This design comes from an exercise in tuning for small area, a short achievable clock period and few clock cycles per item on the open sky130 flow, not from production work. Function was checked by simulation only, so behaviour that the tests miss may differ from the original. The series may have gaps, and a smaller design here may also do less where the tests do not look.

**Run 1: routed metal per tile**

(1 px per um) The die is cut into 21 by 21 equal tiles; black is low, pale yellow is high, scaled to the fullest tile. Values are wire area over tile area, all layers added.
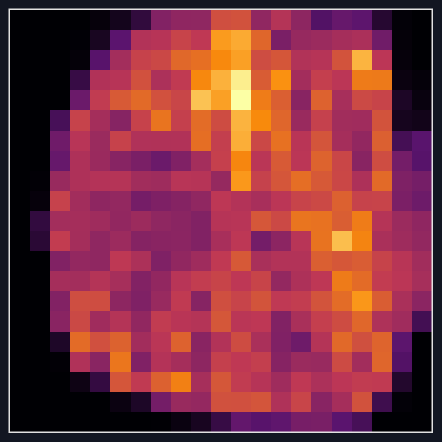
**Run 1: close-up of the layout**

Region (301, 90) to (331, 120) um. Cells in gray, sequential cells in the stronger gray; small squares are vias.
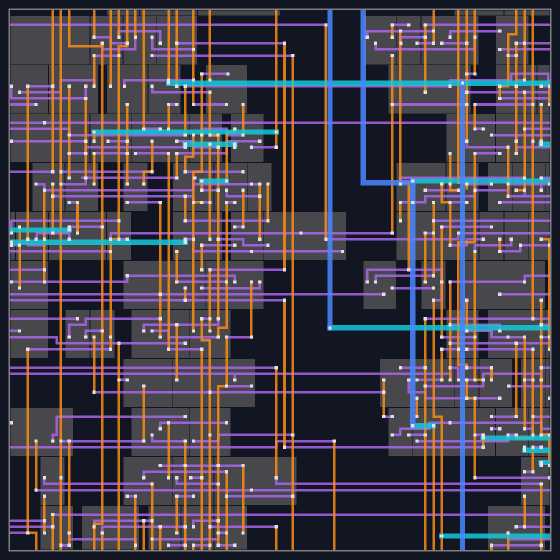
**Run 1: signal wires on met4**

(1.5 px per um) Supply wires on this layer in gray.
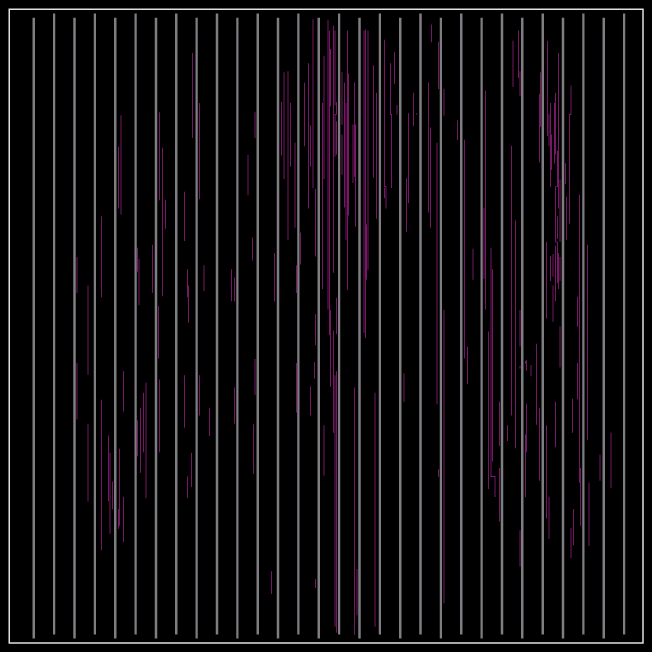
--- design/flow/run.sh ---
#!/bin/bash
# synth_recipe.tcl (not shown) runs the flow's synth.tcl, then flattens the netlist and writes it again
# the make line also repeats each setting of config.mk as NAME=value (left out here)
make -C /OpenROAD-flow-scripts/flow DESIGN_CONFIG=/design/flow/config.mk WORK_HOME=/design/flow/orfs CLKGATE_MAP_FILE= SYNTH_SCRIPT=/design/flow/synth_recipe.tcl finish
--- design/flow/design.v ---
module div_pipe_u #(
  parameter WIDTH = 32
)(
  input  logic             clk,
  input  logic             en,
  input  logic [WIDTH-1:0] a,
  input  logic [WIDTH-1:0] b,
  output logic [WIDTH-1:0] quotient,
  output logic [WIDTH-1:0] remainder,
  output logic             divide_by_0
);
  logic [WIDTH-1:0] q_c, r_c;
  logic [WIDTH:0]   rem;
  logic [WIDTH:0]   diff;
  always_comb begin
    rem = '0;
    q_c = '0;
    for (integer i = WIDTH-1; i >= 0; i--) begin
      rem  = {rem[WIDTH-1:0], a[i]};
      diff = rem - {1'b0, b};
      if (!diff[WIDTH]) begin
        rem    = diff;
        q_c[i] = 1'b1;
      end
    end
    r_c = rem[WIDTH-1:0];
  end
  always_ff @(posedge clk) begin
    if (en) begin
      quotient    <= q_c;
      remainder   <= r_c;
      divide_by_0 <= (b == '0);
    end
  end
endmodule
module div
#(
  parameter XLEN = 32,
  localparam integer NUM_ROB_ENTRIES = 32,
  localparam integer ARCH_REG_IDX    = 4,
  localparam integer PHYS_REG_IDX    = 5
)(
  input  logic clk,
  input  logic rst,
  input  logic        req_valid,
  output logic        req_ready,
  input  logic [XLEN-1:0] op_a,
  input  logic [XLEN-1:0] op_b,
  input  logic [ARCH_REG_IDX:0] rd_arch,
  input  logic [PHYS_REG_IDX:0] pd_phys,
  input  logic [$clog2(NUM_ROB_ENTRIES)-1:0] rob_idx,
  input  logic        dest_we,
  input  logic [2:0]    sub_op,
  output logic        resp_valid,
  input  logic        resp_ready,
  output logic [XLEN-1:0] resp_value,
  output logic [ARCH_REG_IDX:0] resp_rd,
  output logic [PHYS_REG_IDX:0] resp_pd,
  output logic [$clog2(NUM_ROB_ENTRIES)-1:0] resp_rob_idx,
  output logic        resp_dest_we
);
  localparam integer STAGES = 2;
  logic [XLEN-1:0] q_s, r_s;  logic div0_s;
  logic [XLEN-1:0] q_u, r_u;  logic div0_u;
  logic [2:0]       subop_pipe_q[STAGES], subop_pipe_d[STAGES];
  logic [XLEN-1:0]  a_pipe_q   [STAGES], a_pipe_d   [STAGES];
  logic             a_intmin_q [STAGES], a_intmin_d [STAGES];
  logic             b_neg1_q   [STAGES], b_neg1_d   [STAGES];
  logic             sign_a_pipe_q[STAGES], sign_a_pipe_d[STAGES];
  logic             sign_b_pipe_q[STAGES], sign_b_pipe_d[STAGES];
  logic [STAGES-1:0] valid_pipe_q, valid_pipe_d;
  logic [ARCH_REG_IDX:0] rd_pipe_q[STAGES], rd_pipe_d[STAGES];
  logic [PHYS_REG_IDX:0] pd_pipe_q[STAGES], pd_pipe_d[STAGES];
  logic [$clog2(NUM_ROB_ENTRIES)-1:0] rob_pipe_q[STAGES], rob_pipe_d[STAGES];
  logic we_pipe_q[STAGES], we_pipe_d[STAGES];
  logic buf_value_q, buf_value_d;
  logic [XLEN-1:0] buf_val_q, buf_val_d;
  logic [ARCH_REG_IDX:0] buf_rd_q, buf_rd_d;
  logic [PHYS_REG_IDX:0] buf_pd_q, buf_pd_d;
  logic [$clog2(NUM_ROB_ENTRIES)-1:0] buf_rob_q, buf_rob_d;
  logic buf_we_q, buf_we_d;
  logic [XLEN-1:0] a_q, a_d;
  logic [XLEN-1:0] b_q, b_d;
  wire pipe_out_v = valid_pipe_q[STAGES-1];
  wire stall_out = pipe_out_v && buf_value_q && !resp_ready;
  wire adv_pipe = (|valid_pipe_q || (req_valid && !stall_out)) && !stall_out;
  wire req_fire = req_valid && !stall_out;
  wire signed_op = (sub_op == 3'b100) || (sub_op == 3'b110);
  always_comb begin
    a_d = a_q;
    b_d = b_q;
    if (req_fire) begin
      if (signed_op) begin
        a_d = op_a[XLEN-1] ? -op_a : op_a;
        b_d = op_b[XLEN-1] ? -op_b : op_b;
      end else begin
        a_d = op_a;
        b_d = op_b;
      end
    end
  end
  div_pipe_u #(
    .WIDTH      (XLEN)
  ) U_div (
    .clk        (clk),
    .en         (adv_pipe),
    .a          (a_q),
    .b          (b_q),
    .quotient   (q_u),
    .remainder  (r_u),
    .divide_by_0(div0_u)
  );
  always_comb begin
    valid_pipe_d = valid_pipe_q;
    for (integer i = 0; i < STAGES; i++) begin
      rd_pipe_d[i] = rd_pipe_q[i];
      pd_pipe_d[i] = pd_pipe_q[i];
      rob_pipe_d[i] = rob_pipe_q[i];
      we_pipe_d[i] = we_pipe_q[i];
      subop_pipe_d[i] = subop_pipe_q[i];
      a_pipe_d[i] = a_pipe_q[i];
      a_intmin_d[i] = a_intmin_q[i];
      b_neg1_d[i] = b_neg1_q[i];
      sign_a_pipe_d[i] = sign_a_pipe_q[i];
      sign_b_pipe_d[i] = sign_b_pipe_q[i];
    end
    if (adv_pipe) begin
      for (integer i = STAGES-1; i > 0; i--) begin
        rd_pipe_d[i] = rd_pipe_q[i-1];
        pd_pipe_d[i] = pd_pipe_q[i-1];
        rob_pipe_d[i] = rob_pipe_q[i-1];
        we_pipe_d[i] = we_pipe_q[i-1];
        subop_pipe_d[i] = subop_pipe_q[i-1];
        a_pipe_d[i] = a_pipe_q[i-1];
        a_intmin_d[i] = a_intmin_q[i-1];
        b_neg1_d[i] = b_neg1_q[i-1];
        sign_a_pipe_d[i] = sign_a_pipe_q[i-1];
        sign_b_pipe_d[i] = sign_b_pipe_q[i-1];
      end
      if (req_fire) begin
        rd_pipe_d[0] = rd_arch;
        pd_pipe_d[0] = pd_phys;
        rob_pipe_d[0] = rob_idx;
        we_pipe_d[0] = dest_we;
        subop_pipe_d[0] = sub_op;
        a_pipe_d[0] = op_a;
        a_intmin_d[0] = (op_a == 32'h80000000);
        b_neg1_d[0] = (op_b == 32'hFFFFFFFF);
        sign_a_pipe_d[0] = op_a[XLEN-1];
        sign_b_pipe_d[0] = op_b[XLEN-1];
      end
      valid_pipe_d = {valid_pipe_q[STAGES-2:0], req_fire};
    end
  end
  wire pop = buf_value_q && resp_ready;
  wire push = pipe_out_v && (!buf_value_q || resp_ready);
  logic            is_div0_s, is_div0_u, ovf_s;
  assign is_div0_s = div0_s;
  assign is_div0_u = div0_u;
  assign ovf_s     = a_intmin_q[STAGES-1] & b_neg1_q[STAGES-1]; 
  always_comb begin
    div0_s = div0_u;
    q_s = q_u;
    r_s = r_u;
    if (!div0_u && !ovf_s) begin
      if (sign_a_pipe_q[STAGES-1] ^ sign_b_pipe_q[STAGES-1]) begin
        q_s = -q_u;
      end
      if (sign_a_pipe_q[STAGES-1]) begin
        r_s = -r_u;
      end
    end
  end
  always_comb begin
    buf_value_d = (buf_value_q & ~pop) | push;
    buf_val_d = buf_val_q;
    buf_rd_d = buf_rd_q;
    buf_pd_d = buf_pd_q;
    buf_rob_d = buf_rob_q;
    buf_we_d = buf_we_q;
    if (push) begin
      unique case(subop_pipe_q[STAGES-1])
      3'b100: begin  
        buf_val_d = is_div0_s ? 32'hFFFF_FFFF : (ovf_s ? 32'h8000_0000 : q_s);
      end
      3'b101: begin  
        buf_val_d = is_div0_u ? {XLEN{1'b1}} : q_u;
      end
      3'b110: begin  
        buf_val_d = is_div0_s ? a_pipe_q[STAGES-1] : (ovf_s ? '0 : r_s);
      end
      3'b111: begin  
        buf_val_d = is_div0_u ? a_pipe_q[STAGES-1] : r_u;
      end 
      default: ;  
      endcase
      buf_rd_d = rd_pipe_q[STAGES-1];
      buf_pd_d = pd_pipe_q[STAGES-1];
      buf_rob_d = rob_pipe_q[STAGES-1];
      buf_we_d = we_pipe_q[STAGES-1];
    end
  end
  always_ff @(posedge clk) begin
    if (rst) begin
      valid_pipe_q <= '0;
      for (integer i = 0; i < STAGES; i++) begin
        rd_pipe_q[i] <= '0;
        pd_pipe_q[i] <= '0;
        rob_pipe_q[i] <= '0;
        we_pipe_q[i] <= 1'b0;
        subop_pipe_q[i] <= '0;
        a_pipe_q[i] <= '0;
        a_intmin_q[i] <= 1'b0;
        b_neg1_q[i] <= 1'b0;
        sign_a_pipe_q[i] <= 1'b0;
        sign_b_pipe_q[i] <= 1'b0;
      end
      buf_value_q <= 1'b0;
      buf_val_q <= '0;
      buf_rd_q <= '0;
      buf_pd_q <= '0;
      buf_rob_q <= '0;
      buf_we_q <= 1'b0;
      a_q <= '0;
      b_q <= '0;
    end else begin
      valid_pipe_q <= valid_pipe_d;
      for (integer i = 0; i < STAGES; i++) begin
        rd_pipe_q[i] <= rd_pipe_d[i];
        pd_pipe_q[i] <= pd_pipe_d[i];
        rob_pipe_q[i] <= rob_pipe_d[i];
        we_pipe_q[i] <= we_pipe_d[i];
        subop_pipe_q[i] <= subop_pipe_d[i];
        a_pipe_q[i] <= a_pipe_d[i];
        a_intmin_q[i] <= a_intmin_d[i];
        b_neg1_q[i] <= b_neg1_d[i];
        sign_a_pipe_q[i] <= sign_a_pipe_d[i];
        sign_b_pipe_q[i] <= sign_b_pipe_d[i];
      end
      buf_value_q <= buf_value_d;
      buf_val_q <= buf_val_d;
      buf_rd_q <= buf_rd_d;
      buf_pd_q <= buf_pd_d;
      buf_rob_q <= buf_rob_d;
      buf_we_q <= buf_we_d;
      a_q <= a_d;
      b_q <= b_d;
    end
  end
  assign resp_valid   = buf_value_q;
  assign req_ready    = !stall_out;
  assign resp_value   = buf_val_q;
  assign resp_rd      = buf_rd_q;
  assign resp_pd      = buf_pd_q;
  assign resp_rob_idx = buf_rob_q;
  assign resp_dest_we = buf_we_q;
endmodule
--- design/flow/constraint.sdc ---
create_clock -name core_clock -period 200.0 [get_ports {clk}]
set_input_delay 40.0000 -clock core_clock [delete_from_list [all_inputs] [get_ports {clk}]]
set_output_delay 40.0000 -clock core_clock [all_outputs]
set_load 0.01 [all_outputs]
--- design/flow/config.mk ---
export PLATFORM = sky130hd
export DESIGN_NAME = div
export DESIGN_NICKNAME = div
export VERILOG_FILES = /design/flow/design.v
export SDC_FILE = /design/flow/constraint.sdc
export NUM_CORES = 4
export LEC_CHECK = 0
export CAP_MARGIN = 20
export CORE_MARGIN = 2
export CORE_UTILIZATION = 40
export SLEW_MARGIN = 20
==> results.txt, run 1 <==
crit-path most repeated cell = a21o_1
simple-gate portion of the synthesized area = 20.5%
Slew HR = 22.6%
reg2reg path depth = 937
Clock Pin Slew Worst Setup and Hold Paths = 0.06 ns
largest family of logic cells by synthesized area = compound AO/OA/AOI/OAI gates
Rows = 153
Post CTS Setup Buffer Count = 0
DR top layer = met5
Worst-Margin Slew = 1.13 ns
Required @ worst endpoint = 200.32 ns
Worst Path Buf+Inv = 60
initial core utilization = 40.2%
Max-Cap Viols = 0
total CTS buffers = 36
CLK BUF = 48
initial antenna violation count = 4
# hold bufs at CTS = 0
Post-Route WL = 238,000 um
Hold WC Path Type = reg2reg
Hold WS = 0.445 ns
non-filler cells, final = 12,292
placed cell count = 12,203
run status = finished clean
DP HPWL = 184,000 um
Nets = 11,056
Top-Level Pins = 139
vias in the first global route = 66,808
die footprint = 178,000 um^2
Max Freq = 5.47 MHz
first-pass GRT wire length = 370,000 um
critical path type = reg2reg
Vias/cell = 5.84
# fillers = 17,748
Detail Route met2 WL = 107,000 um
Core Footprint = 173,000 um^2
#FFs+latches synth = 290
Seq/Total Area, Yosys = 9.26%
Testbench counts for the RTL of run 1, summed over its fixed seeds: cycles 3,224, ops 3,200.
About 'routed metal per tile':
- mean over tiles: 0.22
- nearly empty tiles: 17%
- fullest tile: 0.56
- densest ninth of the die: top center
- tiles over half the peak: 34%

About 'close-up of the layout':
- orange: metal 2
- blue: metal 4
- cyan: metal 3
- purple: metal 1
- sequential cells in the window: 0
- cells with their middle in the window: 80
- most frequent: o21ai_0 (11), a21oi_1 (11), nand2_1 (10)

About 'signal wires on met4':
- share of all routed wire: 4.1%
- nets with wire on the layer: 113

-- run 1: layer usage --
layer / track usage, % / vias to the layer above
li1: - / 35778
met1: 33.7 / 33644
met2: 42.4 / 1952
met3: 2.34 / 381
met4: 9.22 / 2
met5: 0 / -
-- run 1: synthesized netlist by cell type, types with 32 or more instances --
library cell and number:
o211ai_1 59, o21bai_1 32, clkbuf_1 265, a21boi_0 235
nor2b_1 113, and2_1 70, xnor2_1 410, o21ai_1 46
nor3_1 135, mux2_2 183, o21ai_0 788, and3_1 65
nand2b_1 164, nor2_1 1067, nor4_1 43, a21o_1 572
edfxtp_1 65, ha_1 998, dfxtp_1 225, a211oi_1 108
nand3_1 174, a21oi_1 751, xor2_1 349, a22oi_1 78
a221o_1 63, nand2_1 1201, inv_1 602, o21a_1 75
buf_1 47, a31oi_1 63, o31ai_1 144, or3_1 59
mux2i_1 112, nor3b_1 35
-- run 1: sequential cells by signal, summed over array words and instances (netlist names), 5 cells and up --
signal           count
buf_val_q           32
buf_rd_q             5
buf_pd_q             6
pd_pipe_q           12
b_q                 32
a_q                 31
rd_pipe_q           10
subop_pipe_q         6
buf_rob_q            5
a_pipe_q            64
U_div.remainder     32
rob_pipe_q          10
U_div.quotient      32
## Run 2: files that changed since run 1, shown whole
==> design/flow/design.v <==
module div_steps #(
  parameter WIDTH = 32,
  parameter K     = 4
)(
  input  logic [WIDTH-1:0] p_i,
  input  logic [WIDTH-1:0] a_i,
  input  logic [WIDTH-1:0] d_i,
  input  logic             cin,
  output logic [WIDTH-1:0] p_o,
  output logic [WIDTH-1:0] a_o
);
  always_comb begin
    logic [WIDTH:0]   t;
    logic [WIDTH+1:0] s;
    p_o = p_i;
    a_o = a_i;
    for (integer i = 0; i < K; i++) begin
      t   = {p_o, a_o[WIDTH-1]};
      s   = {t, 1'b1} + {1'b1, d_i, cin};
      a_o = {a_o[WIDTH-2:0], !s[WIDTH+1]};
      p_o = s[WIDTH+1] ? t[WIDTH-1:0] : s[WIDTH:1];
    end
  end
endmodule
module div
#(
  parameter XLEN = 32,
  localparam integer NUM_ROB_ENTRIES = 32,
  localparam integer ARCH_REG_IDX    = 4,
  localparam integer PHYS_REG_IDX    = 5
)(
  input  logic clk,
  input  logic rst,
  input  logic        req_valid,
  output logic        req_ready,
  input  logic [XLEN-1:0] op_a,
  input  logic [XLEN-1:0] op_b,
  input  logic [ARCH_REG_IDX:0] rd_arch,
  input  logic [PHYS_REG_IDX:0] pd_phys,
  input  logic [$clog2(NUM_ROB_ENTRIES)-1:0] rob_idx,
  input  logic        dest_we,
  input  logic [2:0]    sub_op,
  output logic        resp_valid,
  input  logic        resp_ready,
  output logic [XLEN-1:0] resp_value,
  output logic [ARCH_REG_IDX:0] resp_rd,
  output logic [PHYS_REG_IDX:0] resp_pd,
  output logic [$clog2(NUM_ROB_ENTRIES)-1:0] resp_rob_idx,
  output logic        resp_dest_we
);
  localparam integer K  = 4;             
  localparam integer NM = XLEN / K;      
  localparam integer CW = $clog2(NM);
  localparam integer TW = ARCH_REG_IDX + 1 + PHYS_REG_IDX + 1 + $clog2(NUM_ROB_ENTRIES) + 1;
  logic            busy_q, first_q, one_q;
  logic [CW-1:0]   cnt_q;               
  logic            isrem_q, sa_q, sb_q;
  logic [XLEN-1:0] p_q, a_q;            
  logic [XLEN-1:0] d_q;                 
  logic [TW-1:0]   tag_q;
  logic [1:0]      ov_q;
  logic            rp_q, wp_q;
  logic [XLEN-1:0] oval_q [2];
  logic [TW-1:0]   otag_q [2];
  wire last     = busy_q && (first_q ? one_q : (cnt_q == '0));
  wire finish   = last && !ov_q[wp_q];
  assign req_ready = !busy_q || finish;
  wire take     = req_valid && req_ready;
  wire pop      = ov_q[rp_q] && resp_ready;
  function automatic logic fits_k(input logic [XLEN-1:0] ax, input logic [XLEN-1:0] bx, input logic s);
    logic [XLEN:0] z;      
    fits_k = 1'b0;
    z[XLEN] = 1'b1;
    for (integer k = XLEN-1; k >= 0; k--)
      z[k] = z[k+1] && !ax[k];
    for (integer j = 0; j < XLEN; j++) begin
      if (j + K - 1 >= XLEN) fits_k = fits_k | (bx[j]);
      else if (s) fits_k = fits_k | (bx[j] && z[j + K - 1]);
      else        fits_k = fits_k | (bx[j] && z[j + K]);
    end
  endfunction
  function automatic logic [5:0] clz32(input logic [XLEN-1:0] x);
    clz32 = 6'd32;
    for (integer i = 0; i < XLEN; i++)
      if (x[i]) clz32 = 6'(XLEN-1-i);
  endfunction
  wire sgn  = !sub_op[0];
  wire in_sa = sgn && op_a[XLEN-1];
  wire in_sb = sgn && op_b[XLEN-1];
  wire in_one = fits_k(op_a ^ {XLEN{in_sa}}, op_b ^ {XLEN{in_sb}}, in_sa);
  logic [XLEN-1:0] ma;
  always_comb begin
    logic any_a;
    any_a = 1'b0;
    for (integer i = 0; i < XLEN; i++) begin
      ma[i] = a_q[i] ^ (sa_q && any_a);
      any_a = any_a | a_q[i];
    end
  end
  wire [XLEN-1:0] bx  = ~d_q;           
  wire [5:0] cza = clz32(a_q ^ {XLEN{sa_q}});
  wire [5:0] czb = clz32(bx);
  wire [6:0] n_off = {1'b0, czb} + 7'(XLEN + 1) + {6'b0, sa_q} - {1'b0, cza};
  logic [CW-1:0] m1;    
  always_comb begin
    if (one_q)                    m1 = '0;
    else if (czb == 6'd32)        m1 = CW'(NM-1);
    else if (n_off >= 7'(2*XLEN)) m1 = CW'(NM-1);
    else if (n_off <= 7'(XLEN))   m1 = '0;
    else                          m1 = CW'((n_off - 7'(XLEN + 1)) / K);
  end
  logic [XLEN-1:0] p_s, a_s;
  always_comb begin
    logic [2*XLEN-1:0] w;
    w = {{XLEN{1'b0}}, ma} << (XLEN - K*(m1+1));
    if (first_q) begin
      p_s = w[2*XLEN-1:XLEN];
      a_s = w[XLEN-1:0];
    end else begin
      p_s = p_q;
      a_s = a_q;
    end
  end
  logic [XLEN-1:0] p_n, a_n;
  div_steps #(.WIDTH(XLEN), .K(K)) U_steps (
    .p_i(p_s), .a_i(a_s), .d_i(d_q), .cin(!sb_q), .p_o(p_n), .a_o(a_n)
  );
  wire div0 = !sb_q && (&d_q);
  wire neg  = isrem_q ? sa_q : (sa_q ^ sb_q) && !div0;
  wire [XLEN-1:0] res  = isrem_q ? p_n : a_n;
  wire [XLEN-1:0] fres = neg ? -res : res;
  always_ff @(posedge clk) begin
    if (rst) begin
      busy_q <= 1'b0;
      ov_q   <= '0;
      rp_q   <= 1'b0;
      wp_q   <= 1'b0;
    end else begin
      if (take)
        busy_q <= 1'b1;
      else if (finish)
        busy_q <= 1'b0;
      if (finish) begin
        ov_q[wp_q] <= 1'b1;
        wp_q       <= !wp_q;
      end
      if (pop) begin
        ov_q[rp_q] <= 1'b0;
        rp_q       <= !rp_q;
      end
    end
  end
  always_ff @(posedge clk) begin
    if (take) begin
      first_q <= 1'b1;
      one_q   <= in_one;
      isrem_q <= sub_op[1];
      sa_q    <= in_sa;
      sb_q    <= in_sb;
      a_q     <= op_a;
      d_q     <= op_b ^ {XLEN{!in_sb}};
      tag_q   <= {rd_arch, pd_phys, rob_idx, dest_we};
    end else if (busy_q && !last) begin
      first_q <= 1'b0;
      cnt_q   <= first_q ? m1 - 1'b1 : cnt_q - 1'b1;
      p_q     <= p_n;
      a_q     <= a_n;
    end
    if (finish) begin
      oval_q[wp_q] <= fres;
      otag_q[wp_q] <= tag_q;
    end
  end
  assign resp_valid = ov_q[rp_q];
  assign resp_value = oval_q[rp_q];
  assign {resp_rd, resp_pd, resp_rob_idx, resp_dest_we} = otag_q[rp_q];
endmodule
**Run 2: routed metal per tile**

(1.5 px per um) The die is cut into 24 by 24 equal tiles; black is low, pale yellow is high, scaled to the fullest tile. Values are wire area over tile area, all layers added.
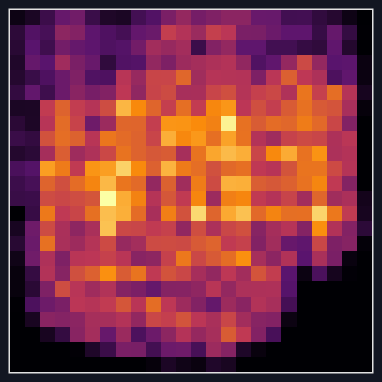
vias: 21,914
GRT Total Usage: 29.6%
post-DR wirelength/cell: 25.4 um

**Run 2: final layout**

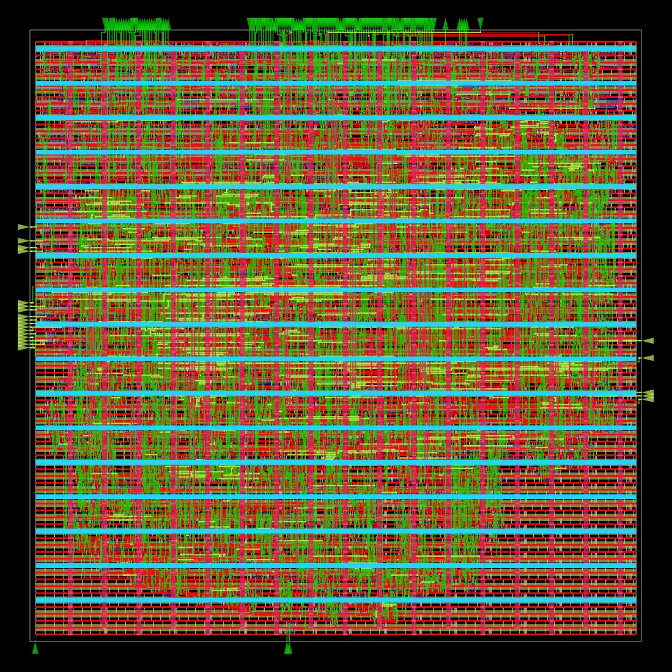
Rows: 86
die width: 241 um
post-route cell area: 25,600 um^2
Core Util, Final: 46.1%
Top-Level Pins: 139

==> results.txt, run 2 <==
adder-cell share of the synthesized area = 8.44%
initial core utilization = 40.7% (+0.45 points)
largest family of logic cells by synthesized area = compound AO/OA/AOI/OAI gates
crit-path most repeated cell = o211ai_1
CTS HTree Levels = 1
ranking of synthesized cells by area = edfxtp_1 29%, ha_1 8.0%, xnor2_1 5.4%
count leader, synth = nor2_1
Critical Path Fanout Max = 25
max reg flops = 64 (unchanged)
Final Hold Viols = 0
Worst EP arrival = 44.55 ns
minimum clock period = 44.21 ns
CTS-repair resized insts = 0
first-pass GRT wire length = 129,000 um (-65%)
Slew HR = 19.9% (-2.6 points)
CTS Buffer Depth = 3
initial antenna violation count = 1 (-3)
Reg with most FFs = oval_q
RSZ-0062 raised after global routing = no
met3 usage in global routing = 2.75% (+0.41 points)
pin count of the biggest net entering global routing = 84
metal3 WL = 5820 um
Clock Pin Slew Worst Setup and Hold Paths = 0.07 ns (about the same)
DP HPWL = 69,800 um (-62%)
post-synthesis mux area share = 6.59%
die footprint = 58,200 um^2 (-67%)
total CTS buffers = 25 (-31%)
area of the multi-input gates = 15,000 um^2
clk_skew = 0.0113 ns
Antenna Nets Post-Route = 0
# setup viols final = 0
Post-Route WL = 88,900 um (-63%)
DP Area = 24,700 um^2
Required @ worst endpoint = 200.34 ns (+0.02 ns)
Core Footprint = 55,400 um^2 (-68%)
post-route setup slack = 155.79 ns
vias in the first global route = 20,276 (-70%)
Max-Cap Viols = 0 (unchanged)
delay-heaviest family, CP = compound AO/OA/AOI/OAI gates
Crit. End Element = flip-flop
top cell type's share of synthesized area = 29.1%
Mean Syn Cell Area = 8.51 um^2
Worst Path Buf+Inv = 2 (-97%)
Post-Syn Area = 22,500 um^2
critical path type = in2reg
biggest regs = oval_q (64), otag_q (34)
CTS tree = yes
Vias/cell = 6.26 (+7.2%)
DRC viols = 0
# fillers = 5,420 (-69%)
Crit-path slowest cell = clkdlybuf4s50_1
#FFs+latches synth = 225 (-22%)
Main synth FF type = edfxtp_1
GR peak layer = met2
GRT met2 Usage = 46.8% (+4.4 points)
synth warn = 2
Post CTS Setup Buffer Count = 0 (unchanged)
Seq/Total Area, Yosys = 29.7% (+20 points)
# hold bufs at CTS = 0 (unchanged)
leading area contributor after synthesis = edfxtp_1
Nets = 2,971 (-73%)
Clock Latency Late Sink = 0.56 ns
EDFF count, synth = 218
Max Freq = 22.6 MHz (+310%)
setup_tns = 0 ns
simple-gate portion of the synthesized area = 17.8% (-2.8 points)
Syn-to-layout area delta = 13.5%
met1 Use GR = 41.1% (+7.5 points)
Worst-Margin Slew = 1.19 ns (+0.0562 ns)
DR top layer = met4
initial DRC count = 2,379
IO Port Bufs = 137
Slew Viols, Final = 0
non-filler cells, final = 3,502 (-72%)
FFs w/ async S/R, synth = 0%
share of layout cells above drive strength 1 = 8.98%
Detail Route met2 WL = 40,100 um (-63%)
run status = finished clean
commonest non-fill, non-tap cell in the layout = nor2_1
Hold WC Path Type = reg2reg
fraction of the mapped netlist area in compound gates = 25.0%
placed cell count = 3,455 (-72%)
most frequent cells after synthesis = 294 x nor2_1, 222 x nand2_1, 218 x edfxtp_1
Testbench counts for the RTL of run 2, summed over its fixed seeds: cycles 6,775, ops 3,200.
run 2: final timing paths:
path	depth (start not counted)	slack (ns)	to	startpoint
worst min register to register	0	0.45	otag_q[1][15]	tag_q[15]
worst max-delay path	21	155.79	one_q	sub_op[0]
worst max register to register	99	169.24	oval_q[1][29]	sa_q
worst min-delay path	0	0.45	otag_q[1][15]	tag_q[15]
run 2: cell type report:
cell class | count | area share, %
clock inverter | 17 | 0.803
sequential | 225 | 26.2
clock buffer | 27 | 2.48
inverter | 98 | 1.44
tap | 748 | 3.66
antenna | 3 | 0.0294
timing repair buffer | 179 | 6.60
multi-input combinational | 2205 | 58.8
run 2: worst register-to-register path, delay by kind of cell (launching register included):
| family | cells | cell delay (ns) |
|---|---|---|
| compound gates | 50 | 13.98 |
| simple gates | 21 | 6.71 |
| buf+inv | 9 | 3.25 |
| fa+ha+maj | 9 | 3.03 |
| mux | 6 | 2.14 |
| xor+xnor | 4 | 1.04 |
| flops | 1 | 0.32 |
run 2: metrics by stage:
stage          utilization [%]  hold WS (ns)
6_report                  46.1         0.450
5_1_grt                   46.1         0.449
4_1_cts                   46.1         0.445
3_5_place_dp              44.6         0.431
3_3_place_gp              44.6         0.424
2_1_floorplan                -         0.421
--- run 3 (changed files replaced; the others as in run 2) ---
==> design/flow/design.v <==
module div_steps #(
  parameter WIDTH = 32,
  parameter AW    = 32,
  parameter K     = 4
)(
  input  logic [WIDTH-1:0] p_i,
  input  logic [AW-1:0]    a_i,
  input  logic [WIDTH-1:0] d_i,
  input  logic             cin,
  output logic [WIDTH-1:0] p_o,
  output logic [AW-1:0]    a_o
);
  always_comb begin
    logic [WIDTH:0]   t;
    logic [WIDTH+1:0] s;
    p_o = p_i;
    a_o = a_i;
    for (integer i = 0; i < K; i++) begin
      t   = {p_o, a_o[AW-1]};
      s   = {t, 1'b1} + {1'b1, d_i, cin};
      a_o = {a_o[AW-2:0], !s[WIDTH+1]};
      p_o = s[WIDTH+1] ? t[WIDTH-1:0] : s[WIDTH:1];
    end
  end
endmodule
module div
#(
  parameter XLEN = 32,
  localparam integer NUM_ROB_ENTRIES = 32,
  localparam integer ARCH_REG_IDX    = 4,
  localparam integer PHYS_REG_IDX    = 5
)(
  input  logic clk,
  input  logic rst,
  input  logic        req_valid,
  output logic        req_ready,
  input  logic [XLEN-1:0] op_a,
  input  logic [XLEN-1:0] op_b,
  input  logic [ARCH_REG_IDX:0] rd_arch,
  input  logic [PHYS_REG_IDX:0] pd_phys,
  input  logic [$clog2(NUM_ROB_ENTRIES)-1:0] rob_idx,
  input  logic        dest_we,
  input  logic [2:0]    sub_op,
  output logic        resp_valid,
  input  logic        resp_ready,
  output logic [XLEN-1:0] resp_value,
  output logic [ARCH_REG_IDX:0] resp_rd,
  output logic [PHYS_REG_IDX:0] resp_pd,
  output logic [$clog2(NUM_ROB_ENTRIES)-1:0] resp_rob_idx,
  output logic        resp_dest_we
);
  localparam integer K  = 4;                   
  localparam integer NM = (XLEN + K - 1) / K;  
  localparam integer AW = K * NM;              
  localparam integer CW = $clog2(NM);
  localparam integer TW = ARCH_REG_IDX + 1 + PHYS_REG_IDX + 1 + $clog2(NUM_ROB_ENTRIES) + 1;
  logic            busy_q, first_q, one_q, endc_q;
  logic [CW-1:0]   cnt_q;               
  logic            isrem_q, sa_q, sb_q;
  logic [XLEN-1:0] p_q;                 
  logic [AW-1:0]   a_q;                 
  logic [XLEN-1:0] d_q;                 
  logic [TW-1:0]   tag_q;
  logic [1:0]      ov_q;
  logic            rp_q, wp_q, full_q;   
  logic [XLEN-1:0] oval_q [2];
  logic [TW-1:0]   otag_q [2];
  wire last     = busy_q && (first_q ? one_q : endc_q);
  wire finish   = last && !full_q;
  assign req_ready = !busy_q || ((first_q ? one_q : endc_q) && !full_q);
  wire take     = req_valid && req_ready;
  wire pop      = ov_q[rp_q] && resp_ready;
  function automatic logic [5:0] clz32(input logic [XLEN-1:0] x);
    logic [15:0] z1; logic [15:0]      c1;
    logic [7:0]  z2; logic [7:0][1:0]  c2;
    logic [3:0]  z3; logic [3:0][2:0]  c3;
    logic [1:0]  z4; logic [1:0][3:0]  c4;
    logic        z5; logic [4:0]       c5;
    for (integer g = 0; g < 16; g++) begin
      z1[g] = !x[2*g+1] && !x[2*g];
      c1[g] = !x[2*g+1];
    end
    for (integer g = 0; g < 8; g++) begin
      z2[g] = z1[2*g+1] && z1[2*g];
      c2[g] = z1[2*g+1] ? {1'b1, c1[2*g]} : {1'b0, c1[2*g+1]};
    end
    for (integer g = 0; g < 4; g++) begin
      z3[g] = z2[2*g+1] && z2[2*g];
      c3[g] = z2[2*g+1] ? {1'b1, c2[2*g]} : {1'b0, c2[2*g+1]};
    end
    for (integer g = 0; g < 2; g++) begin
      z4[g] = z3[2*g+1] && z3[2*g];
      c4[g] = z3[2*g+1] ? {1'b1, c3[2*g]} : {1'b0, c3[2*g+1]};
    end
    z5 = z4[1] && z4[0];
    c5 = z4[1] ? {1'b1, c4[0]} : {1'b0, c4[1]};
    clz32 = z5 ? 6'd32 : {1'b0, c5};
  endfunction
  function automatic logic above(input logic [XLEN-1:0] x, input logic [XLEN-1:0] y);
    logic [XLEN-1:0] f, zx, zy;    
    f  = x & ~y;
    zx = ~x;
    zy = ~y;
    for (integer w = 1; w < XLEN; w = w * 2)
      for (integer g = 0; g < XLEN; g = g + 2 * w) begin
        f[g]  = f[g + w] | (zx[g + w] & zy[g + w] & f[g]);
        zx[g] = zx[g + w] & zx[g];
        zy[g] = zy[g + w] & zy[g];
      end
    above = f[0];
  endfunction
  wire sgn   = !sub_op[0];
  wire in_sa = sgn && op_a[XLEN-1];
  wire in_sb = sgn && op_b[XLEN-1];
  wire [XLEN-1:0] in_u = in_sa ? (~op_a >> (K - 1)) : (op_a >> K);
  wire in_one = above(op_b ^ {XLEN{in_sb}}, in_u);
  logic [XLEN-1:0] ma;
  always_comb begin
    logic any_a;
    any_a = 1'b0;
    for (integer i = 0; i < XLEN; i++) begin
      ma[i] = a_q[i] ^ (sa_q && any_a);
      any_a = any_a | a_q[i];
    end
  end
  wire [5:0] cza = clz32(a_q[XLEN-1:0] ^ {XLEN{sa_q}});
  wire [5:0] czb = clz32(~d_q);         
  wire [6:0] n_off = {1'b0, czb} + 7'(XLEN + 1) + {6'b0, sa_q} - {1'b0, cza};
  logic [CW-1:0] m1;    
  always_comb begin
    if (one_q)                    m1 = '0;
    else if (czb == 6'd32)        m1 = CW'(NM-1);
    else if (n_off >= 7'(XLEN + K*(NM-1) + 1)) m1 = CW'(NM-1);
    else if (n_off <= 7'(XLEN + 2*K)) m1 = CW'(1);
    else                          m1 = CW'((n_off - 7'(XLEN + 1)) / K);
  end
  logic [XLEN-1:0] p_s;
  logic [AW-1:0]   a_s;
  always_comb begin
    logic [XLEN+AW-1:0] w;
    w = {{AW{1'b0}}, ma} << (AW - K*(m1+1));
    if (first_q) begin
      p_s = w[XLEN+AW-1:AW];
      a_s = w[AW-1:0];
    end else begin
      p_s = p_q;
      a_s = a_q;
    end
  end
  logic [XLEN-1:0] p_n;
  logic [AW-1:0]   a_n;
  div_steps #(.WIDTH(XLEN), .AW(AW), .K(K)) U_steps (
    .p_i(p_s), .a_i(a_s), .d_i(d_q), .cin(!sb_q), .p_o(p_n), .a_o(a_n)
  );
  wire div0 = !sb_q && (&d_q);
  wire neg  = isrem_q ? sa_q : (sa_q ^ sb_q) && !div0;
  wire [XLEN-1:0] res  = isrem_q ? p_n : a_n[XLEN-1:0];
  wire [XLEN-1:0] fres = neg ? -res : res;
  wire [CW-1:0] cnt_n = first_q ? m1 - 1'b1 : cnt_q - 1'b1;
  always_ff @(posedge clk) begin
    if (rst) begin
      busy_q <= 1'b0;
      ov_q   <= '0;
      rp_q   <= 1'b0;
      wp_q   <= 1'b0;
      full_q <= 1'b0;
    end else begin
      if (take)
        busy_q <= 1'b1;
      else if (finish)
        busy_q <= 1'b0;
      if (finish) begin
        ov_q[wp_q] <= 1'b1;
        wp_q       <= !wp_q;
      end
      if (pop) begin
        ov_q[rp_q] <= 1'b0;
        rp_q       <= !rp_q;
      end
      if (finish)
        full_q <= ov_q[!wp_q] && !(pop && rp_q != wp_q);
      else
        full_q <= ov_q[wp_q] && !(pop && rp_q == wp_q);
    end
  end
  always_ff @(posedge clk) begin
    if (req_ready) begin
      first_q <= 1'b1;
      one_q   <= in_one;
      isrem_q <= sub_op[1];
      sa_q    <= in_sa;
      sb_q    <= in_sb;
      a_q     <= AW'(op_a);
      d_q     <= op_b ^ {XLEN{!in_sb}};
      tag_q   <= {rd_arch, pd_phys, rob_idx, dest_we};
    end else if (busy_q && !last) begin
      first_q <= 1'b0;
      cnt_q   <= cnt_n;
      endc_q  <= (cnt_n == '0);
      p_q     <= p_n;
      a_q     <= a_n;
    end
    if (finish) begin
      oval_q[wp_q] <= fres;
      otag_q[wp_q] <= tag_q;
    end
  end
  assign resp_valid = ov_q[rp_q];
  assign resp_value = oval_q[rp_q];
  assign {resp_rd, resp_pd, resp_rob_idx, resp_dest_we} = otag_q[rp_q];
endmodule
==> design/flow/config.mk <==
export PLATFORM = sky130hd
export DESIGN_NAME = div
export DESIGN_NICKNAME = div
export VERILOG_FILES = /design/flow/design.v
export SDC_FILE = /design/flow/constraint.sdc
export NUM_CORES = 4
export LEC_CHECK = 0
export ABC_AREA = 1
export CAP_MARGIN = 20
export CORE_MARGIN = 2
export CORE_UTILIZATION = 40
export SLEW_MARGIN = 20
**Run 3: final layout**

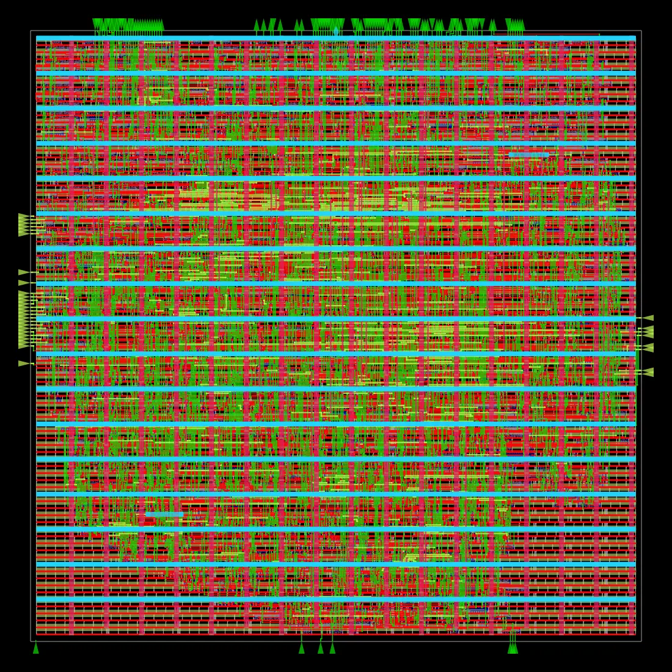
Rows: 85
post-route cell area: 24,700 um^2
die footprint: 56,100 um^2

**Run 3: signal wires by layer**

(3 px per um)
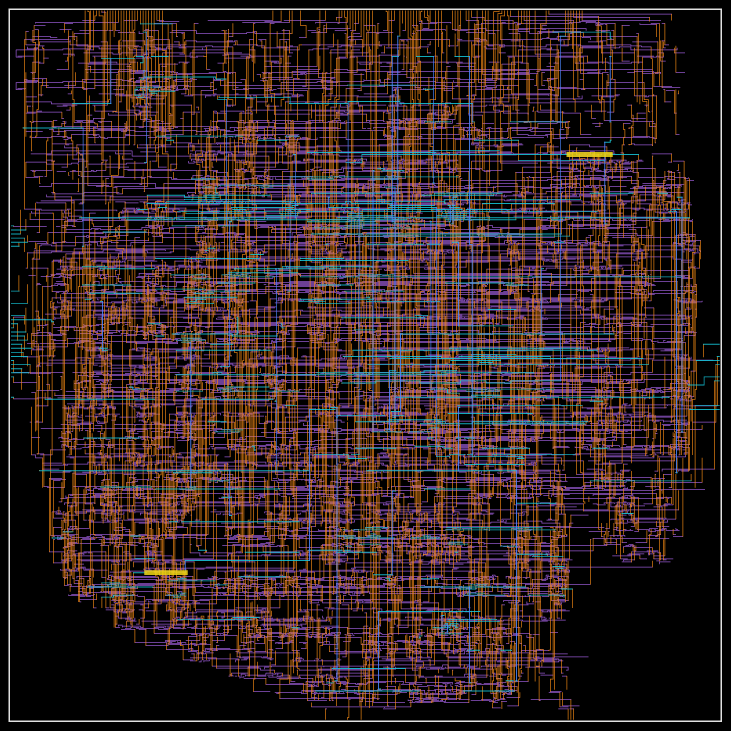
- cyan: metal 3 (wire length 5,470 um)
- orange: metal 2 (wire length 36.5 mm)
- blue: metal 4 (wire length 1,880 um)
- yellow: metal 5 (wire length 26.7 um)
- purple: metal 1 (wire length 37.4 mm)

==> results.txt, run 3 <==
Top-Level Pins = 139 (unchanged)
Crit. End Element = flip-flop
critical path type = in2reg
Max-Cap Viols = 0 (unchanged)
first-pass GRT wire length = 120,000 um (-6.9%)
Mean Syn Cell Area = 7.48 um^2 (-12%)
non-filler cells, final = 3,717 (+6.1%)
Final Hold Viols = 0 (unchanged)
Critical Path Fanout Max = 23 (-8.0%)
total CTS buffers = 29 (+16%)
DRC viols = 0 (unchanged)
Worst-Margin Slew = 1.34 ns (+0.156 ns)
synth warn = 2 (unchanged)
Slew HR = 9.45% (-10 points)
initial core utilization = 40.4% (-0.27 points)
CTS HTree Levels = 1 (unchanged)
initial antenna violation count = 5 (+4)
r2r setup slk = 171.29 ns (+2.05 ns)
Worst EP arrival = 43.84 ns (-0.71 ns)
Clock Pin Slew Worst Setup and Hold Paths = 0.06 ns (about the same)
run status = finished clean
count leader, synth = nand2_1
# setup viols final = 0 (unchanged)
Core Footprint = 53,700 um^2 (-3.1%)
CTS tree = yes
placed cell count = 3,659 (+5.9%)
most frequent cells after synthesis = 734 x nand2_1, 310 x inv_1, 224 x o21ai_0
IO Port Bufs = 137 (unchanged)
largest family of logic cells by synthesized area = simple AND/OR/NAND/NOR gates
DP HPWL = 65,600 um (-6.0%)
CTS Buffer Depth = 3 (unchanged)
Post CTS Setup Buffer Count = 0 (unchanged)
commonest non-fill, non-tap cell in the layout = nand2_1
Required @ worst endpoint = 200.34 ns (about the same)
reg2reg path depth = 160 (+62%)
Core Util, Final = 46.1% (-0.052 points)
Worst Hold Depth = 0 (unchanged)
GRT met2 Usage = 45.5% (-1.3 points)
leading area contributor after synthesis = edfxtp_1
CTS-repair resized insts = 0 (unchanged)
DP Area = 23,700 um^2 (-4.1%)
Detail Route met2 WL = 36,500 um (-9.0%)
#FFs+latches synth = 227 (+0.89%)
post-DR wirelength/cell = 21.9 um (-14%)
RSZ-0062 raised after global routing = no
simple-gate portion of the synthesized area = 25.6% (+7.9 points)
FFs w/ async S/R, synth = 0% (unchanged)
EDFF count, synth = 219 (+0.46%)
Hold WC Path Type = reg2reg
metal3 WL = 5470 um (-6.0%)
CP Launch Point = sub_op[0]
adder-cell share of the synthesized area = 8.86% (+0.42 points)
max reg flops = 64 (unchanged)
Testbench counts for the RTL of run 3, summed over its fixed seeds: cycles 6,775, ops 3,200.
==> run 3: cell count changes after synthesis, moves of 50 or more <==
cell / before / now
a21o_1: 60 / 6
inv_1: 94 / 310
mux2_2: 102 / 49
nand2_1: 222 / 734
nand3_1: 58 / 150
nor2_1: 294 / 175
nor3_1: 68 / 18
xnor2_1: 140 / 63
xor2_1: 82 / 142
==> run 3: cell type report <==
cell class	count	area [um^2]	share of cell area (%)
Timing Repair Buffer	160	1560	6.32
Clock inverter	22	282	1.14
Inverter	322	1210	4.88
Sequential cell	227	6740	27.2
Clock buffer	32	737	2.98
Multi-Input combinational cell	2255	13300	53.9
Tap cell	696	871	3.52
Antenna cell	3	7.51	0.0303
==> run 3: worst max-delay path: cells and delay by family <==
family	cells	cell delay (ns)
compound gates	8	1.92
simple gates	4	1.03
buf+inv	2	0.60
xor+xnor	1	0.25
## Run 4: what changed since run 3
--- a/design/flow/design.v
+++ b/design/flow/design.v
@@ -49,7 +49,7 @@
   output logic [$clog2(NUM_ROB_ENTRIES)-1:0] resp_rob_idx,
   output logic        resp_dest_we
 );
-  localparam integer K  = 4;                   
+  localparam integer K  = 8;                   
   localparam integer NM = (XLEN + K - 1) / K;  
   localparam integer AW = K * NM;              
   localparam integer CW = $clog2(NM);
**Run 4: final layout**

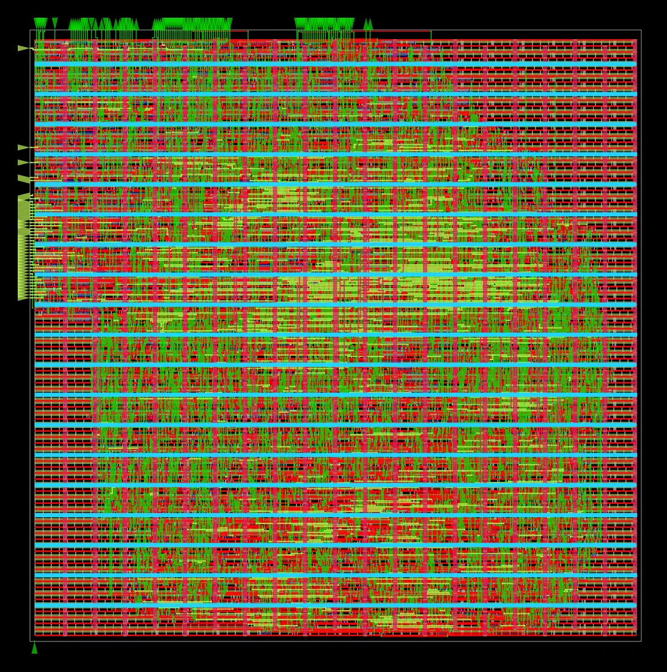
Post-Route WL: 109,000 um
Core Util, Final: 45.1%
die width: 277 um
Die Y: 277 um
die footprint: 76,500 um^2

**Run 4: routed metal per tile**

(1.5 px per um) The die is cut into 28 by 28 equal tiles; black is low, pale yellow is high, scaled to the fullest tile. Values are wire area over tile area, all layers added.
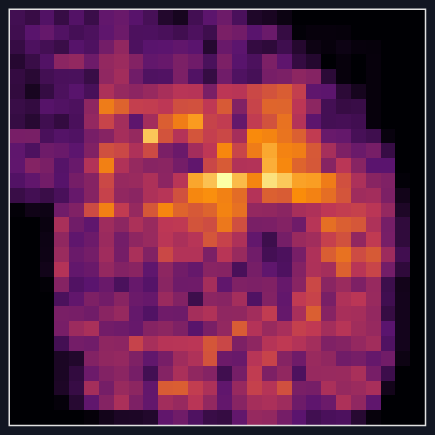
post-DR wirelength/cell: 19.9 um
GRT Total Usage: 27.4%
vias: 30,097

==> results.txt, run 4 <==
run status = finished clean
leading area contributor after synthesis = edfxtp_1
commonest non-fill, non-tap cell in the layout = nand2_1
Post CTS Setup Buffer Count = 0 (unchanged)
CTS Buffer Depth = 3 (unchanged)
Top-Level Pins = 139 (unchanged)
inverters = 564 (+75%)
Largest cell class = multi-input combinational cells
Slew HR = 27.2% (+18 points)
NonClk Buf Share = 5.32% (-1.0 points)
synth warn = 2 (unchanged)
max reg flops = 64 (unchanged)
CLK BUF = 33 (+3.1%)
DRC viols = 0 (unchanged)
area of the multi-input gates = 20,400 um^2 (+53%)
number of multi-input logic gates = 3,495 (+55%)
Worst EP arrival = 3.44 ns (-40.40 ns)
most frequent cells after synthesis = 1,175 x nand2_1, 548 x inv_1, 360 x a21oi_1
EDFF count, synth = 218 (-0.46%)
FFs w/ async S/R, synth = 0% (unchanged)
placed cell count = 5,432 (+48%)
Clock Pin Slew Worst Setup and Hold Paths = 0.06 ns (about the same)
adder-cell share of the synthesized area = 12.0% (+3.1 points)
Worst Hold Depth = 0 (unchanged)
Hold WC Path Type = reg2reg
initial antenna violation count = 9 (+4)
initial core utilization = 40.6% (+0.20 points)
total CTS buffers = 24 (-17%)
Final Hold Viols = 0 (unchanged)
Required @ worst endpoint = 160.00 ns (-40.34 ns)
fraction of area in multi-input gates = 61.8% (+7.8 points)
clk tree area frac = 2.51% (-1.6 points)
CTS-repair resized insts = 0 (unchanged)
Mean Syn Cell Area = 6.76 um^2 (-9.6%)
largest family of logic cells by synthesized area = simple AND/OR/NAND/NOR gates
IO Port Bufs = 137 (unchanged)
reg2reg path depth = 144 (-10%)
Max-Cap Viols = 0 (unchanged)
non-filler cells, final = 5,478 (+47%)
count leader, synth = nand2_1
DP Area = 32,200 um^2 (+36%)
delay-heaviest family, CP = buffers and inverters
Testbench counts for the RTL of run 4, summed over its fixed seeds: cycles 4,782, ops 3,200.
run 4: cell types whose count changed after synthesis, moves of 41 or more:
cell | previous run | this run
nand4_1 | 20 | 61
nand2_1 | 734 | 1175
xnor2_1 | 63 | 144
o21ai_0 | 224 | 297
nand3_1 | 150 | 232
ha_1 | 144 | 269
a21oi_1 | 193 | 360
nor2_1 | 175 | 295
inv_1 | 310 | 548
run 4: how the worst max path moves through the flow:
stage,startpoint,to,slack (ns),cells after the start
4_1_cts,sub_op[0],one_q,156.56,17
6_report,first_q,req_ready,156.56,6
2_1_floorplan,first_q,req_ready,156.52,9
5_1_grt,sub_op[0],one_q,156.32,17
3_3_place_gp,sub_op[0],one_q,156.05,17
3_5_place_dp,sub_op[0],one_q,156.02,17
run 4: per-layer routing:
layer	wire, um	global-route usage (%)	vias to the layer above
met2	47500	43.0	1068
met1	49600	39.7	13895
li1	-	-	15016
met5	0	0	-
met4	2080	5.09	0
met3	9930	4.14	118
## Run 5: what changed since run 4
--- a/design/flow/design.v
+++ b/design/flow/design.v
@@ -49,7 +49,7 @@
   output logic [$clog2(NUM_ROB_ENTRIES)-1:0] resp_rob_idx,
   output logic        resp_dest_we
 );
-  localparam integer K  = 8;                   
+  localparam integer K  = 4;                   
   localparam integer NM = (XLEN + K - 1) / K;  
   localparam integer AW = K * NM;              
   localparam integer CW = $clog2(NM);
@@ -61,15 +61,20 @@
   logic [AW-1:0]   a_q;                 
   logic [XLEN-1:0] d_q;                 
   logic [TW-1:0]   tag_q;
-  logic [1:0]      ov_q;
-  logic            rp_q, wp_q, full_q;   
-  logic [XLEN-1:0] oval_q [2];
-  logic [TW-1:0]   otag_q [2];
-  wire last     = busy_q && (first_q ? one_q : endc_q);
-  wire finish   = last && !full_q;
-  assign req_ready = !busy_q || ((first_q ? one_q : endc_q) && !full_q);
+  logic            ov_q;
+  logic [XLEN-1:0] oval_q;
+  logic [TW-1:0]   otag_q;
+  logic            pv_q;
+  logic [TW-1:0]   ptag_q;
+  wire last_c   = first_q ? one_q : endc_q;
+  wire last     = busy_q && last_c;
+  wire finish   = last && !pv_q;
+  assign req_ready = !busy_q || (last_c && !pv_q);
   wire take     = req_valid && req_ready;
-  wire pop      = ov_q[rp_q] && resp_ready;
+  wire step     = busy_q && !last_c && !pv_q;
+  wire out_free = !ov_q || resp_ready;
+  wire to_pend  = finish && !out_free;
+  wire load_out = out_free && (finish || pv_q);
   function automatic logic [5:0] clz32(input logic [XLEN-1:0] x);
     logic [15:0] z1; logic [15:0]      c1;
     logic [7:0]  z2; logic [7:0][1:0]  c2;
@@ -160,27 +165,21 @@
   always_ff @(posedge clk) begin
     if (rst) begin
       busy_q <= 1'b0;
-      ov_q   <= '0;
-      rp_q   <= 1'b0;
-      wp_q   <= 1'b0;
-      full_q <= 1'b0;
+      ov_q   <= 1'b0;
+      pv_q   <= 1'b0;
     end else begin
       if (take)
         busy_q <= 1'b1;
       else if (finish)
         busy_q <= 1'b0;
-      if (finish) begin
-        ov_q[wp_q] <= 1'b1;
-        wp_q       <= !wp_q;
-      end
-      if (pop) begin
-        ov_q[rp_q] <= 1'b0;
-        rp_q       <= !rp_q;
-      end
-      if (finish)
-        full_q <= ov_q[!wp_q] && !(pop && rp_q != wp_q);
-      else
-        full_q <= ov_q[wp_q] && !(pop && rp_q == wp_q);
+      if (load_out)
+        ov_q <= 1'b1;
+      else if (resp_ready)
+        ov_q <= 1'b0;
+      if (to_pend)
+        pv_q <= 1'b1;
+      else if (out_free)
+        pv_q <= 1'b0;
     end
   end
   always_ff @(posedge clk) begin
@@ -193,19 +192,23 @@
       a_q     <= AW'(op_a);
       d_q     <= op_b ^ {XLEN{!in_sb}};
       tag_q   <= {rd_arch, pd_phys, rob_idx, dest_we};
-    end else if (busy_q && !last) begin
+    end else if (step) begin
       first_q <= 1'b0;
       cnt_q   <= cnt_n;
       endc_q  <= (cnt_n == '0);
+      a_q     <= a_n;
+    end
+    if (to_pend) begin
+      p_q     <= fres;
+      ptag_q  <= tag_q;
+    end else if (step)
       p_q     <= p_n;
-      a_q     <= a_n;
-    end
-    if (finish) begin
-      oval_q[wp_q] <= fres;
-      otag_q[wp_q] <= tag_q;
-    end
-  end
-  assign resp_valid = ov_q[rp_q];
-  assign resp_value = oval_q[rp_q];
-  assign {resp_rd, resp_pd, resp_rob_idx, resp_dest_we} = otag_q[rp_q];
+    if (load_out) begin
+      oval_q  <= pv_q ? p_q : fres;
+      otag_q  <= pv_q ? ptag_q : tag_q;
+    end
+  end
+  assign resp_valid = ov_q;
+  assign resp_value = oval_q;
+  assign {resp_rd, resp_pd, resp_rob_idx, resp_dest_we} = otag_q;
 endmodule
**Run 5: signal wires on met4**

(2 px per um) Supply wires on this layer in gray.
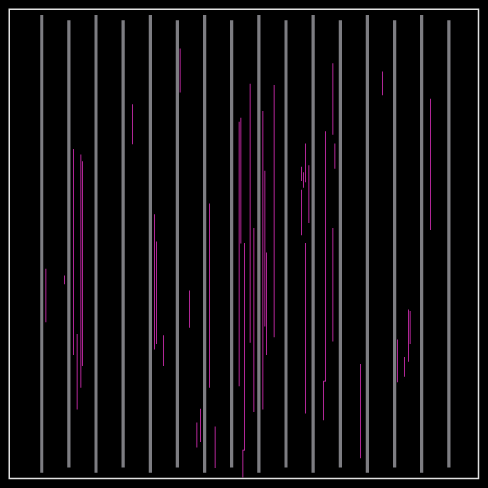
- wire length on this layer: 2,270 um
- nets with wire on the layer: 36
- longest straight run: 149 um
- share of all routed wire: 2.8%

**Run 5: signal wires by layer**

(3 px per um)
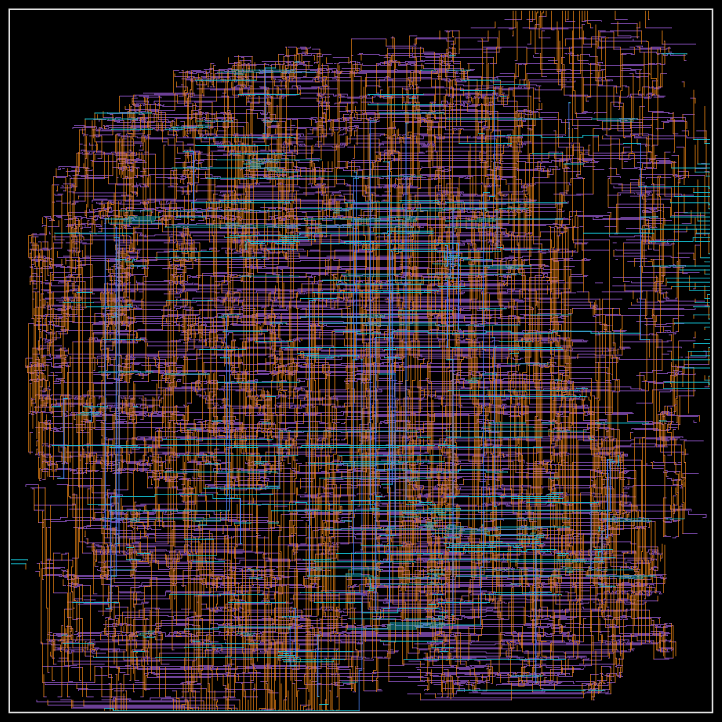
- blue: metal 4 (wire length 2,270 um)
- orange: metal 2 (wire length 35.9 mm)
- cyan: metal 3 (wire length 6,240 um)
- purple: metal 1 (wire length 37.2 mm)

==> results.txt, run 5 <==
run status = finished clean
Post CTS Setup Buffer Count = 0 (unchanged)
first-pass GRT wire length = 121,000 um
Hold WC Path Type = reg2reg
Final Hold Viols = 0 (unchanged)
clk tree area frac = 2.62% (+0.10 points)
met3 usage in global routing = 3.64% (-0.50 points)
CTS tree = yes
# setup viols final = 0
area of the multi-input gates = 13,600 um^2 (-33%)
sequential cell count = 191
Max Freq = 23.3 MHz
Non-CTS buffers = 166
Seq/Total Area, Yosys = 26.9%
IO Port Bufs = 137 (unchanged)
non-filler cells, final = 3,817 (-30%)
share of layout cells above drive strength 1 = 6.55%
Required @ worst endpoint = 160.00 ns (about the same)
pin count of the biggest net entering global routing = 76
CTS-repair resized insts = 0 (unchanged)
Critical Path Fanout Max = 63
Nets = 3,353
#FFs+latches synth = 191
met1 wire length = 37,200 um (-25%)
Tapcells = 688
Worst Setup EP = req_ready
commonest non-fill, non-tap cell in the layout = nand2_1
r2r setup slk = 172.07 ns
CLK BUF = 17 (-48%)
met1 Use GR = 42.9% (+3.1 points)
vias = 21,220 (-29%)
total CTS buffers = 17 (-29%)
sequential cell area = 5700 um^2
synth warn = 2 (unchanged)
FFs w/ async S/R, synth = 0% (unchanged)
setup_tns = 0 ns
Worst EP arrival = 2.90 ns (-0.54 ns)
Clock Pin Slew Worst Setup and Hold Paths = 0.08 ns (+0.02 ns)
GR peak layer = met2
reg2reg start = sa_q
Largest cell class = multi-input combinational cells
ranking of synthesized cells by area = edfxtp_1 27%, nand2_1 16%, ha_1 8.5%
GRT Total Usage = 30.1% (+2.7 points)
NonClk Buf Share = 6.74% (+1.4 points)
Slew HR = 30.4% (+3.2 points)
Post-Route WL = 81,700 um (-25%)
Detail Route met2 WL = 35,900 um (-24%)
DR top layer = met4
most frequent cells after synthesis = 908 x nand2_1, 296 x inv_1, 232 x o21ai_0
initial core utilization = 40.3% (-0.27 points)
# fillers = 5,343
Top-Level Pins = 139 (unchanged)
CTS Buffer Depth = 2 (-1)
die footprint = 54,700 um^2 (-28%)
leading area contributor after synthesis = edfxtp_1
DRC viols = 0 (unchanged)
Worst Hold Depth = 0 (unchanged)
placed cell count = 3,784 (-30%)
Syn-to-layout area delta = 11.6%
DP HPWL = 65,900 um
inverters = 311 (-45%)
EDFF count, synth = 187 (-14%)
GRT met2 Usage = 47.6% (+4.6 points)
fraction of area in multi-input gates = 57.9% (-3.9 points)
Die Y = 234 um (-15%)
Max-Cap Viols = 0 (unchanged)
DP Area = 23,000 um^2 (-29%)
Antenna Nets Post-Route = 0
reg2reg path depth = 178 (+24%)
CP Launch Point = pv_q
count leader, synth = nand2_1
initial antenna violation count = 1 (-8)
Mean Syn Cell Area = 6.95 um^2 (+2.7%)
metal3 WL = 6240 um (-37%)
die width = 234 um (-15%)
number of multi-input logic gates = 2,428 (-31%)
post-DR wirelength/cell = 21.4 um (+7.3%)
Testbench counts for the RTL of run 5, summed over its fixed seeds: cycles 6,775, ops 3,200.
## run 5: cell count changes after synthesis, sizes merged, moves of 21 or more
cell,change
nand3,-35
nand2,-252
xor2,-56
nand4,-34
a21boi,-21
inv,-254
o21ai,-22
ha,-125
mux2,-49
nor2,-103
edfxtp,-31
a31oi,-22
xnor2,-55
a21oi,-184
## run 5: critical path, stage by stage, from the launching register on
cell and delay [ns]:
dfxtp_2 0.32, buf_4 0.57, clkinv_1 0.15, buf_4 0.34, a21oi_4 0.24, clkinv_2 0.21
clkdlybuf4s50_1 0.54
## run 5: metrics by stage
stage / utilization (%) / hold WS (ns) / worst slack, ns
2_1_floorplan: - / 0.427 / 156.70
3_3_place_gp: 43.8 / 0.432 / 156.68
3_5_place_dp: 43.8 / 0.433 / 156.63
4_1_cts: 45.0 / 0.442 / 157.05
5_1_grt: 45.0 / 0.449 / 156.76
6_report: 45.0 / 0.450 / 157.10
## run 5: kinds of logic after synthesis
logic type / Yosys count / synth area share, %
buffers and inverters: 424 / 8.71
and+or+nand+nor: 1444 / 30.0
muxes: 6 / 0.284
xor gates and xnor gates: 202 / 8.37
adders and majority gates: 150 / 9.09
DFF: 191 / 26.9
AOI/OAI and AO/OA: 626 / 16.6
## Run 6: what changed since run 5
--- a/design/flow/design.v
+++ b/design/flow/design.v
@@ -49,7 +49,7 @@
   output logic [$clog2(NUM_ROB_ENTRIES)-1:0] resp_rob_idx,
   output logic        resp_dest_we
 );
-  localparam integer K  = 4;                   
+  localparam integer K  = 8;                   
   localparam integer NM = (XLEN + K - 1) / K;  
   localparam integer AW = K * NM;              
   localparam integer CW = $clog2(NM);
**Run 6: routed metal per tile**

(1.5 px per um) The die is cut into 27 by 27 equal tiles; black is low, pale yellow is high, scaled to the fullest tile. Values are wire area over tile area, all layers added.
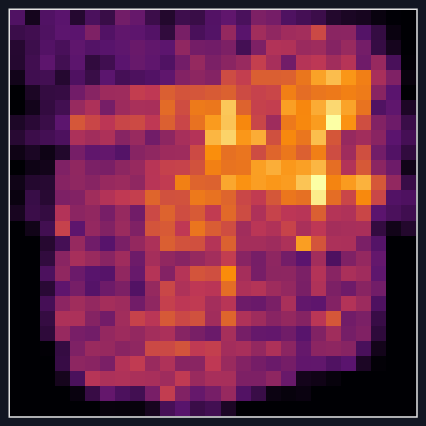
- fullest tile: 0.71
- mean over tiles: 0.25
- tiles over half the peak: 24%

**Run 6: final layout**

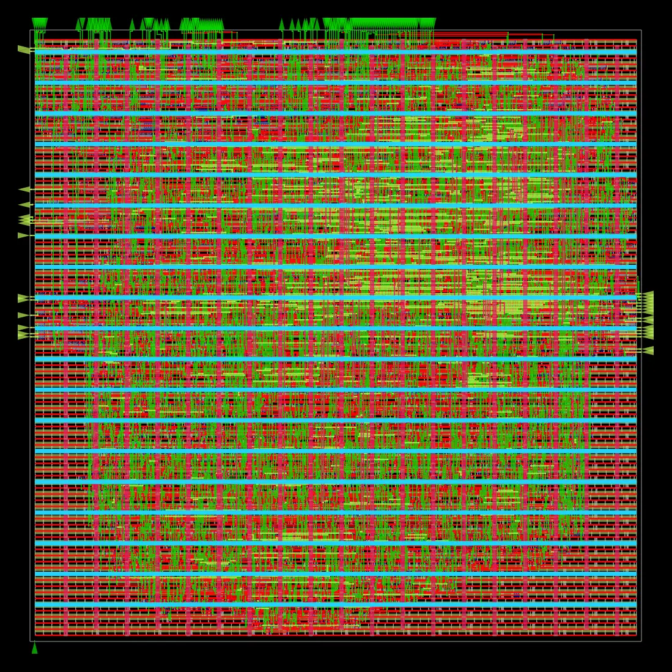
Rows: 97
post-route cell area: 31,600 um^2
Post-Route WL: 111,000 um
Core Util, Final: 45.0%
Die Y: 271 um

==> results.txt, run 6 <==
IO Port Bufs = 137 (unchanged)
non-filler cells, final = 5,492 (+44%)
Antenna Nets Post-Route = 0 (unchanged)
Syn-to-layout area delta = 10.9%
first-pass GRT wire length = 165,000 um (+36%)
pre-CTS WS = 156.31 ns (-0.322 ns)
pin count of the biggest net entering global routing = 79 (+3.9%)
DP Area = 30,900 um^2 (+35%)
EDFF count, synth = 186 (-0.53%)
Max Freq = 23.1 MHz (-0.80%)
post-route setup slack = 156.75 ns (-0.347 ns)
GRT Total Usage = 29.4% (-0.70 points)
Synth Area in XOR/XNOR = 9.56% (+1.2 points)
Worst EP arrival = 43.52 ns (+40.62 ns)
CTS-repair resized insts = 0 (unchanged)
Seq/Total Area, Yosys = 19.9% (-7.1 points)
fraction of the mapped netlist area in compound gates = 18.3% (+1.7 points)
Nets = 4,906 (+46%)
run status = finished clean
simple-gate portion of the synthesized area = 30.5% (+0.45 points)
Critical Path Fanout Max = 20 (-68%)
total CTS buffers = 17 (unchanged)
ranking of synthesized cells by area = edfxtp_1 20%, nand2_1 17%, ha_1 12%
adder-cell share of the synthesized area = 12.5% (+3.4 points)
vias = 30,332 (+43%)
initial core utilization = 40.5% (+0.24 points)
Top-Level Pins = 139 (unchanged)
Crit-path slowest cell = xor2_1
Required @ worst endpoint = 200.27 ns (+40.27 ns)
CP Launch Point = sub_op[0]
placed cell count = 5,457 (+44%)
slowest stage delay, CP = 0.88 ns (+0.31 ns)
largest family of logic cells by synthesized area = simple AND/OR/NAND/NOR gates
count leader, synth = nand2_1
DRC viols = 0 (unchanged)
post-DR wirelength/cell = 20.1 um (-5.9%)
initial antenna violation count = 2 (+1)
setup_tns = 0 ns (unchanged)
Max-Cap Viols = 0 (unchanged)
die width = 271 um (+16%)
Cell Chain, Critical Path = clkdlybuf4s50_1 > inv_1 > nand2_2 > buf_4 > xor2_1 > nand4_1 > or2_2 > nor4_1 > o21ai_0 > o311ai_0
Testbench counts for the RTL of run 6, summed over its fixed seeds: cycles 4,782, ops 3,200.
-- run 6: layer usage --
metal | GRT usage, % | share of wire [%]
met2 | 47.1 | 44
met3 | 4.54 | 7.6
met4 | 9.81 | 3.7
met1 | 40.1 | 44
met5 | 0 | 0
-- run 6: cell type report --
cell class              count  area, um^2
repair buffers            194        1800
inverters                 550        2070
clock inverters            15         220
flip-flops and latches    190        5670
well taps                 940        1180
fillers                  7454       38700
multi-input cells        3586       20300
clock buffers              17         425
-- run 6: final timing paths --
check	to	slack, ns	cells past startpoint
max	one_q	156.75	10
min	ptag_q[2]	0.45	0
max reg2reg	oval_q[16]	166.02	158
min reg2reg	ptag_q[2]	0.45	0
-- run 6: logic make-up (layout without fill, tap and decap cells) --
group | after synthesis | count (layout)
flops | 190 | 190
fa+ha+maj | 279 | 279
xor+xnor | 311 | 311
buf+inv | 667 | 776
compound gates | 922 | 922
simple gates | 2070 | 2070
mux | 4 | 4
## Run 7: what changed since run 6
--- a/design/flow/design.v
+++ b/design/flow/design.v
@@ -1,7 +1,8 @@
 module div_steps #(
-  parameter WIDTH = 32,
-  parameter AW    = 32,
-  parameter K     = 4
+  parameter WIDTH  = 32,
+  parameter AW     = 32,
+  parameter K      = 4,
+  parameter RIPPLE = 0
 )(
   input  logic [WIDTH-1:0] p_i,
   input  logic [AW-1:0]    a_i,
@@ -10,18 +11,31 @@
   output logic [WIDTH-1:0] p_o,
   output logic [AW-1:0]    a_o
 );
-  always_comb begin
+  logic [WIDTH-1:0] pp [K+1];
+  logic [AW-1:0]    aa [K+1];
+  assign pp[0] = p_i;
+  assign aa[0] = a_i;
+  for (genvar i = 0; i < K; i++) begin : g_step
     logic [WIDTH:0]   t;
     logic [WIDTH+1:0] s;
-    p_o = p_i;
-    a_o = a_i;
-    for (integer i = 0; i < K; i++) begin
-      t   = {p_o, a_o[AW-1]};
-      s   = {t, 1'b1} + {1'b1, d_i, cin};
-      a_o = {a_o[AW-2:0], !s[WIDTH+1]};
-      p_o = s[WIDTH+1] ? t[WIDTH-1:0] : s[WIDTH:1];
-    end
-  end
+    assign t = {pp[i], aa[i][AW-1]};
+    if (RIPPLE[i]) begin : g_rc
+      logic [WIDTH:0] c;
+      assign c[0] = cin;
+      assign s[0] = 1'b0;
+      for (genvar j = 0; j < WIDTH; j++) begin : g_bit
+        assign s[j+1] = t[j] ^ d_i[j] ^ c[j];
+        assign c[j+1] = (t[j] & d_i[j]) | (t[j] & c[j]) | (d_i[j] & c[j]);
+      end
+      assign s[WIDTH+1] = !(t[WIDTH] ^ c[WIDTH]);
+    end else begin : g_bk
+      assign s = {t, 1'b1} + {1'b1, d_i, cin};
+    end
+    assign aa[i+1] = {aa[i][AW-2:0], !s[WIDTH+1]};
+    assign pp[i+1] = s[WIDTH+1] ? t[WIDTH-1:0] : s[WIDTH:1];
+  end
+  assign p_o = pp[K];
+  assign a_o = aa[K];
 endmodule
 module div
 #(
@@ -49,7 +63,7 @@
   output logic [$clog2(NUM_ROB_ENTRIES)-1:0] resp_rob_idx,
   output logic        resp_dest_we
 );
-  localparam integer K  = 8;                   
+  localparam integer K  = 4;                   
   localparam integer NM = (XLEN + K - 1) / K;  
   localparam integer AW = K * NM;              
   localparam integer CW = $clog2(NM);
@@ -154,7 +168,7 @@
   end
   logic [XLEN-1:0] p_n;
   logic [AW-1:0]   a_n;
-  div_steps #(.WIDTH(XLEN), .AW(AW), .K(K)) U_steps (
+  div_steps #(.WIDTH(XLEN), .AW(AW), .K(K), .RIPPLE(8)) U_steps (
     .p_i(p_s), .a_i(a_s), .d_i(d_q), .cin(!sb_q), .p_o(p_n), .a_o(a_n)
   );
   wire div0 = !sb_q && (&d_q);
**Run 7: routed metal per tile**

(1.5 px per um) The die is cut into 23 by 23 equal tiles; black is low, pale yellow is high, scaled to the fullest tile. Values are wire area over tile area, all layers added.
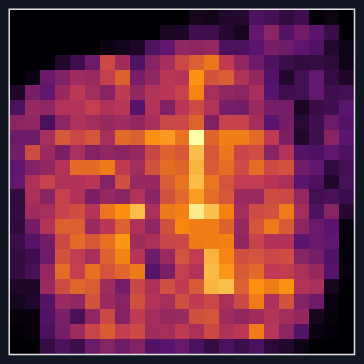
vias: 20,193
Post-Route WL: 77,600 um
post-DR wirelength/cell: 21.2 um
GRT Total Usage: 29.4%

**Run 7: final layout**

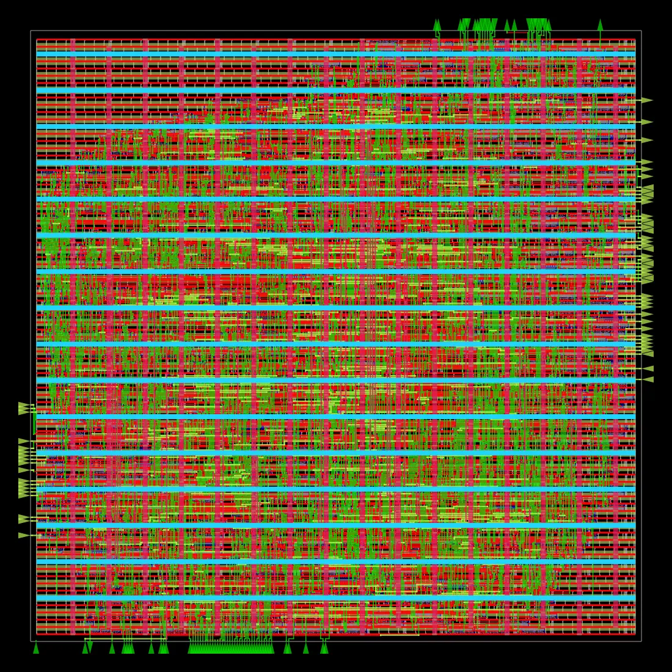
post-route cell area: 22,900 um^2
Core Util, Final: 45.7%

==> results.txt, run 7 <==
run status = finished clean
non-filler cells, final = 3,659 (-33%)
synth warn = 4
share of layout cells above drive strength 1 = 5.90%
post-route setup slack = 156.79 ns (+0.0410 ns)
initial antenna violation count = 2 (unchanged)
die footprint = 52,500 um^2
setup_tns = 0 ns (unchanged)
first-pass GRT wire length = 116,000 um (-30%)
Hold WS = 0.448 ns
adder-cell share of the synthesized area = 10.6% (-1.9 points)
Top-Level Pins = 139 (unchanged)
# fillers = 5,288 (-29%)
slowest stage delay, CP = 0.65 ns (-0.23 ns)
initial core utilization = 40.5% (-0.059 points)
Required @ worst endpoint = 160.00 ns (-40.27 ns)
Max Freq = 23.1 MHz (about the same)
Post-Syn Area = 20,300 um^2
Antenna Nets Post-Route = 0 (unchanged)
Crit-path slowest cell = clkdlybuf4s50_1
minimum clock period = 43.21 ns
final period utilization = 21.6%
Post CTS Setup Buffer Count = 0
metal3 WL = 5660 um (-33%)
RSZ-0062 raised after global routing = no
met1 Use GR = 41.7% (+1.6 points)
clk_skew = 0.0215 ns
Detail Route met2 WL = 33,200 um (-32%)
die width = 229 um (-15%)
met1 wire length = 35,600 um (-28%)
Slew HR = 24.9%
DR top layer = met4
GRT met2 Usage = 44.7% (-2.4 points)
Die Y = 229 um (-15%)
pre-CTS WS = 156.54 ns (+0.226 ns)
commonest non-fill, non-tap cell in the layout = nand2_1
Critical Path Fanout Max = 63 (+220%)
top cell type's share of synthesized area = 27.7%
EDFF count, synth = 187 (+0.54%)
Worst Path Buf+Inv = 5
CTS-repair resized insts = 0 (unchanged)
post-synth cell types = 68
simple-gate portion of the synthesized area = 29.0% (-1.5 points)
IO Port Bufs = 137 (unchanged)
critical path type = reg2out
Max-Cap Viols = 0 (unchanged)
DRC viols = 0 (unchanged)
Nets = 3,209 (-35%)
Clock Pin Slew Worst Setup and Hold Paths = 0.08 ns
placed cell count = 3,625 (-34%)
Rows = 82 (-15%)
total CTS buffers = 17 (unchanged)
DP Area = 22,300 um^2 (-28%)
Gate Count Post-Synth = 2,896
FFs w/ async S/R, synth = 0%
final global-route overflow total = 0
largest family of logic cells by synthesized area = simple AND/OR/NAND/NOR gates
count leader, synth = nand2_1
GR peak layer = met2
Synth Area in XOR/XNOR = 7.51% (-2.0 points)
pin count of the biggest net entering global routing = 68 (-14%)
Syn-to-layout area delta = 12.8%
Cell Chain, Critical Path = buf_4 > clkinv_1 > buf_4 > a21oi_4 > clkinv_2 > clkdlybuf4s50_1
DP HPWL = 61,400 um
leading area contributor after synthesis = edfxtp_1
vias in the first global route = 18,850
Hold WC Path Type = reg2reg
met3 usage in global routing = 4.59% (+0.050 points)
#FFs+latches synth = 191
CTS tree = yes
# setup viols final = 0
Mean Syn Cell Area = 7.00 um^2
fraction of the mapped netlist area in compound gates = 16.3% (-2.0 points)
ranking of synthesized cells by area = edfxtp_1 28%, nand2_1 17%, ha_1 6.9%
post-synthesis mux area share = 0.395%
Worst EP arrival = 3.21 ns (-40.31 ns)
Seq/Total Area, Yosys = 28.1% (+8.2 points)
Testbench counts for the RTL of run 7, summed over its fixed seeds: cycles 6,775, ops 3,200.
## run 7: layout make-up
class | instances | area [um^2] | share of cell area, %
antenna | 2 | 5.00 | 0.0219
multi-input combinational | 2286 | 13000 | 56.7
sequential | 191 | 5700 | 24.9
clock buffer | 17 | 425 | 1.86
clock inverter | 15 | 179 | 0.782
inverter | 309 | 1160 | 5.08
tap | 672 | 841 | 3.68
timing repair buffer | 167 | 1600 | 6.98
## run 7: kinds of logic after synthesis
group | Yosys count
AND/OR/NAND/NOR | 1366
buffers and inverters | 419
adder cells (fa/ha/maj) | 149
flip-flops | 191
multiplexers | 8
XOR/XNOR | 173
AO/OA/AOI/OAI | 590
## run 7: path summary, 6_finish.rpt
kind | startpoint | endpoint | slack, ns | cells past startpoint
worst max-delay path | pv_q | req_ready | 156.79 | 6
worst min register to register | tag_q[11] | ptag_q[11] | 0.45 | 0
worst min-delay path | tag_q[11] | ptag_q[11] | 0.45 | 0
worst max register to register | sa_q | oval_q[9] | 163.28 | 170
## Run 8: what changed since run 7
--- a/design/flow/design.v
+++ b/design/flow/design.v
@@ -83,7 +83,8 @@
   wire last_c   = first_q ? one_q : endc_q;
   wire last     = busy_q && last_c;
   wire finish   = last && !pv_q;
-  assign req_ready = !busy_q || (last_c && !pv_q);
+  logic rx_q, ry_q;
+  assign req_ready = rx_q || (ry_q && one_q);
   wire take     = req_valid && req_ready;
   wire step     = busy_q && !last_c && !pv_q;
   wire out_free = !ov_q || resp_ready;
@@ -142,9 +143,9 @@
       any_a = any_a | a_q[i];
     end
   end
-  wire [5:0] cza = clz32(a_q[XLEN-1:0] ^ {XLEN{sa_q}});
+  wire [5:0] cza = clz32(ma);
   wire [5:0] czb = clz32(~d_q);         
-  wire [6:0] n_off = {1'b0, czb} + 7'(XLEN + 1) + {6'b0, sa_q} - {1'b0, cza};
+  wire [6:0] n_off = {1'b0, czb} + 7'(XLEN + 1) - {1'b0, cza};
   logic [CW-1:0] m1;    
   always_comb begin
     if (one_q)                    m1 = '0;
@@ -196,6 +197,19 @@
         pv_q <= 1'b0;
     end
   end
+  wire busy_d  = take || (busy_q && !finish);
+  wire first_d = req_ready || (first_q && !step);
+  wire endc_d  = step ? (cnt_n == '0) : endc_q;
+  wire pv_d    = to_pend || (pv_q && !out_free);
+  always_ff @(posedge clk) begin
+    if (rst) begin
+      rx_q <= 1'b1;
+      ry_q <= 1'b0;
+    end else begin
+      rx_q <= !busy_d || (!first_d && endc_d && !pv_d);
+      ry_q <= first_d && !pv_d;
+    end
+  end
   always_ff @(posedge clk) begin
     if (req_ready) begin
       first_q <= 1'b1;
**Run 8: final layout**

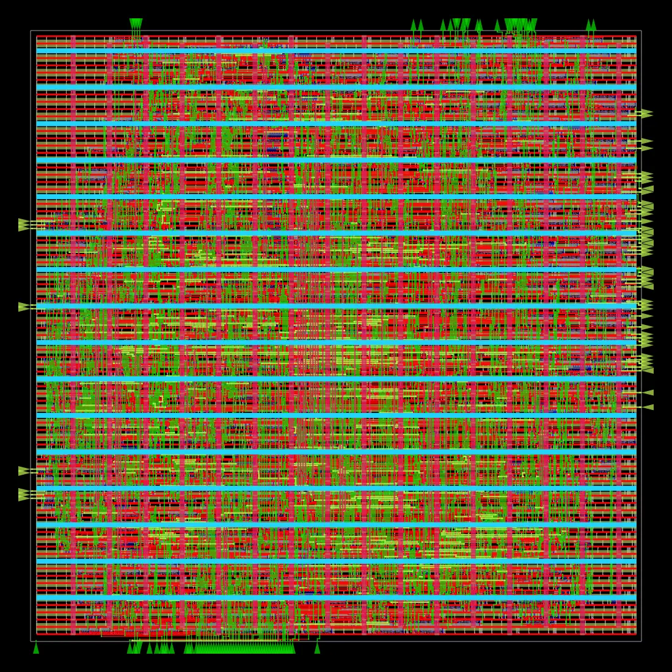
Rows: 82
Post-Route WL: 77,400 um
die footprint: 51,900 um^2
Core Util, Final: 45.3%
post-route cell area: 22,600 um^2

**Run 8: close-up of the layout**

Region (156, 42) to (186, 72) um. Cells in gray, sequential cells in the stronger gray; small squares are vias.
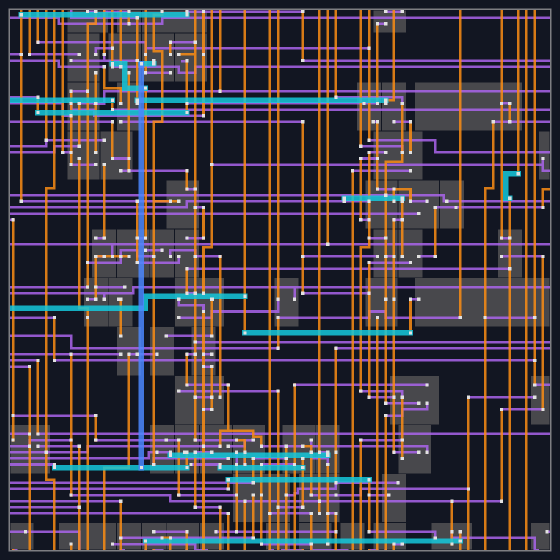
- cyan: metal 3
- blue: metal 4
- orange: metal 2
- purple: metal 1
- cells with their middle in the window: 57
- most frequent: inv_1 (13), o21ai_0 (10), nor2_1 (8)
- sequential cells in the window: 0

==> results.txt, run 8 <==
final global-route overflow total = 0 (unchanged)
antenna cell count = 0 (-2)
run status = finished clean
placed cell count = 3,576 (-1.4%)
FFs w/ async S/R, synth = 0% (unchanged)
leading area contributor after synthesis = edfxtp_1
Max Freq = 23.0 MHz (-0.82%)
Worst-Margin Slew = 1.13 ns
reg2reg start = a_q[0]
commonest non-fill, non-tap cell in the layout = nand2_1
Hold WS = 0.442 ns (-0.00642 ns)
Worst EP arrival = 43.93 ns (+40.72 ns)
GRT Total Usage = 29.6% (+0.14 points)
CTS tree = yes
Die Y = 228 um (-0.55%)
Hold Path End = ptag_q[6]
# setup viols final = 0 (unchanged)
Top-Level Pins = 139 (unchanged)
EDFF count, synth = 187 (unchanged)
pin count of the biggest net entering global routing = 80 (+18%)
DP Area = 22,000 um^2 (-1.2%)
Mean Syn Cell Area = 7.04 um^2 (+0.55%)
post-DR wirelength/cell = 21.4 um (+1.1%)
die width = 228 um (-0.55%)
DRC viols = 0 (unchanged)
Worst Hold Depth = 0 (unchanged)
Nets = 3,159 (-1.6%)
Post-Syn Area = 20,000 um^2 (-1.1%)
synth warn = 4 (unchanged)
IO Port Bufs = 137 (unchanged)
Worst Setup EP = one_q
total CTS buffers = 17 (unchanged)
clk_skew = 0.0227 ns (+0.00115 ns)
final period utilization = 21.8% (+0.18 points)
vias in the first global route = 18,912 (+0.33%)
Main synth FF type = edfxtp_1
Worst Path Buf+Inv = 2 (-3)
hold path startpoint = tag_q[6]
CTS HTree Levels = 4
initial core utilization = 40.2% (-0.29 points)
Critical Path Fanout Max = 32 (-49%)
top cell type's share of synthesized area = 28.0% (+0.31 points)
vias = 19,908 (-1.4%)
initial antenna violation count = 0 (-2)
Routability Congestion = 0.980
Required @ worst endpoint = 200.36 ns (+40.36 ns)
Post CTS Setup Buffer Count = 0 (unchanged)
Slew HR = 25.0% (+0.062 points)
r2r setup slk = 164.56 ns (+1.28 ns)
RSZ-0062 raised after global routing = no
Antenna Nets Post-Route = 0 (unchanged)
reg2reg end = oval_q[8]
Cell Chain, Critical Path = clkdlybuf4s50_1 > inv_1 > nand2_2 > xor2_1 > a21oi_1 > nor2_1 > a221oi_1 > o221ai_1 > a221oi_1 > nor2_1 > o21ai_0 > a31oi_1 > a2111oi_0 > nor2_1 > o41ai_1 > a32o_1 > o2111ai_1 > nand4_1
most frequent cells after synthesis = 830 x nand2_1, 298 x inv_1, 206 x o21ai_0
post-route setup slack = 156.43 ns (-0.357 ns)
Crit-path slowest cell = nand2_2
count leader, synth = nand2_1
Levels on crit path = 18 (+12)
non-filler cells, final = 3,608 (-1.4%)
share of layout cells above drive strength 1 = 6.51% (+0.61 points)
setup_tns = 0 ns (unchanged)
delay-heaviest family, CP = compound AO/OA/AOI/OAI gates
Seq/Total Area, Yosys = 28.6% (+0.52 points)
Gate Count Post-Synth = 2,848 (-1.7%)
pre-CTS WS = 156.00 ns (-0.542 ns)
#FFs+latches synth = 193 (+1.0%)
DP HPWL = 62,600 um (+1.9%)
Clock Pin Slew Worst Setup and Hold Paths = 0.08 ns (about the same)
slowest stage delay, CP = 0.72 ns (+0.07 ns)
Hold WC Path Type = reg2reg
Max-Cap Viols = 0 (unchanged)
critical path type = in2reg
reg2reg path depth = 183 (+7.6%)
first-pass GRT wire length = 116,000 um (about the same)
minimum clock period = 43.57 ns (+0.357 ns)
# hold bufs at CTS = 0
Pre-antenna DRT Iters = 6
post-synth cell types = 66 (-2.9%)
Testbench counts for the RTL of run 8, summed over its fixed seeds: cycles 6,713, ops 3,200.
## run 8: changes by cell type after synthesis, moves of 9 or more
cell,change
o21ai_1,+30
nand3_1,+15
nand2_1,-69
a22oi_1,+9
xnor2_1,-22
o211ai_1,-15
o21ai_0,-43
o22ai_1,+22
inv_2,+10
xor2_1,+15
## run 8: cell families after synthesis
family / synth area share [%]
buffers and inverters: 8.43
adders and majority gates: 10.6
DFF: 28.6
xor gates and xnor gates: 7.29
muxes: 0.300
AOI/OAI and AO/OA: 16.4
and+or+nand+nor: 28.4
## run 8: cell type report
type	instances	area, um^2
clock inverters	14	175
repair buffers	159	1540
well taps	672	841
inverters	325	1220
multi-input cells	2227	12700
fillers	5214	27300
clock buffers	18	429
flip-flops and latches	193	5740
## run 8: per-layer routing
metal  vias to the layer above  GRT usage, %  share of wire, %
met3                       118          3.60               6.1
met2                       696          45.7                43
met1                      9425          40.9                46
li1                       9669             -                 -
met4                         0          14.8               5.2
met5                         -             0                 0
## Run 9: what changed since run 8
--- a/design/flow/design.v
+++ b/design/flow/design.v
@@ -63,7 +63,7 @@
   output logic [$clog2(NUM_ROB_ENTRIES)-1:0] resp_rob_idx,
   output logic        resp_dest_we
 );
-  localparam integer K  = 4;                   
+  localparam integer K  = 8;                   
   localparam integer NM = (XLEN + K - 1) / K;  
   localparam integer AW = K * NM;              
   localparam integer CW = $clog2(NM);
@@ -169,7 +169,7 @@
   end
   logic [XLEN-1:0] p_n;
   logic [AW-1:0]   a_n;
-  div_steps #(.WIDTH(XLEN), .AW(AW), .K(K), .RIPPLE(8)) U_steps (
+  div_steps #(.WIDTH(XLEN), .AW(AW), .K(K), .RIPPLE(0)) U_steps (
     .p_i(p_s), .a_i(a_s), .d_i(d_q), .cin(!sb_q), .p_o(p_n), .a_o(a_n)
   );
   wire div0 = !sb_q && (&d_q);
**Run 9: signal wires on met4**

(2 px per um) Supply wires on this layer in gray.
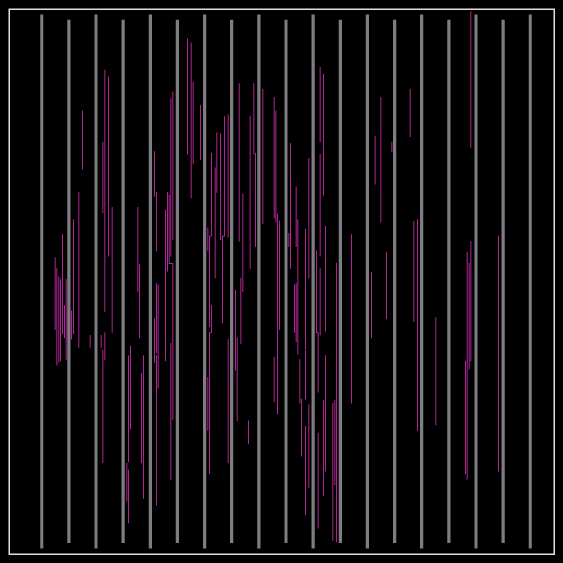
vias: 31,040
Post-Route WL: 117,000 um

**Run 9: close-up of the layout**

Region (189, 53) to (219, 83) um. Cells in gray, sequential cells in the stronger gray; small squares are vias.
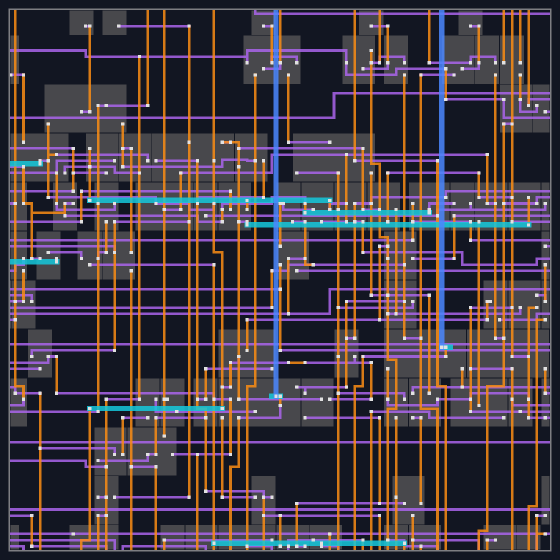
- purple: metal 1
- cyan: metal 3
- orange: metal 2
- blue: metal 4
- most frequent: nand2_1 (23), a21oi_1 (14), o21ai_0 (8)
- sequential cells in the window: 0
- cells with their middle in the window: 75

==> results.txt, run 9 <==
clk_skew = 0.0162 ns (-0.00645 ns)
area of the multi-input gates = 20,700 um^2 (+64%)
sequential cell count = 192 (-0.52%)
met1 wire length = 50,100 um (+42%)
Gate Count Post-Synth = 4,484 (+57%)
#FFs+latches synth = 192 (-0.52%)
Synth Area in XOR/XNOR = 8.61% (+1.3 points)
Max Freq = 23.3 MHz (+1.4%)
adder-cell share of the synthesized area = 12.4% (+1.8 points)
Hold WC Path Type = reg2reg
Clock Pin Slew Worst Setup and Hold Paths = 0.09 ns (about the same)
DR top layer = met4
top cell type's share of synthesized area = 19.5% (-8.5 points)
die width = 272 um (+19%)
die footprint = 73,800 um^2 (+42%)
Max-Cap Viols = 0 (unchanged)
Die Y = 272 um (+19%)
setup_tns = 0 ns (unchanged)
reg2reg path depth = 179 (-2.2%)
commonest non-fill, non-tap cell in the layout = nand2_1
Pre-antenna DRT Iters = 7 (+1)
clk tree area frac = 2.02% (-0.65 points)
synth warn = 4 (unchanged)
Crit-path slowest cell = nand2_1
total CTS buffers = 17 (unchanged)
first-pass GRT wire length = 172,000 um (+48%)
GRT met2 Usage = 50.0% (+4.3 points)
sequential cell area = 5710 um^2 (-0.52%)
DRC viols = 0 (unchanged)
Required @ worst endpoint = 200.14 ns (-0.22 ns)
count leader, synth = nand2_1
Rows = 98 (+20%)
Mean Syn Cell Area = 6.39 um^2 (-9.2%)
# setup viols final = 0 (unchanged)
pin count of the biggest net entering global routing = 71 (-11%)
GR peak layer = met2
inverters = 475 (+46%)
initial antenna violation count = 3 (+3)
CLK BUF = 17 (-1)
share of layout cells above drive strength 1 = 5.03% (-1.5 points)
DP HPWL = 92,800 um (+48%)
Cell Chain, Critical Path = clkdlybuf4s50_1 > nor2_1 > inv_1 > nor2_4 > buf_4 > inv_2 > nand2_1 > buf_4
largest family of logic cells by synthesized area = simple AND/OR/NAND/NOR gates
CTS tree = yes
met3 usage in global routing = 3.79% (+0.19 points)
EDFF count, synth = 186 (-0.53%)
vias in the first global route = 28,172 (+49%)
minimum clock period = 42.97 ns (-0.597 ns)
Tapcells = 950 (+41%)
Main synth FF type = edfxtp_1
leading area contributor after synthesis = edfxtp_1
critical path type = in2reg
number of multi-input logic gates = 3,704 (+66%)
Non-CTS buffers = 189 (+19%)
antenna cell count = 0 (unchanged)
metal3 WL = 8450 um (+81%)
Post CTS Setup Buffer Count = 0 (unchanged)
Routability Congestion = 0.991 (+1.2%)
initial core utilization = 40.2% (+0.046 points)
most frequent cells after synthesis = 1,347 x nand2_1, 447 x inv_1, 400 x nand3_1
FFs w/ async S/R, synth = 0% (unchanged)
fraction of area in multi-input gates = 65.1% (+9.1 points)
post-route setup slack = 157.03 ns (+0.597 ns)
CTS HTree Levels = 4 (unchanged)
met1 Use GR = 40.9% (about the same)
Post-Syn Area = 28,700 um^2 (+43%)
Seq/total area = 17.9% (-7.4 points)
Worst-Margin Slew = 1.15 ns (+0.0251 ns)
RSZ-0062 raised after global routing = no
# hold bufs at CTS = 0 (unchanged)
Critical Path Fanout Max = 46 (+44%)
run status = finished clean
delay-heaviest family, CP = buffers and inverters
final period utilization = 21.5% (-0.30 points)
Levels on crit path = 8 (-10)
simple-gate portion of the synthesized area = 34.4% (+6.0 points)
Detail Route met2 WL = 52,800 um (+58%)
final global-route overflow total = 0 (unchanged)
Worst Path Buf+Inv = 5 (+3)
Slew HR = 22.5% (-2.5 points)
post-synth cell types = 65 (-1.5%)
Nets = 4,945 (+57%)
Antenna Nets Post-Route = 0 (unchanged)
pre-CTS WS = 156.59 ns (+0.593 ns)
Worst Hold Depth = 0 (unchanged)
Testbench counts for the RTL of run 9, summed over its fixed seeds: cycles 4,737, ops 3,200.
run 9: cell types whose count changed after synthesis, sizes merged, moves of 63 or more:
cell / previous run / this run
a21oi: 160 / 351
inv: 320 / 471
nand2: 862 / 1380
nand3: 193 / 416
ha: 112 / 269
nor2: 175 / 285
xnor2: 64 / 127
run 9: final timing paths:
| path | start | slack, ns | to |
|---|---|---|---|
| worst max-delay path | resp_ready | 157.03 | p_q[25] |
| worst min register to register | tag_q[12] | 0.45 | ptag_q[12] |
| worst max register to register | a_q[0] | 160.69 | oval_q[31] |
| worst min-delay path | tag_q[12] | 0.45 | ptag_q[12] |
run 9: stage by stage:
stage,instance area [um^2],hold slack [ns],util [%],std cells
after global placement,31200,0.430,43.7,5510
after detailed placement,31200,0.432,43.7,5510
final,31800,0.452,44.6,5542
after floorplan,28700,0.427,-,4484
after global routing,31800,0.464,44.6,5542
after CTS,31800,0.452,44.6,5542
## Run 10: what changed since run 9
--- a/design/flow/design.v
+++ b/design/flow/design.v
@@ -226,7 +226,7 @@
       endc_q  <= (cnt_n == '0);
       a_q     <= a_n;
     end
-    if (to_pend) begin
+    if (finish) begin
       p_q     <= fres;
       ptag_q  <= tag_q;
     end else if (step)
**Run 10: signal wires by layer**

(3 px per um)
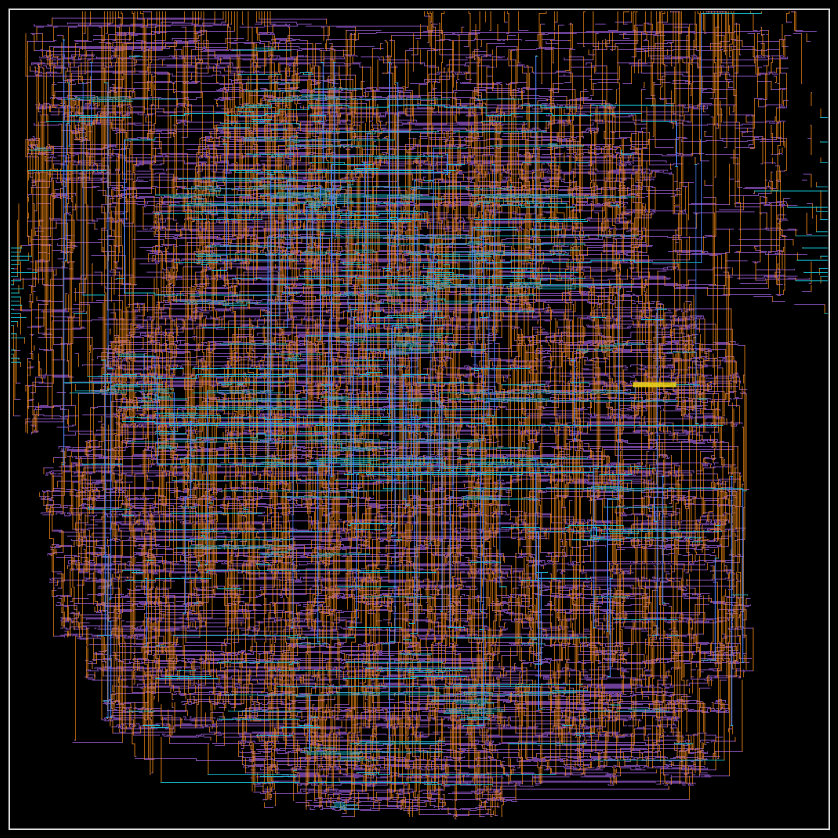
GRT Total Usage: 30.6%
vias: 31,189
Post-Route WL: 117,000 um
post-DR wirelength/cell: 21.0 um

**Run 10: routed metal per tile**

(1.5 px per um) The die is cut into 27 by 27 equal tiles; black is low, pale yellow is high, scaled to the fullest tile. Values are wire area over tile area, all layers added.
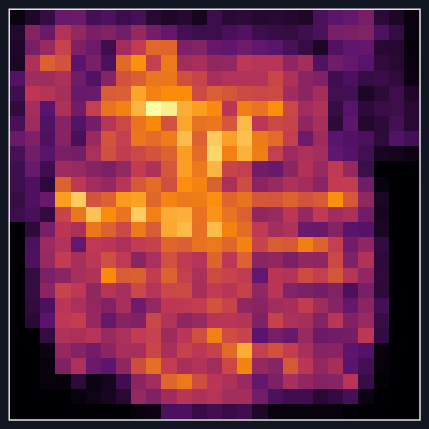
- densest ninth of the die: center
- mean over tiles: 0.26
- fullest tile: 0.70
- tiles over half the peak: 30%

==> results.txt, run 10 <==
run status = finished clean
met3 usage in global routing = 5.10% (+1.3 points)
GRT met2 Usage = 49.1% (-0.95 points)
post-route setup slack = 157.19 ns (+0.156 ns)
metal3 WL = 9470 um (+12%)
pre-CTS WS = 156.74 ns (+0.148 ns)
DRC viols = 0 (unchanged)
RSZ-0062 raised after global routing = no
Nets = 4,986 (+0.83%)
Critical Path Fanout Max = 28 (-39%)
synth warn = 4 (unchanged)
Core Util, Final = 44.8% (+0.12 points)
final period utilization = 21.4% (-0.078 points)
Max Freq = 23.4 MHz (+0.37%)
Pre-antenna DRT Iters = 6 (-1)
#FFs+latches synth = 192 (unchanged)
Clock Pin Slew Worst Setup and Hold Paths = 0.09 ns (about the same)
Mean Syn Cell Area = 6.38 um^2 (-0.23%)
DR top layer = met5
# hold bufs at CTS = 0 (unchanged)
area of the multi-input gates = 20,800 um^2 (+0.25%)
die width = 273 um (+0.40%)
initial antenna violation count = 4 (+1)
final global-route overflow total = 0 (unchanged)
CTS HTree Levels = 4 (unchanged)
Crit-path slowest cell = clkdlybuf4s50_1
Worst-Margin Slew = 1.05 ns (-0.105 ns)
CTS tree = yes
pin count of the biggest net entering global routing = 84 (+18%)
Post-Syn Area = 28,900 um^2 (+0.81%)
leading area contributor after synthesis = edfxtp_1
met1 Use GR = 41.3% (+0.38 points)
r2r setup slk = 165.65 ns (+4.96 ns)
adder-cell share of the synthesized area = 12.3% (-0.10 points)
DP HPWL = 93,300 um (+0.60%)
Cell Chain, Critical Path = clkdlybuf4s50_1 > nor2_1 > buf_4 > inv_1 > nor2_1 > a221oi_1 > o221ai_1 > nand2_1 > a41oi_1 > o311ai_0 > a21boi_0 > o41ai_1 > nand4_1 > nand2_1 > nand4_1 > o2111ai_1
Main synth FF type = edfxtp_1
Slew HR = 30.3% (+7.8 points)
Gate Count Post-Synth = 4,531 (+1.0%)
setup_tns = 0 ns (unchanged)
simple-gate portion of the synthesized area = 33.6% (-0.74 points)
Antenna Nets Post-Route = 0 (unchanged)
Worst Path Buf+Inv = 3 (-2)
Die Y = 273 um (+0.40%)
FFs w/ async S/R, synth = 0% (unchanged)
Post CTS Setup Buffer Count = 0 (unchanged)
share of layout cells above drive strength 1 = 5.40% (+0.37 points)
total CTS buffers = 17 (unchanged)
# setup viols final = 0 (unchanged)
minimum clock period = 42.81 ns (-0.156 ns)
commonest non-fill, non-tap cell in the layout = nand2_1
post-synth cell types = 67 (+3.1%)
initial core utilization = 40.4% (+0.19 points)
count leader, synth = nand2_1
non-filler cells, final = 5,584 (+0.76%)
Hold WS = 0.448 ns (-0.00368 ns)
clk_skew = 0.0210 ns (+0.00476 ns)
Testbench counts for the RTL of run 10, summed over its fixed seeds: cycles 4,737, ops 3,200.
## run 10: cell count changes after synthesis, sizes merged, moves of 4 or more
cell    change
and2        +5
or2         +4
a22oi       -6
o221ai      +4
nand3      -36
xnor2      -12
o22ai      +12
buf         +5
inv        +37
o21ai      +26
o211ai      +6
## run 10: final timing paths
check / from / end / depth (start not counted)
setup / recovery: sub_op[0] / one_q / 16
hold / removal: tag_q[10] / ptag_q[10] / 0
setup reg to reg: a_q[0] / oval_q[12] / 171
hold reg to reg: tag_q[10] / ptag_q[10] / 0
## run 10: cell type report
cell class	count	area share (%)
Multi-Input combinational cell	3709	64.9
Sequential cell	192	17.8
Inverter	513	6.03
Timing Repair Buffer	187	5.46
Tap cell	950	3.71
Clock buffer	17	1.33
Clock inverter	15	0.723
Antenna cell	1	0.00782
## run 10: logic make-up after synthesis
family / count (synthesis)
AND/OR/NAND/NOR: 2248
AO/OA/AOI/OAI: 911
buffers and inverters: 630
adder cells (fa/ha/maj): 278
XOR/XNOR: 272
flip-flops: 192
## Run 11: what changed since run 10
==> design/flow/flow/run.sh (new file) <==
#!/bin/bash
set -o pipefail
export SETUP_SLACK_MARGIN=157.8
bash standard.sh > standard.log 2>&1
==> design/flow/standard.sh (new file) <==
#!/bin/bash
# synth_recipe.tcl (not shown) runs the flow's synth.tcl, then flattens the netlist and writes it again
# the make line also repeats each setting of config.mk as NAME=value (left out here)
make -C /OpenROAD-flow-scripts/flow DESIGN_CONFIG=/design/flow/config.mk WORK_HOME=/design/flow/orfs CLKGATE_MAP_FILE= SYNTH_SCRIPT=/design/flow/synth_recipe.tcl "${@:-finish}"
removed: design/flow/run.sh
**Run 11: signal wires by layer**

(3 px per um)
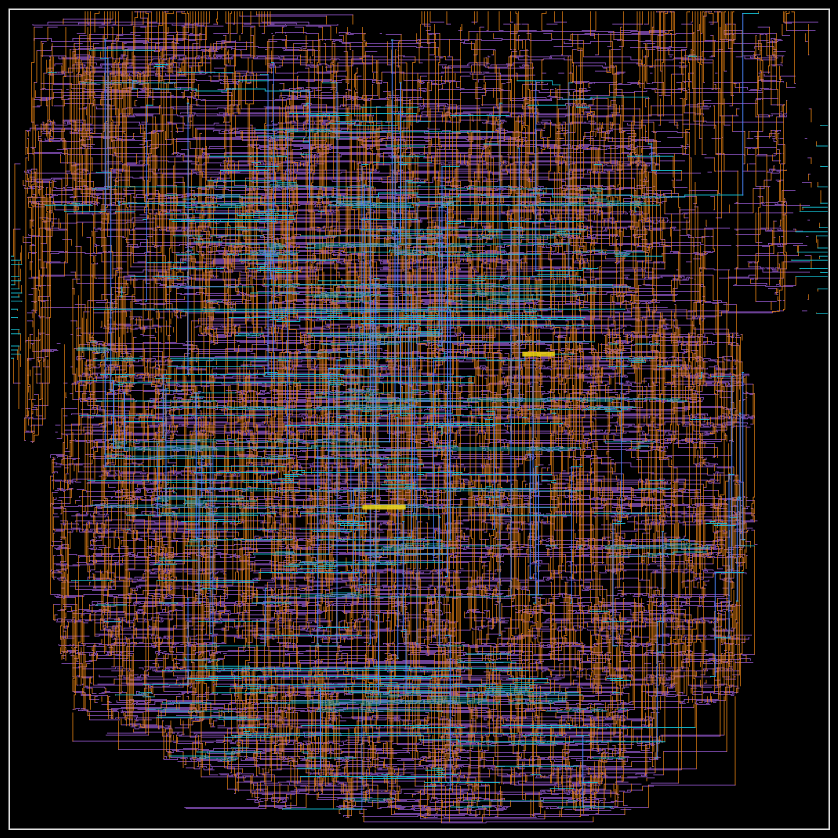
- blue: metal 4 (wire length 4,490 um)
- purple: metal 1 (wire length 52.0 mm)
- orange: metal 2 (wire length 51.5 mm)
- yellow: metal 5 (wire length 22.1 um)
- cyan: metal 3 (wire length 10,300 um)

**Run 11: final layout**

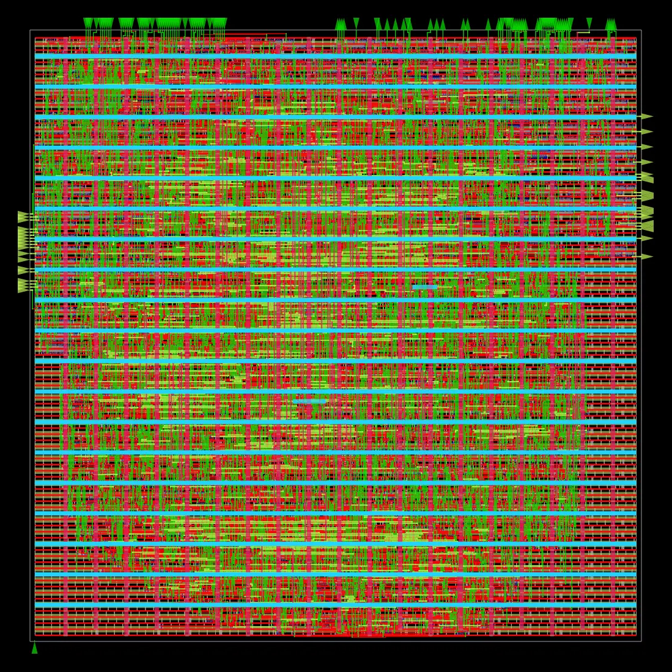
die width: 273 um
Rows: 98

==> results.txt, run 11 <==
simple-gate portion of the synthesized area = 33.6% (unchanged)
Crit. End Element = flip-flop
GRT Total Usage = 30.9% (+0.35 points)
Nets = 5,004 (+0.36%)
run status = finished clean
RSZ-0062 raised after global routing = no
placed cell count = 5,560
Vias/cell = 5.61
post-synth cell types = 67 (unchanged)
Antenna Nets Post-Route = 0 (unchanged)
Gate Count Post-Synth = 4,531 (unchanged)
Slew Viols, Final = 0
final global-route overflow total = 0 (unchanged)
Worst-Margin Slew = 1.03 ns (-0.0167 ns)
Max Freq = 23.8 MHz (+1.7%)
adder-cell share of the synthesized area = 12.3% (unchanged)
Critical Path Fanout Max = 3 (-89%)
DP HPWL = 94,700 um (+1.5%)
count leader, synth = nand2_1
DP Area = 31,400 um^2
initial core utilization = 40.4% (unchanged)
crit path launch type = input pin
antenna cell count = 0 (-1)
# setup viols final = 0 (unchanged)
total CTS buffers = 17 (unchanged)
vias = 31,396 (+0.66%)
Top-Level Pins = 139
final period utilization = 21.0% (-0.36 points)
fraction of the mapped netlist area in compound gates = 17.6%
CTS HTree Levels = 4 (unchanged)
Pre-antenna DRT Iters = 6 (unchanged)
slowest stage delay, CP = 0.47 ns
Worst Path Buf+Inv = 1 (-2)
Post-Route WL = 118,000 um (+1.2%)
minimum clock period = 42.09 ns (-0.729 ns)
Cell Chain, Critical Path = clkdlybuf4s50_1 > o21ai_0 > nand2_1 > a221oi_2 > o221ai_1 > nand2_1 > a41oi_2 > o311ai_2 > a21boi_2 > o41ai_2 > nand4_1 > nand2_1 > nand4_1 > o2111ai_2
Crit-path slowest cell = clkdlybuf4s50_1
setup_tns = 0 ns (unchanged)
commonest non-fill, non-tap cell in the layout = nand2_1
Hold WS = 0.451 ns (+0.00301 ns)
pre-CTS WS = 156.01 ns (-0.732 ns)
share of layout cells above drive strength 1 = 6.00% (+0.60 points)
initial antenna violation count = 6 (+2)
DRC viols = 0 (unchanged)
Main synth FF type = edfxtp_1
Slew HR = 31.1% (+0.86 points)
post-route setup slack = 157.92 ns (+0.729 ns)
# hold bufs at CTS = 0 (unchanged)
initial DRC count = 3,385
pin count of the biggest net entering global routing = 66 (-21%)
Post CTS Setup Buffer Count = 7 (+7)
# fillers = 7,686
Mean Syn Cell Area = 6.38 um^2 (unchanged)
CTS tree = yes
Post-Syn Area = 28,900 um^2 (unchanged)
Core Util, Final = 45.0% (+0.26 points)
Clock Pin Slew Worst Setup and Hold Paths = 0.08 ns (about the same)
clk_skew = 0.0164 ns (-0.00458 ns)
CTS Buffer Depth = 2
non-filler cells, final = 5,601 (+0.30%)
synth warn = 4 (unchanged)
Routability Congestion = 0.998
FFs w/ async S/R, synth = 0% (unchanged)
#FFs+latches synth = 192 (unchanged)
post-DR wirelength/cell = 21.1 um (+0.84%)
leading area contributor after synthesis = edfxtp_1
## run 11: cell counts after synthesis
No cell type changed its count.
## run 11: path summary, 6_finish.rpt
path	from	end	slack, ns	cells past startpoint
worst max-delay path	op_a[8]	one_q	157.92	14
worst min-delay path	tag_q[9]	ptag_q[9]	0.45	0
worst max register to register	a_q[0]	oval_q[31]	165.03	180
worst min register to register	tag_q[9]	ptag_q[9]	0.45	0
## run 11: per-layer routing
metal | wire length (um) | track usage [%] | vias up
li1 | - | - | 15473
met2 | 51500 | 48.3 | 1188
met3 | 10300 | 5.92 | 193
met5 | 22 | 0 | -
met4 | 4490 | 10.8 | 4
met1 | 52000 | 42.5 | 14538
## run 11: final cells by class
class                      count  area [um^2]  area share (%)
clock buffer                  17          425            1.32
clock inverter                15          230           0.715
inverter                     513         1940            6.02
multi-input combinational   3710        20800            64.7
sequential                   192         5710            17.7
tap                          950         1190            3.69
timing repair buffer         203         1860            5.79
timing repair inverter         1         5.00          0.0156
## Run 12: what changed since run 11
==> design/flow/flow/run.sh (replaced) <==
#!/bin/bash
set -o pipefail
export SETUP_SLACK_MARGIN=158.4
bash standard.sh > standard.log 2>&1
**Run 12: signal wires on met4**

(2 px per um) Supply wires on this layer in gray.
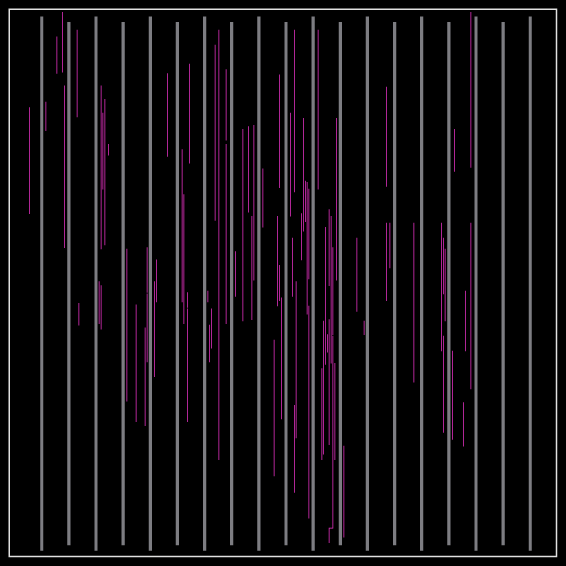
- main direction: vertical
- nets with wire on the layer: 64

**Run 12: signal wires by layer**

(3 px per um)
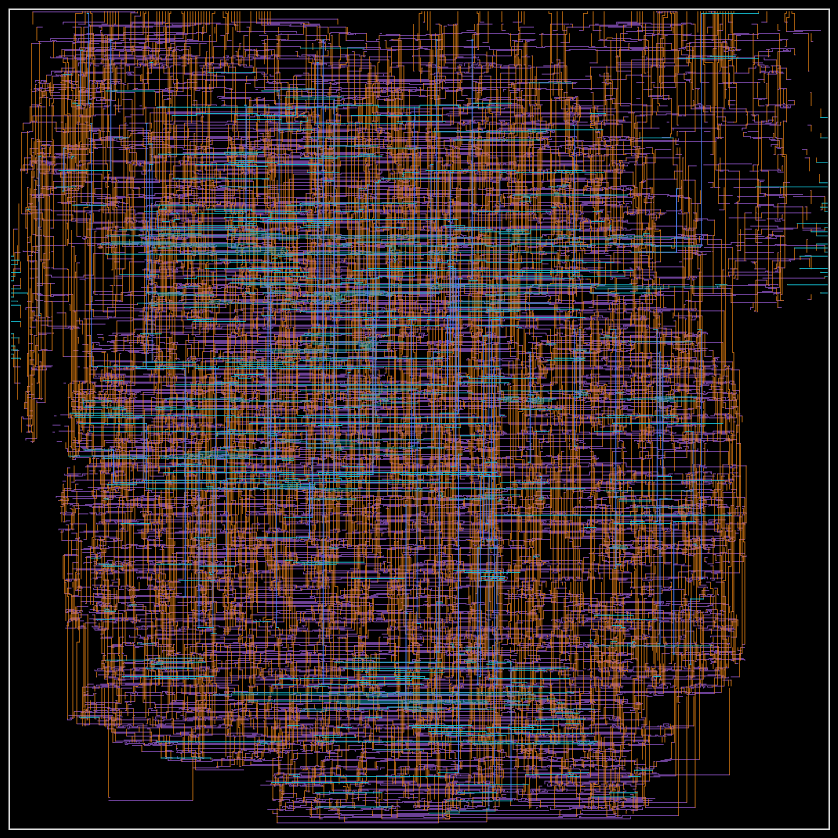
- purple: metal 1 (wire length 52.5 mm)
- blue: metal 4 (wire length 4,190 um)
- orange: metal 2 (wire length 53.0 mm)
- cyan: metal 3 (wire length 8,890 um)

==> results.txt, run 12 <==
run status = finished clean
Main synth FF type = edfxtp_1
DP Area = 31,400 um^2 (about the same)
slowest stage delay, CP = 0.26 ns (-0.21 ns)
Slew Viols, Final = 0 (unchanged)
DRC viols = 0 (unchanged)
DP HPWL = 93,100 um (-1.7%)
initial antenna violation count = 2 (-4)
reg2reg end = oval_q[31]
Antenna Nets Post-Route = 0 (unchanged)
Pre-antenna DRT Iters = 6 (unchanged)
r2r setup slk = 164.83 ns (-0.20 ns)
pre-CTS WS = 156.32 ns (+0.312 ns)
clk_skew = 0.0180 ns (+0.00159 ns)
Post CTS Setup Buffer Count = 12 (+5)
setup_tns = 0 ns (unchanged)
crit path launch type = input pin
Routability Congestion = 0.990 (-0.80%)
CTS Buffer Depth = 2 (unchanged)
Vias/cell = 5.59 (-0.27%)
minimum clock period = 41.90 ns (-0.187 ns)
hold path startpoint = tag_q[15]
Max Freq = 23.9 MHz (+0.45%)
GRT Total Usage = 31.1% (+0.15 points)
#FFs+latches synth = 192 (unchanged)
count leader, synth = nand2_1
Mean Syn Cell Area = 6.38 um^2 (unchanged)
Hold Path End = ptag_q[15]
reg2reg start = a_q[0]
Slew HR = 26.2% (-5.0 points)
Worst Setup EP = one_q
post-DR wirelength/cell = 21.1 um (about the same)
Cell Chain, Critical Path = buf_12 > nor2_4 > buf_6 > nand2_2 > o21ai_1 > nand2_1 > a221oi_2 > o221ai_1 > nand2_1 > a41oi_2 > o311ai_2 > a21boi_1 > o41ai_2 > nand4_1 > nand2_1 > nand4_1 > o2111ai_2
# setup viols final = 0 (unchanged)
CP Launch Point = sub_op[0]
Nets = 5,011 (+0.14%)
Hold WS = 0.443 ns (-0.00861 ns)
CTS tree = yes
Clock Pin Slew Worst Setup and Hold Paths = 0.10 ns (+0.02 ns)
Worst-Margin Slew = 1.10 ns (+0.0665 ns)
Crit-path slowest cell = o311ai_2
synth warn = 4 (unchanged)
pin count of the biggest net entering global routing = 66 (unchanged)
share of layout cells above drive strength 1 = 6.20% (+0.21 points)
Worst Hold Depth = 0 (unchanged)
Critical Path Fanout Max = 7 (+4)
initial core utilization = 40.4% (unchanged)
commonest non-fill, non-tap cell in the layout = nand2_1
initial DRC count = 3,440 (+1.6%)
post-synth cell types = 67 (unchanged)
FFs w/ async S/R, synth = 0% (unchanged)
run 12: cell counts after synthesis:
Identical to the previous run, type by type.
run 12: final cells by class:
| cell class | count | area (um^2) |
|---|---|---|
| Multi-Input combinational cell | 3710 | 20800 |
| Timing Repair inverter | 2 | 21.3 |
| Fill cell | 7673 | 39100 |
| Inverter | 513 | 1960 |
| Tap cell | 950 | 1190 |
| Clock inverter | 15 | 228 |
| Clock buffer | 17 | 425 |
| Timing Repair Buffer | 209 | 2020 |
| Antenna cell | 2 | 5.00 |
| Sequential cell | 192 | 5710 |
run 12: kinds of logic after synthesis:
family,synth area share [%]
XOR/XNOR,8.24
flip-flops,19.7
adder cells (fa/ha/maj),12.3
buffers and inverters,8.54
AO/OA/AOI/OAI,17.6
AND/OR/NAND/NOR,33.6
run 12: routing by layer:
metal | GRT usage, % | wire (um) | part of all wire [%] | vias up
met4 | 10.0 | 4190 | 3.5 | 0
met1 | 42.7 | 52500 | 44 | 14559
met3 | 5.20 | 8890 | 7.5 | 179
met5 | 0 | 0 | 0 | -
li1 | - | - | - | 15477
met2 | 49.5 | 53000 | 45 | 1148

## Gallery

Close-up of the layout.
panel A
Region (192, 54) to (222, 84) um. Cells in gray, sequential cells in the stronger gray; small squares are vias.
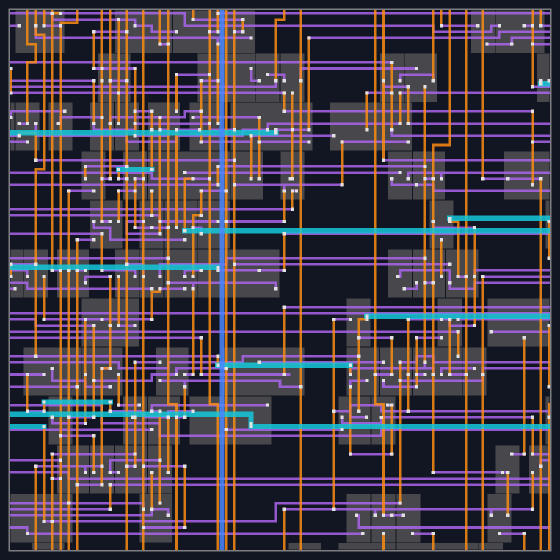
panel B
Region (157, 42) to (187, 72) um. Cells in gray, sequential cells in the stronger gray; small squares are vias.
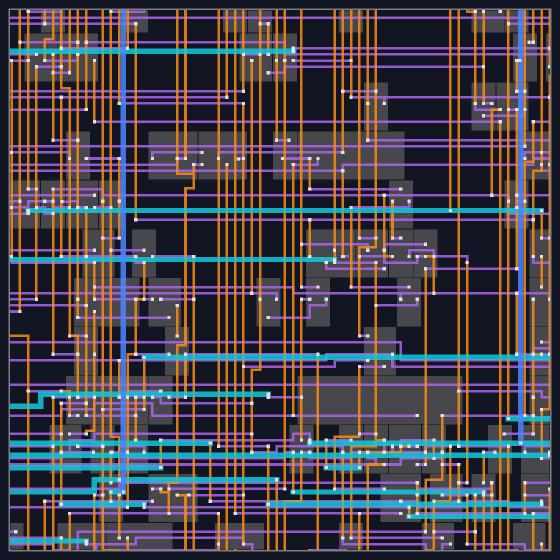
panel C
Region (166, 45) to (196, 75) um. Cells in gray, sequential cells in the stronger gray; small squares are vias.
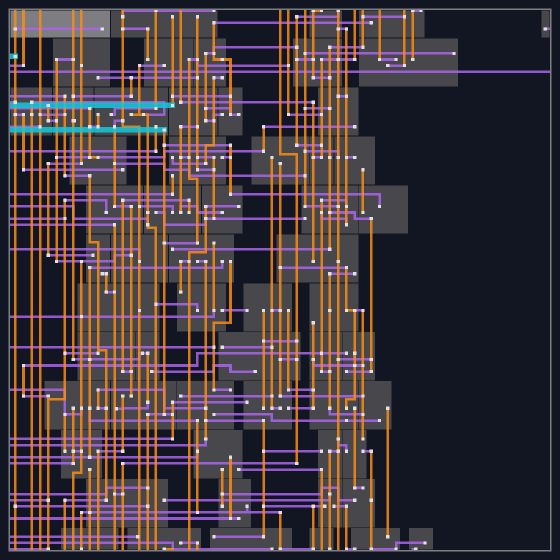
| picture | from |
|---|---|
| panel C | run 2 |
| panel A | run 4 |
| panel B | run 7 |

Key to panel C:
- cyan: metal 3
- purple: metal 1
- orange: metal 2
- sequential cells in the window: 1
- netlist names of flops here include: d_q (1)
- cells with their middle in the window: 52
- most frequent: a21o_1 (5)

## what the ideal ports hide
How much do the figures lean on ideal ports? The routed layouts below were timed once more, with nothing changed but the port constraints. Step 1 (the two cells are an assumption about what drives the block):
set clk [get_ports {clk}]
set_driving_cell -lib_cell sky130_fd_sc_hd__clkbuf_16 $clk
set_driving_cell -lib_cell sky130_fd_sc_hd__buf_2 [delete_from_list [all_inputs] $clk]
Step 2 also shifts input and output timing later by t, the mid clock arrival at the registers, as if the neighbouring blocks saw the same clock. Slacks: ideal ports / drivers / drivers and shift; pairs: ideal ports / drivers.
| run | shift t [ns] | setup WS [ns] | hold WS [ns] | worst setup path at the end |
|---|---|---|---|---|
| run 1 | 0.658 | 17.103 / 17.103 / 17.103 | 0.445 / 0.445 / 0.445 | register to register |
| run 2 | 0.603 | 155.794 / 155.808 / 155.205 | 0.450 / 0.450 / 0.450 | input to register |
| run 3 | 0.642 | 156.508 / 156.491 / 155.849 | 0.447 / 0.447 / 0.447 | input to register |
| run 4 | 0.573 | 156.560 / 156.511 / 155.971 | 0.444 / 0.444 / 0.444 | input to register |
| run 5 | 0.544 | 157.096 / 157.041 / 156.602 | 0.450 / 0.450 / 0.450 | input to register |
| run 6 | 0.520 | 156.749 / 156.780 / 156.259 | 0.453 / 0.453 / 0.453 | input to register |
| run 7 | 0.559 | 156.790 / 156.730 / 156.419 | 0.448 / 0.448 / 0.448 | input to register |
| run 8 | 0.555 | 156.433 / 156.440 / 155.885 | 0.442 / 0.442 / 0.442 | input to register |
| run 9 | 0.510 | 157.030 / 157.042 / 156.532 | 0.452 / 0.452 / 0.452 | input to register |
| run 10 | 0.522 | 157.186 / 157.211 / 156.689 | 0.448 / 0.448 / 0.448 | input to register |
| run 11 | 0.522 | 157.915 / 157.908 / 157.426 | 0.451 / 0.451 / 0.451 | input to register |
| run 12 | 0.527 | 158.102 / 158.099 / 157.572 | 0.443 / 0.443 / 0.443 | input to register |
After both steps every run listed still meets setup and hold. The setup slack of run 3, which loses most, moves by -0.017 ns with the drivers and by -0.659 ns with both steps.
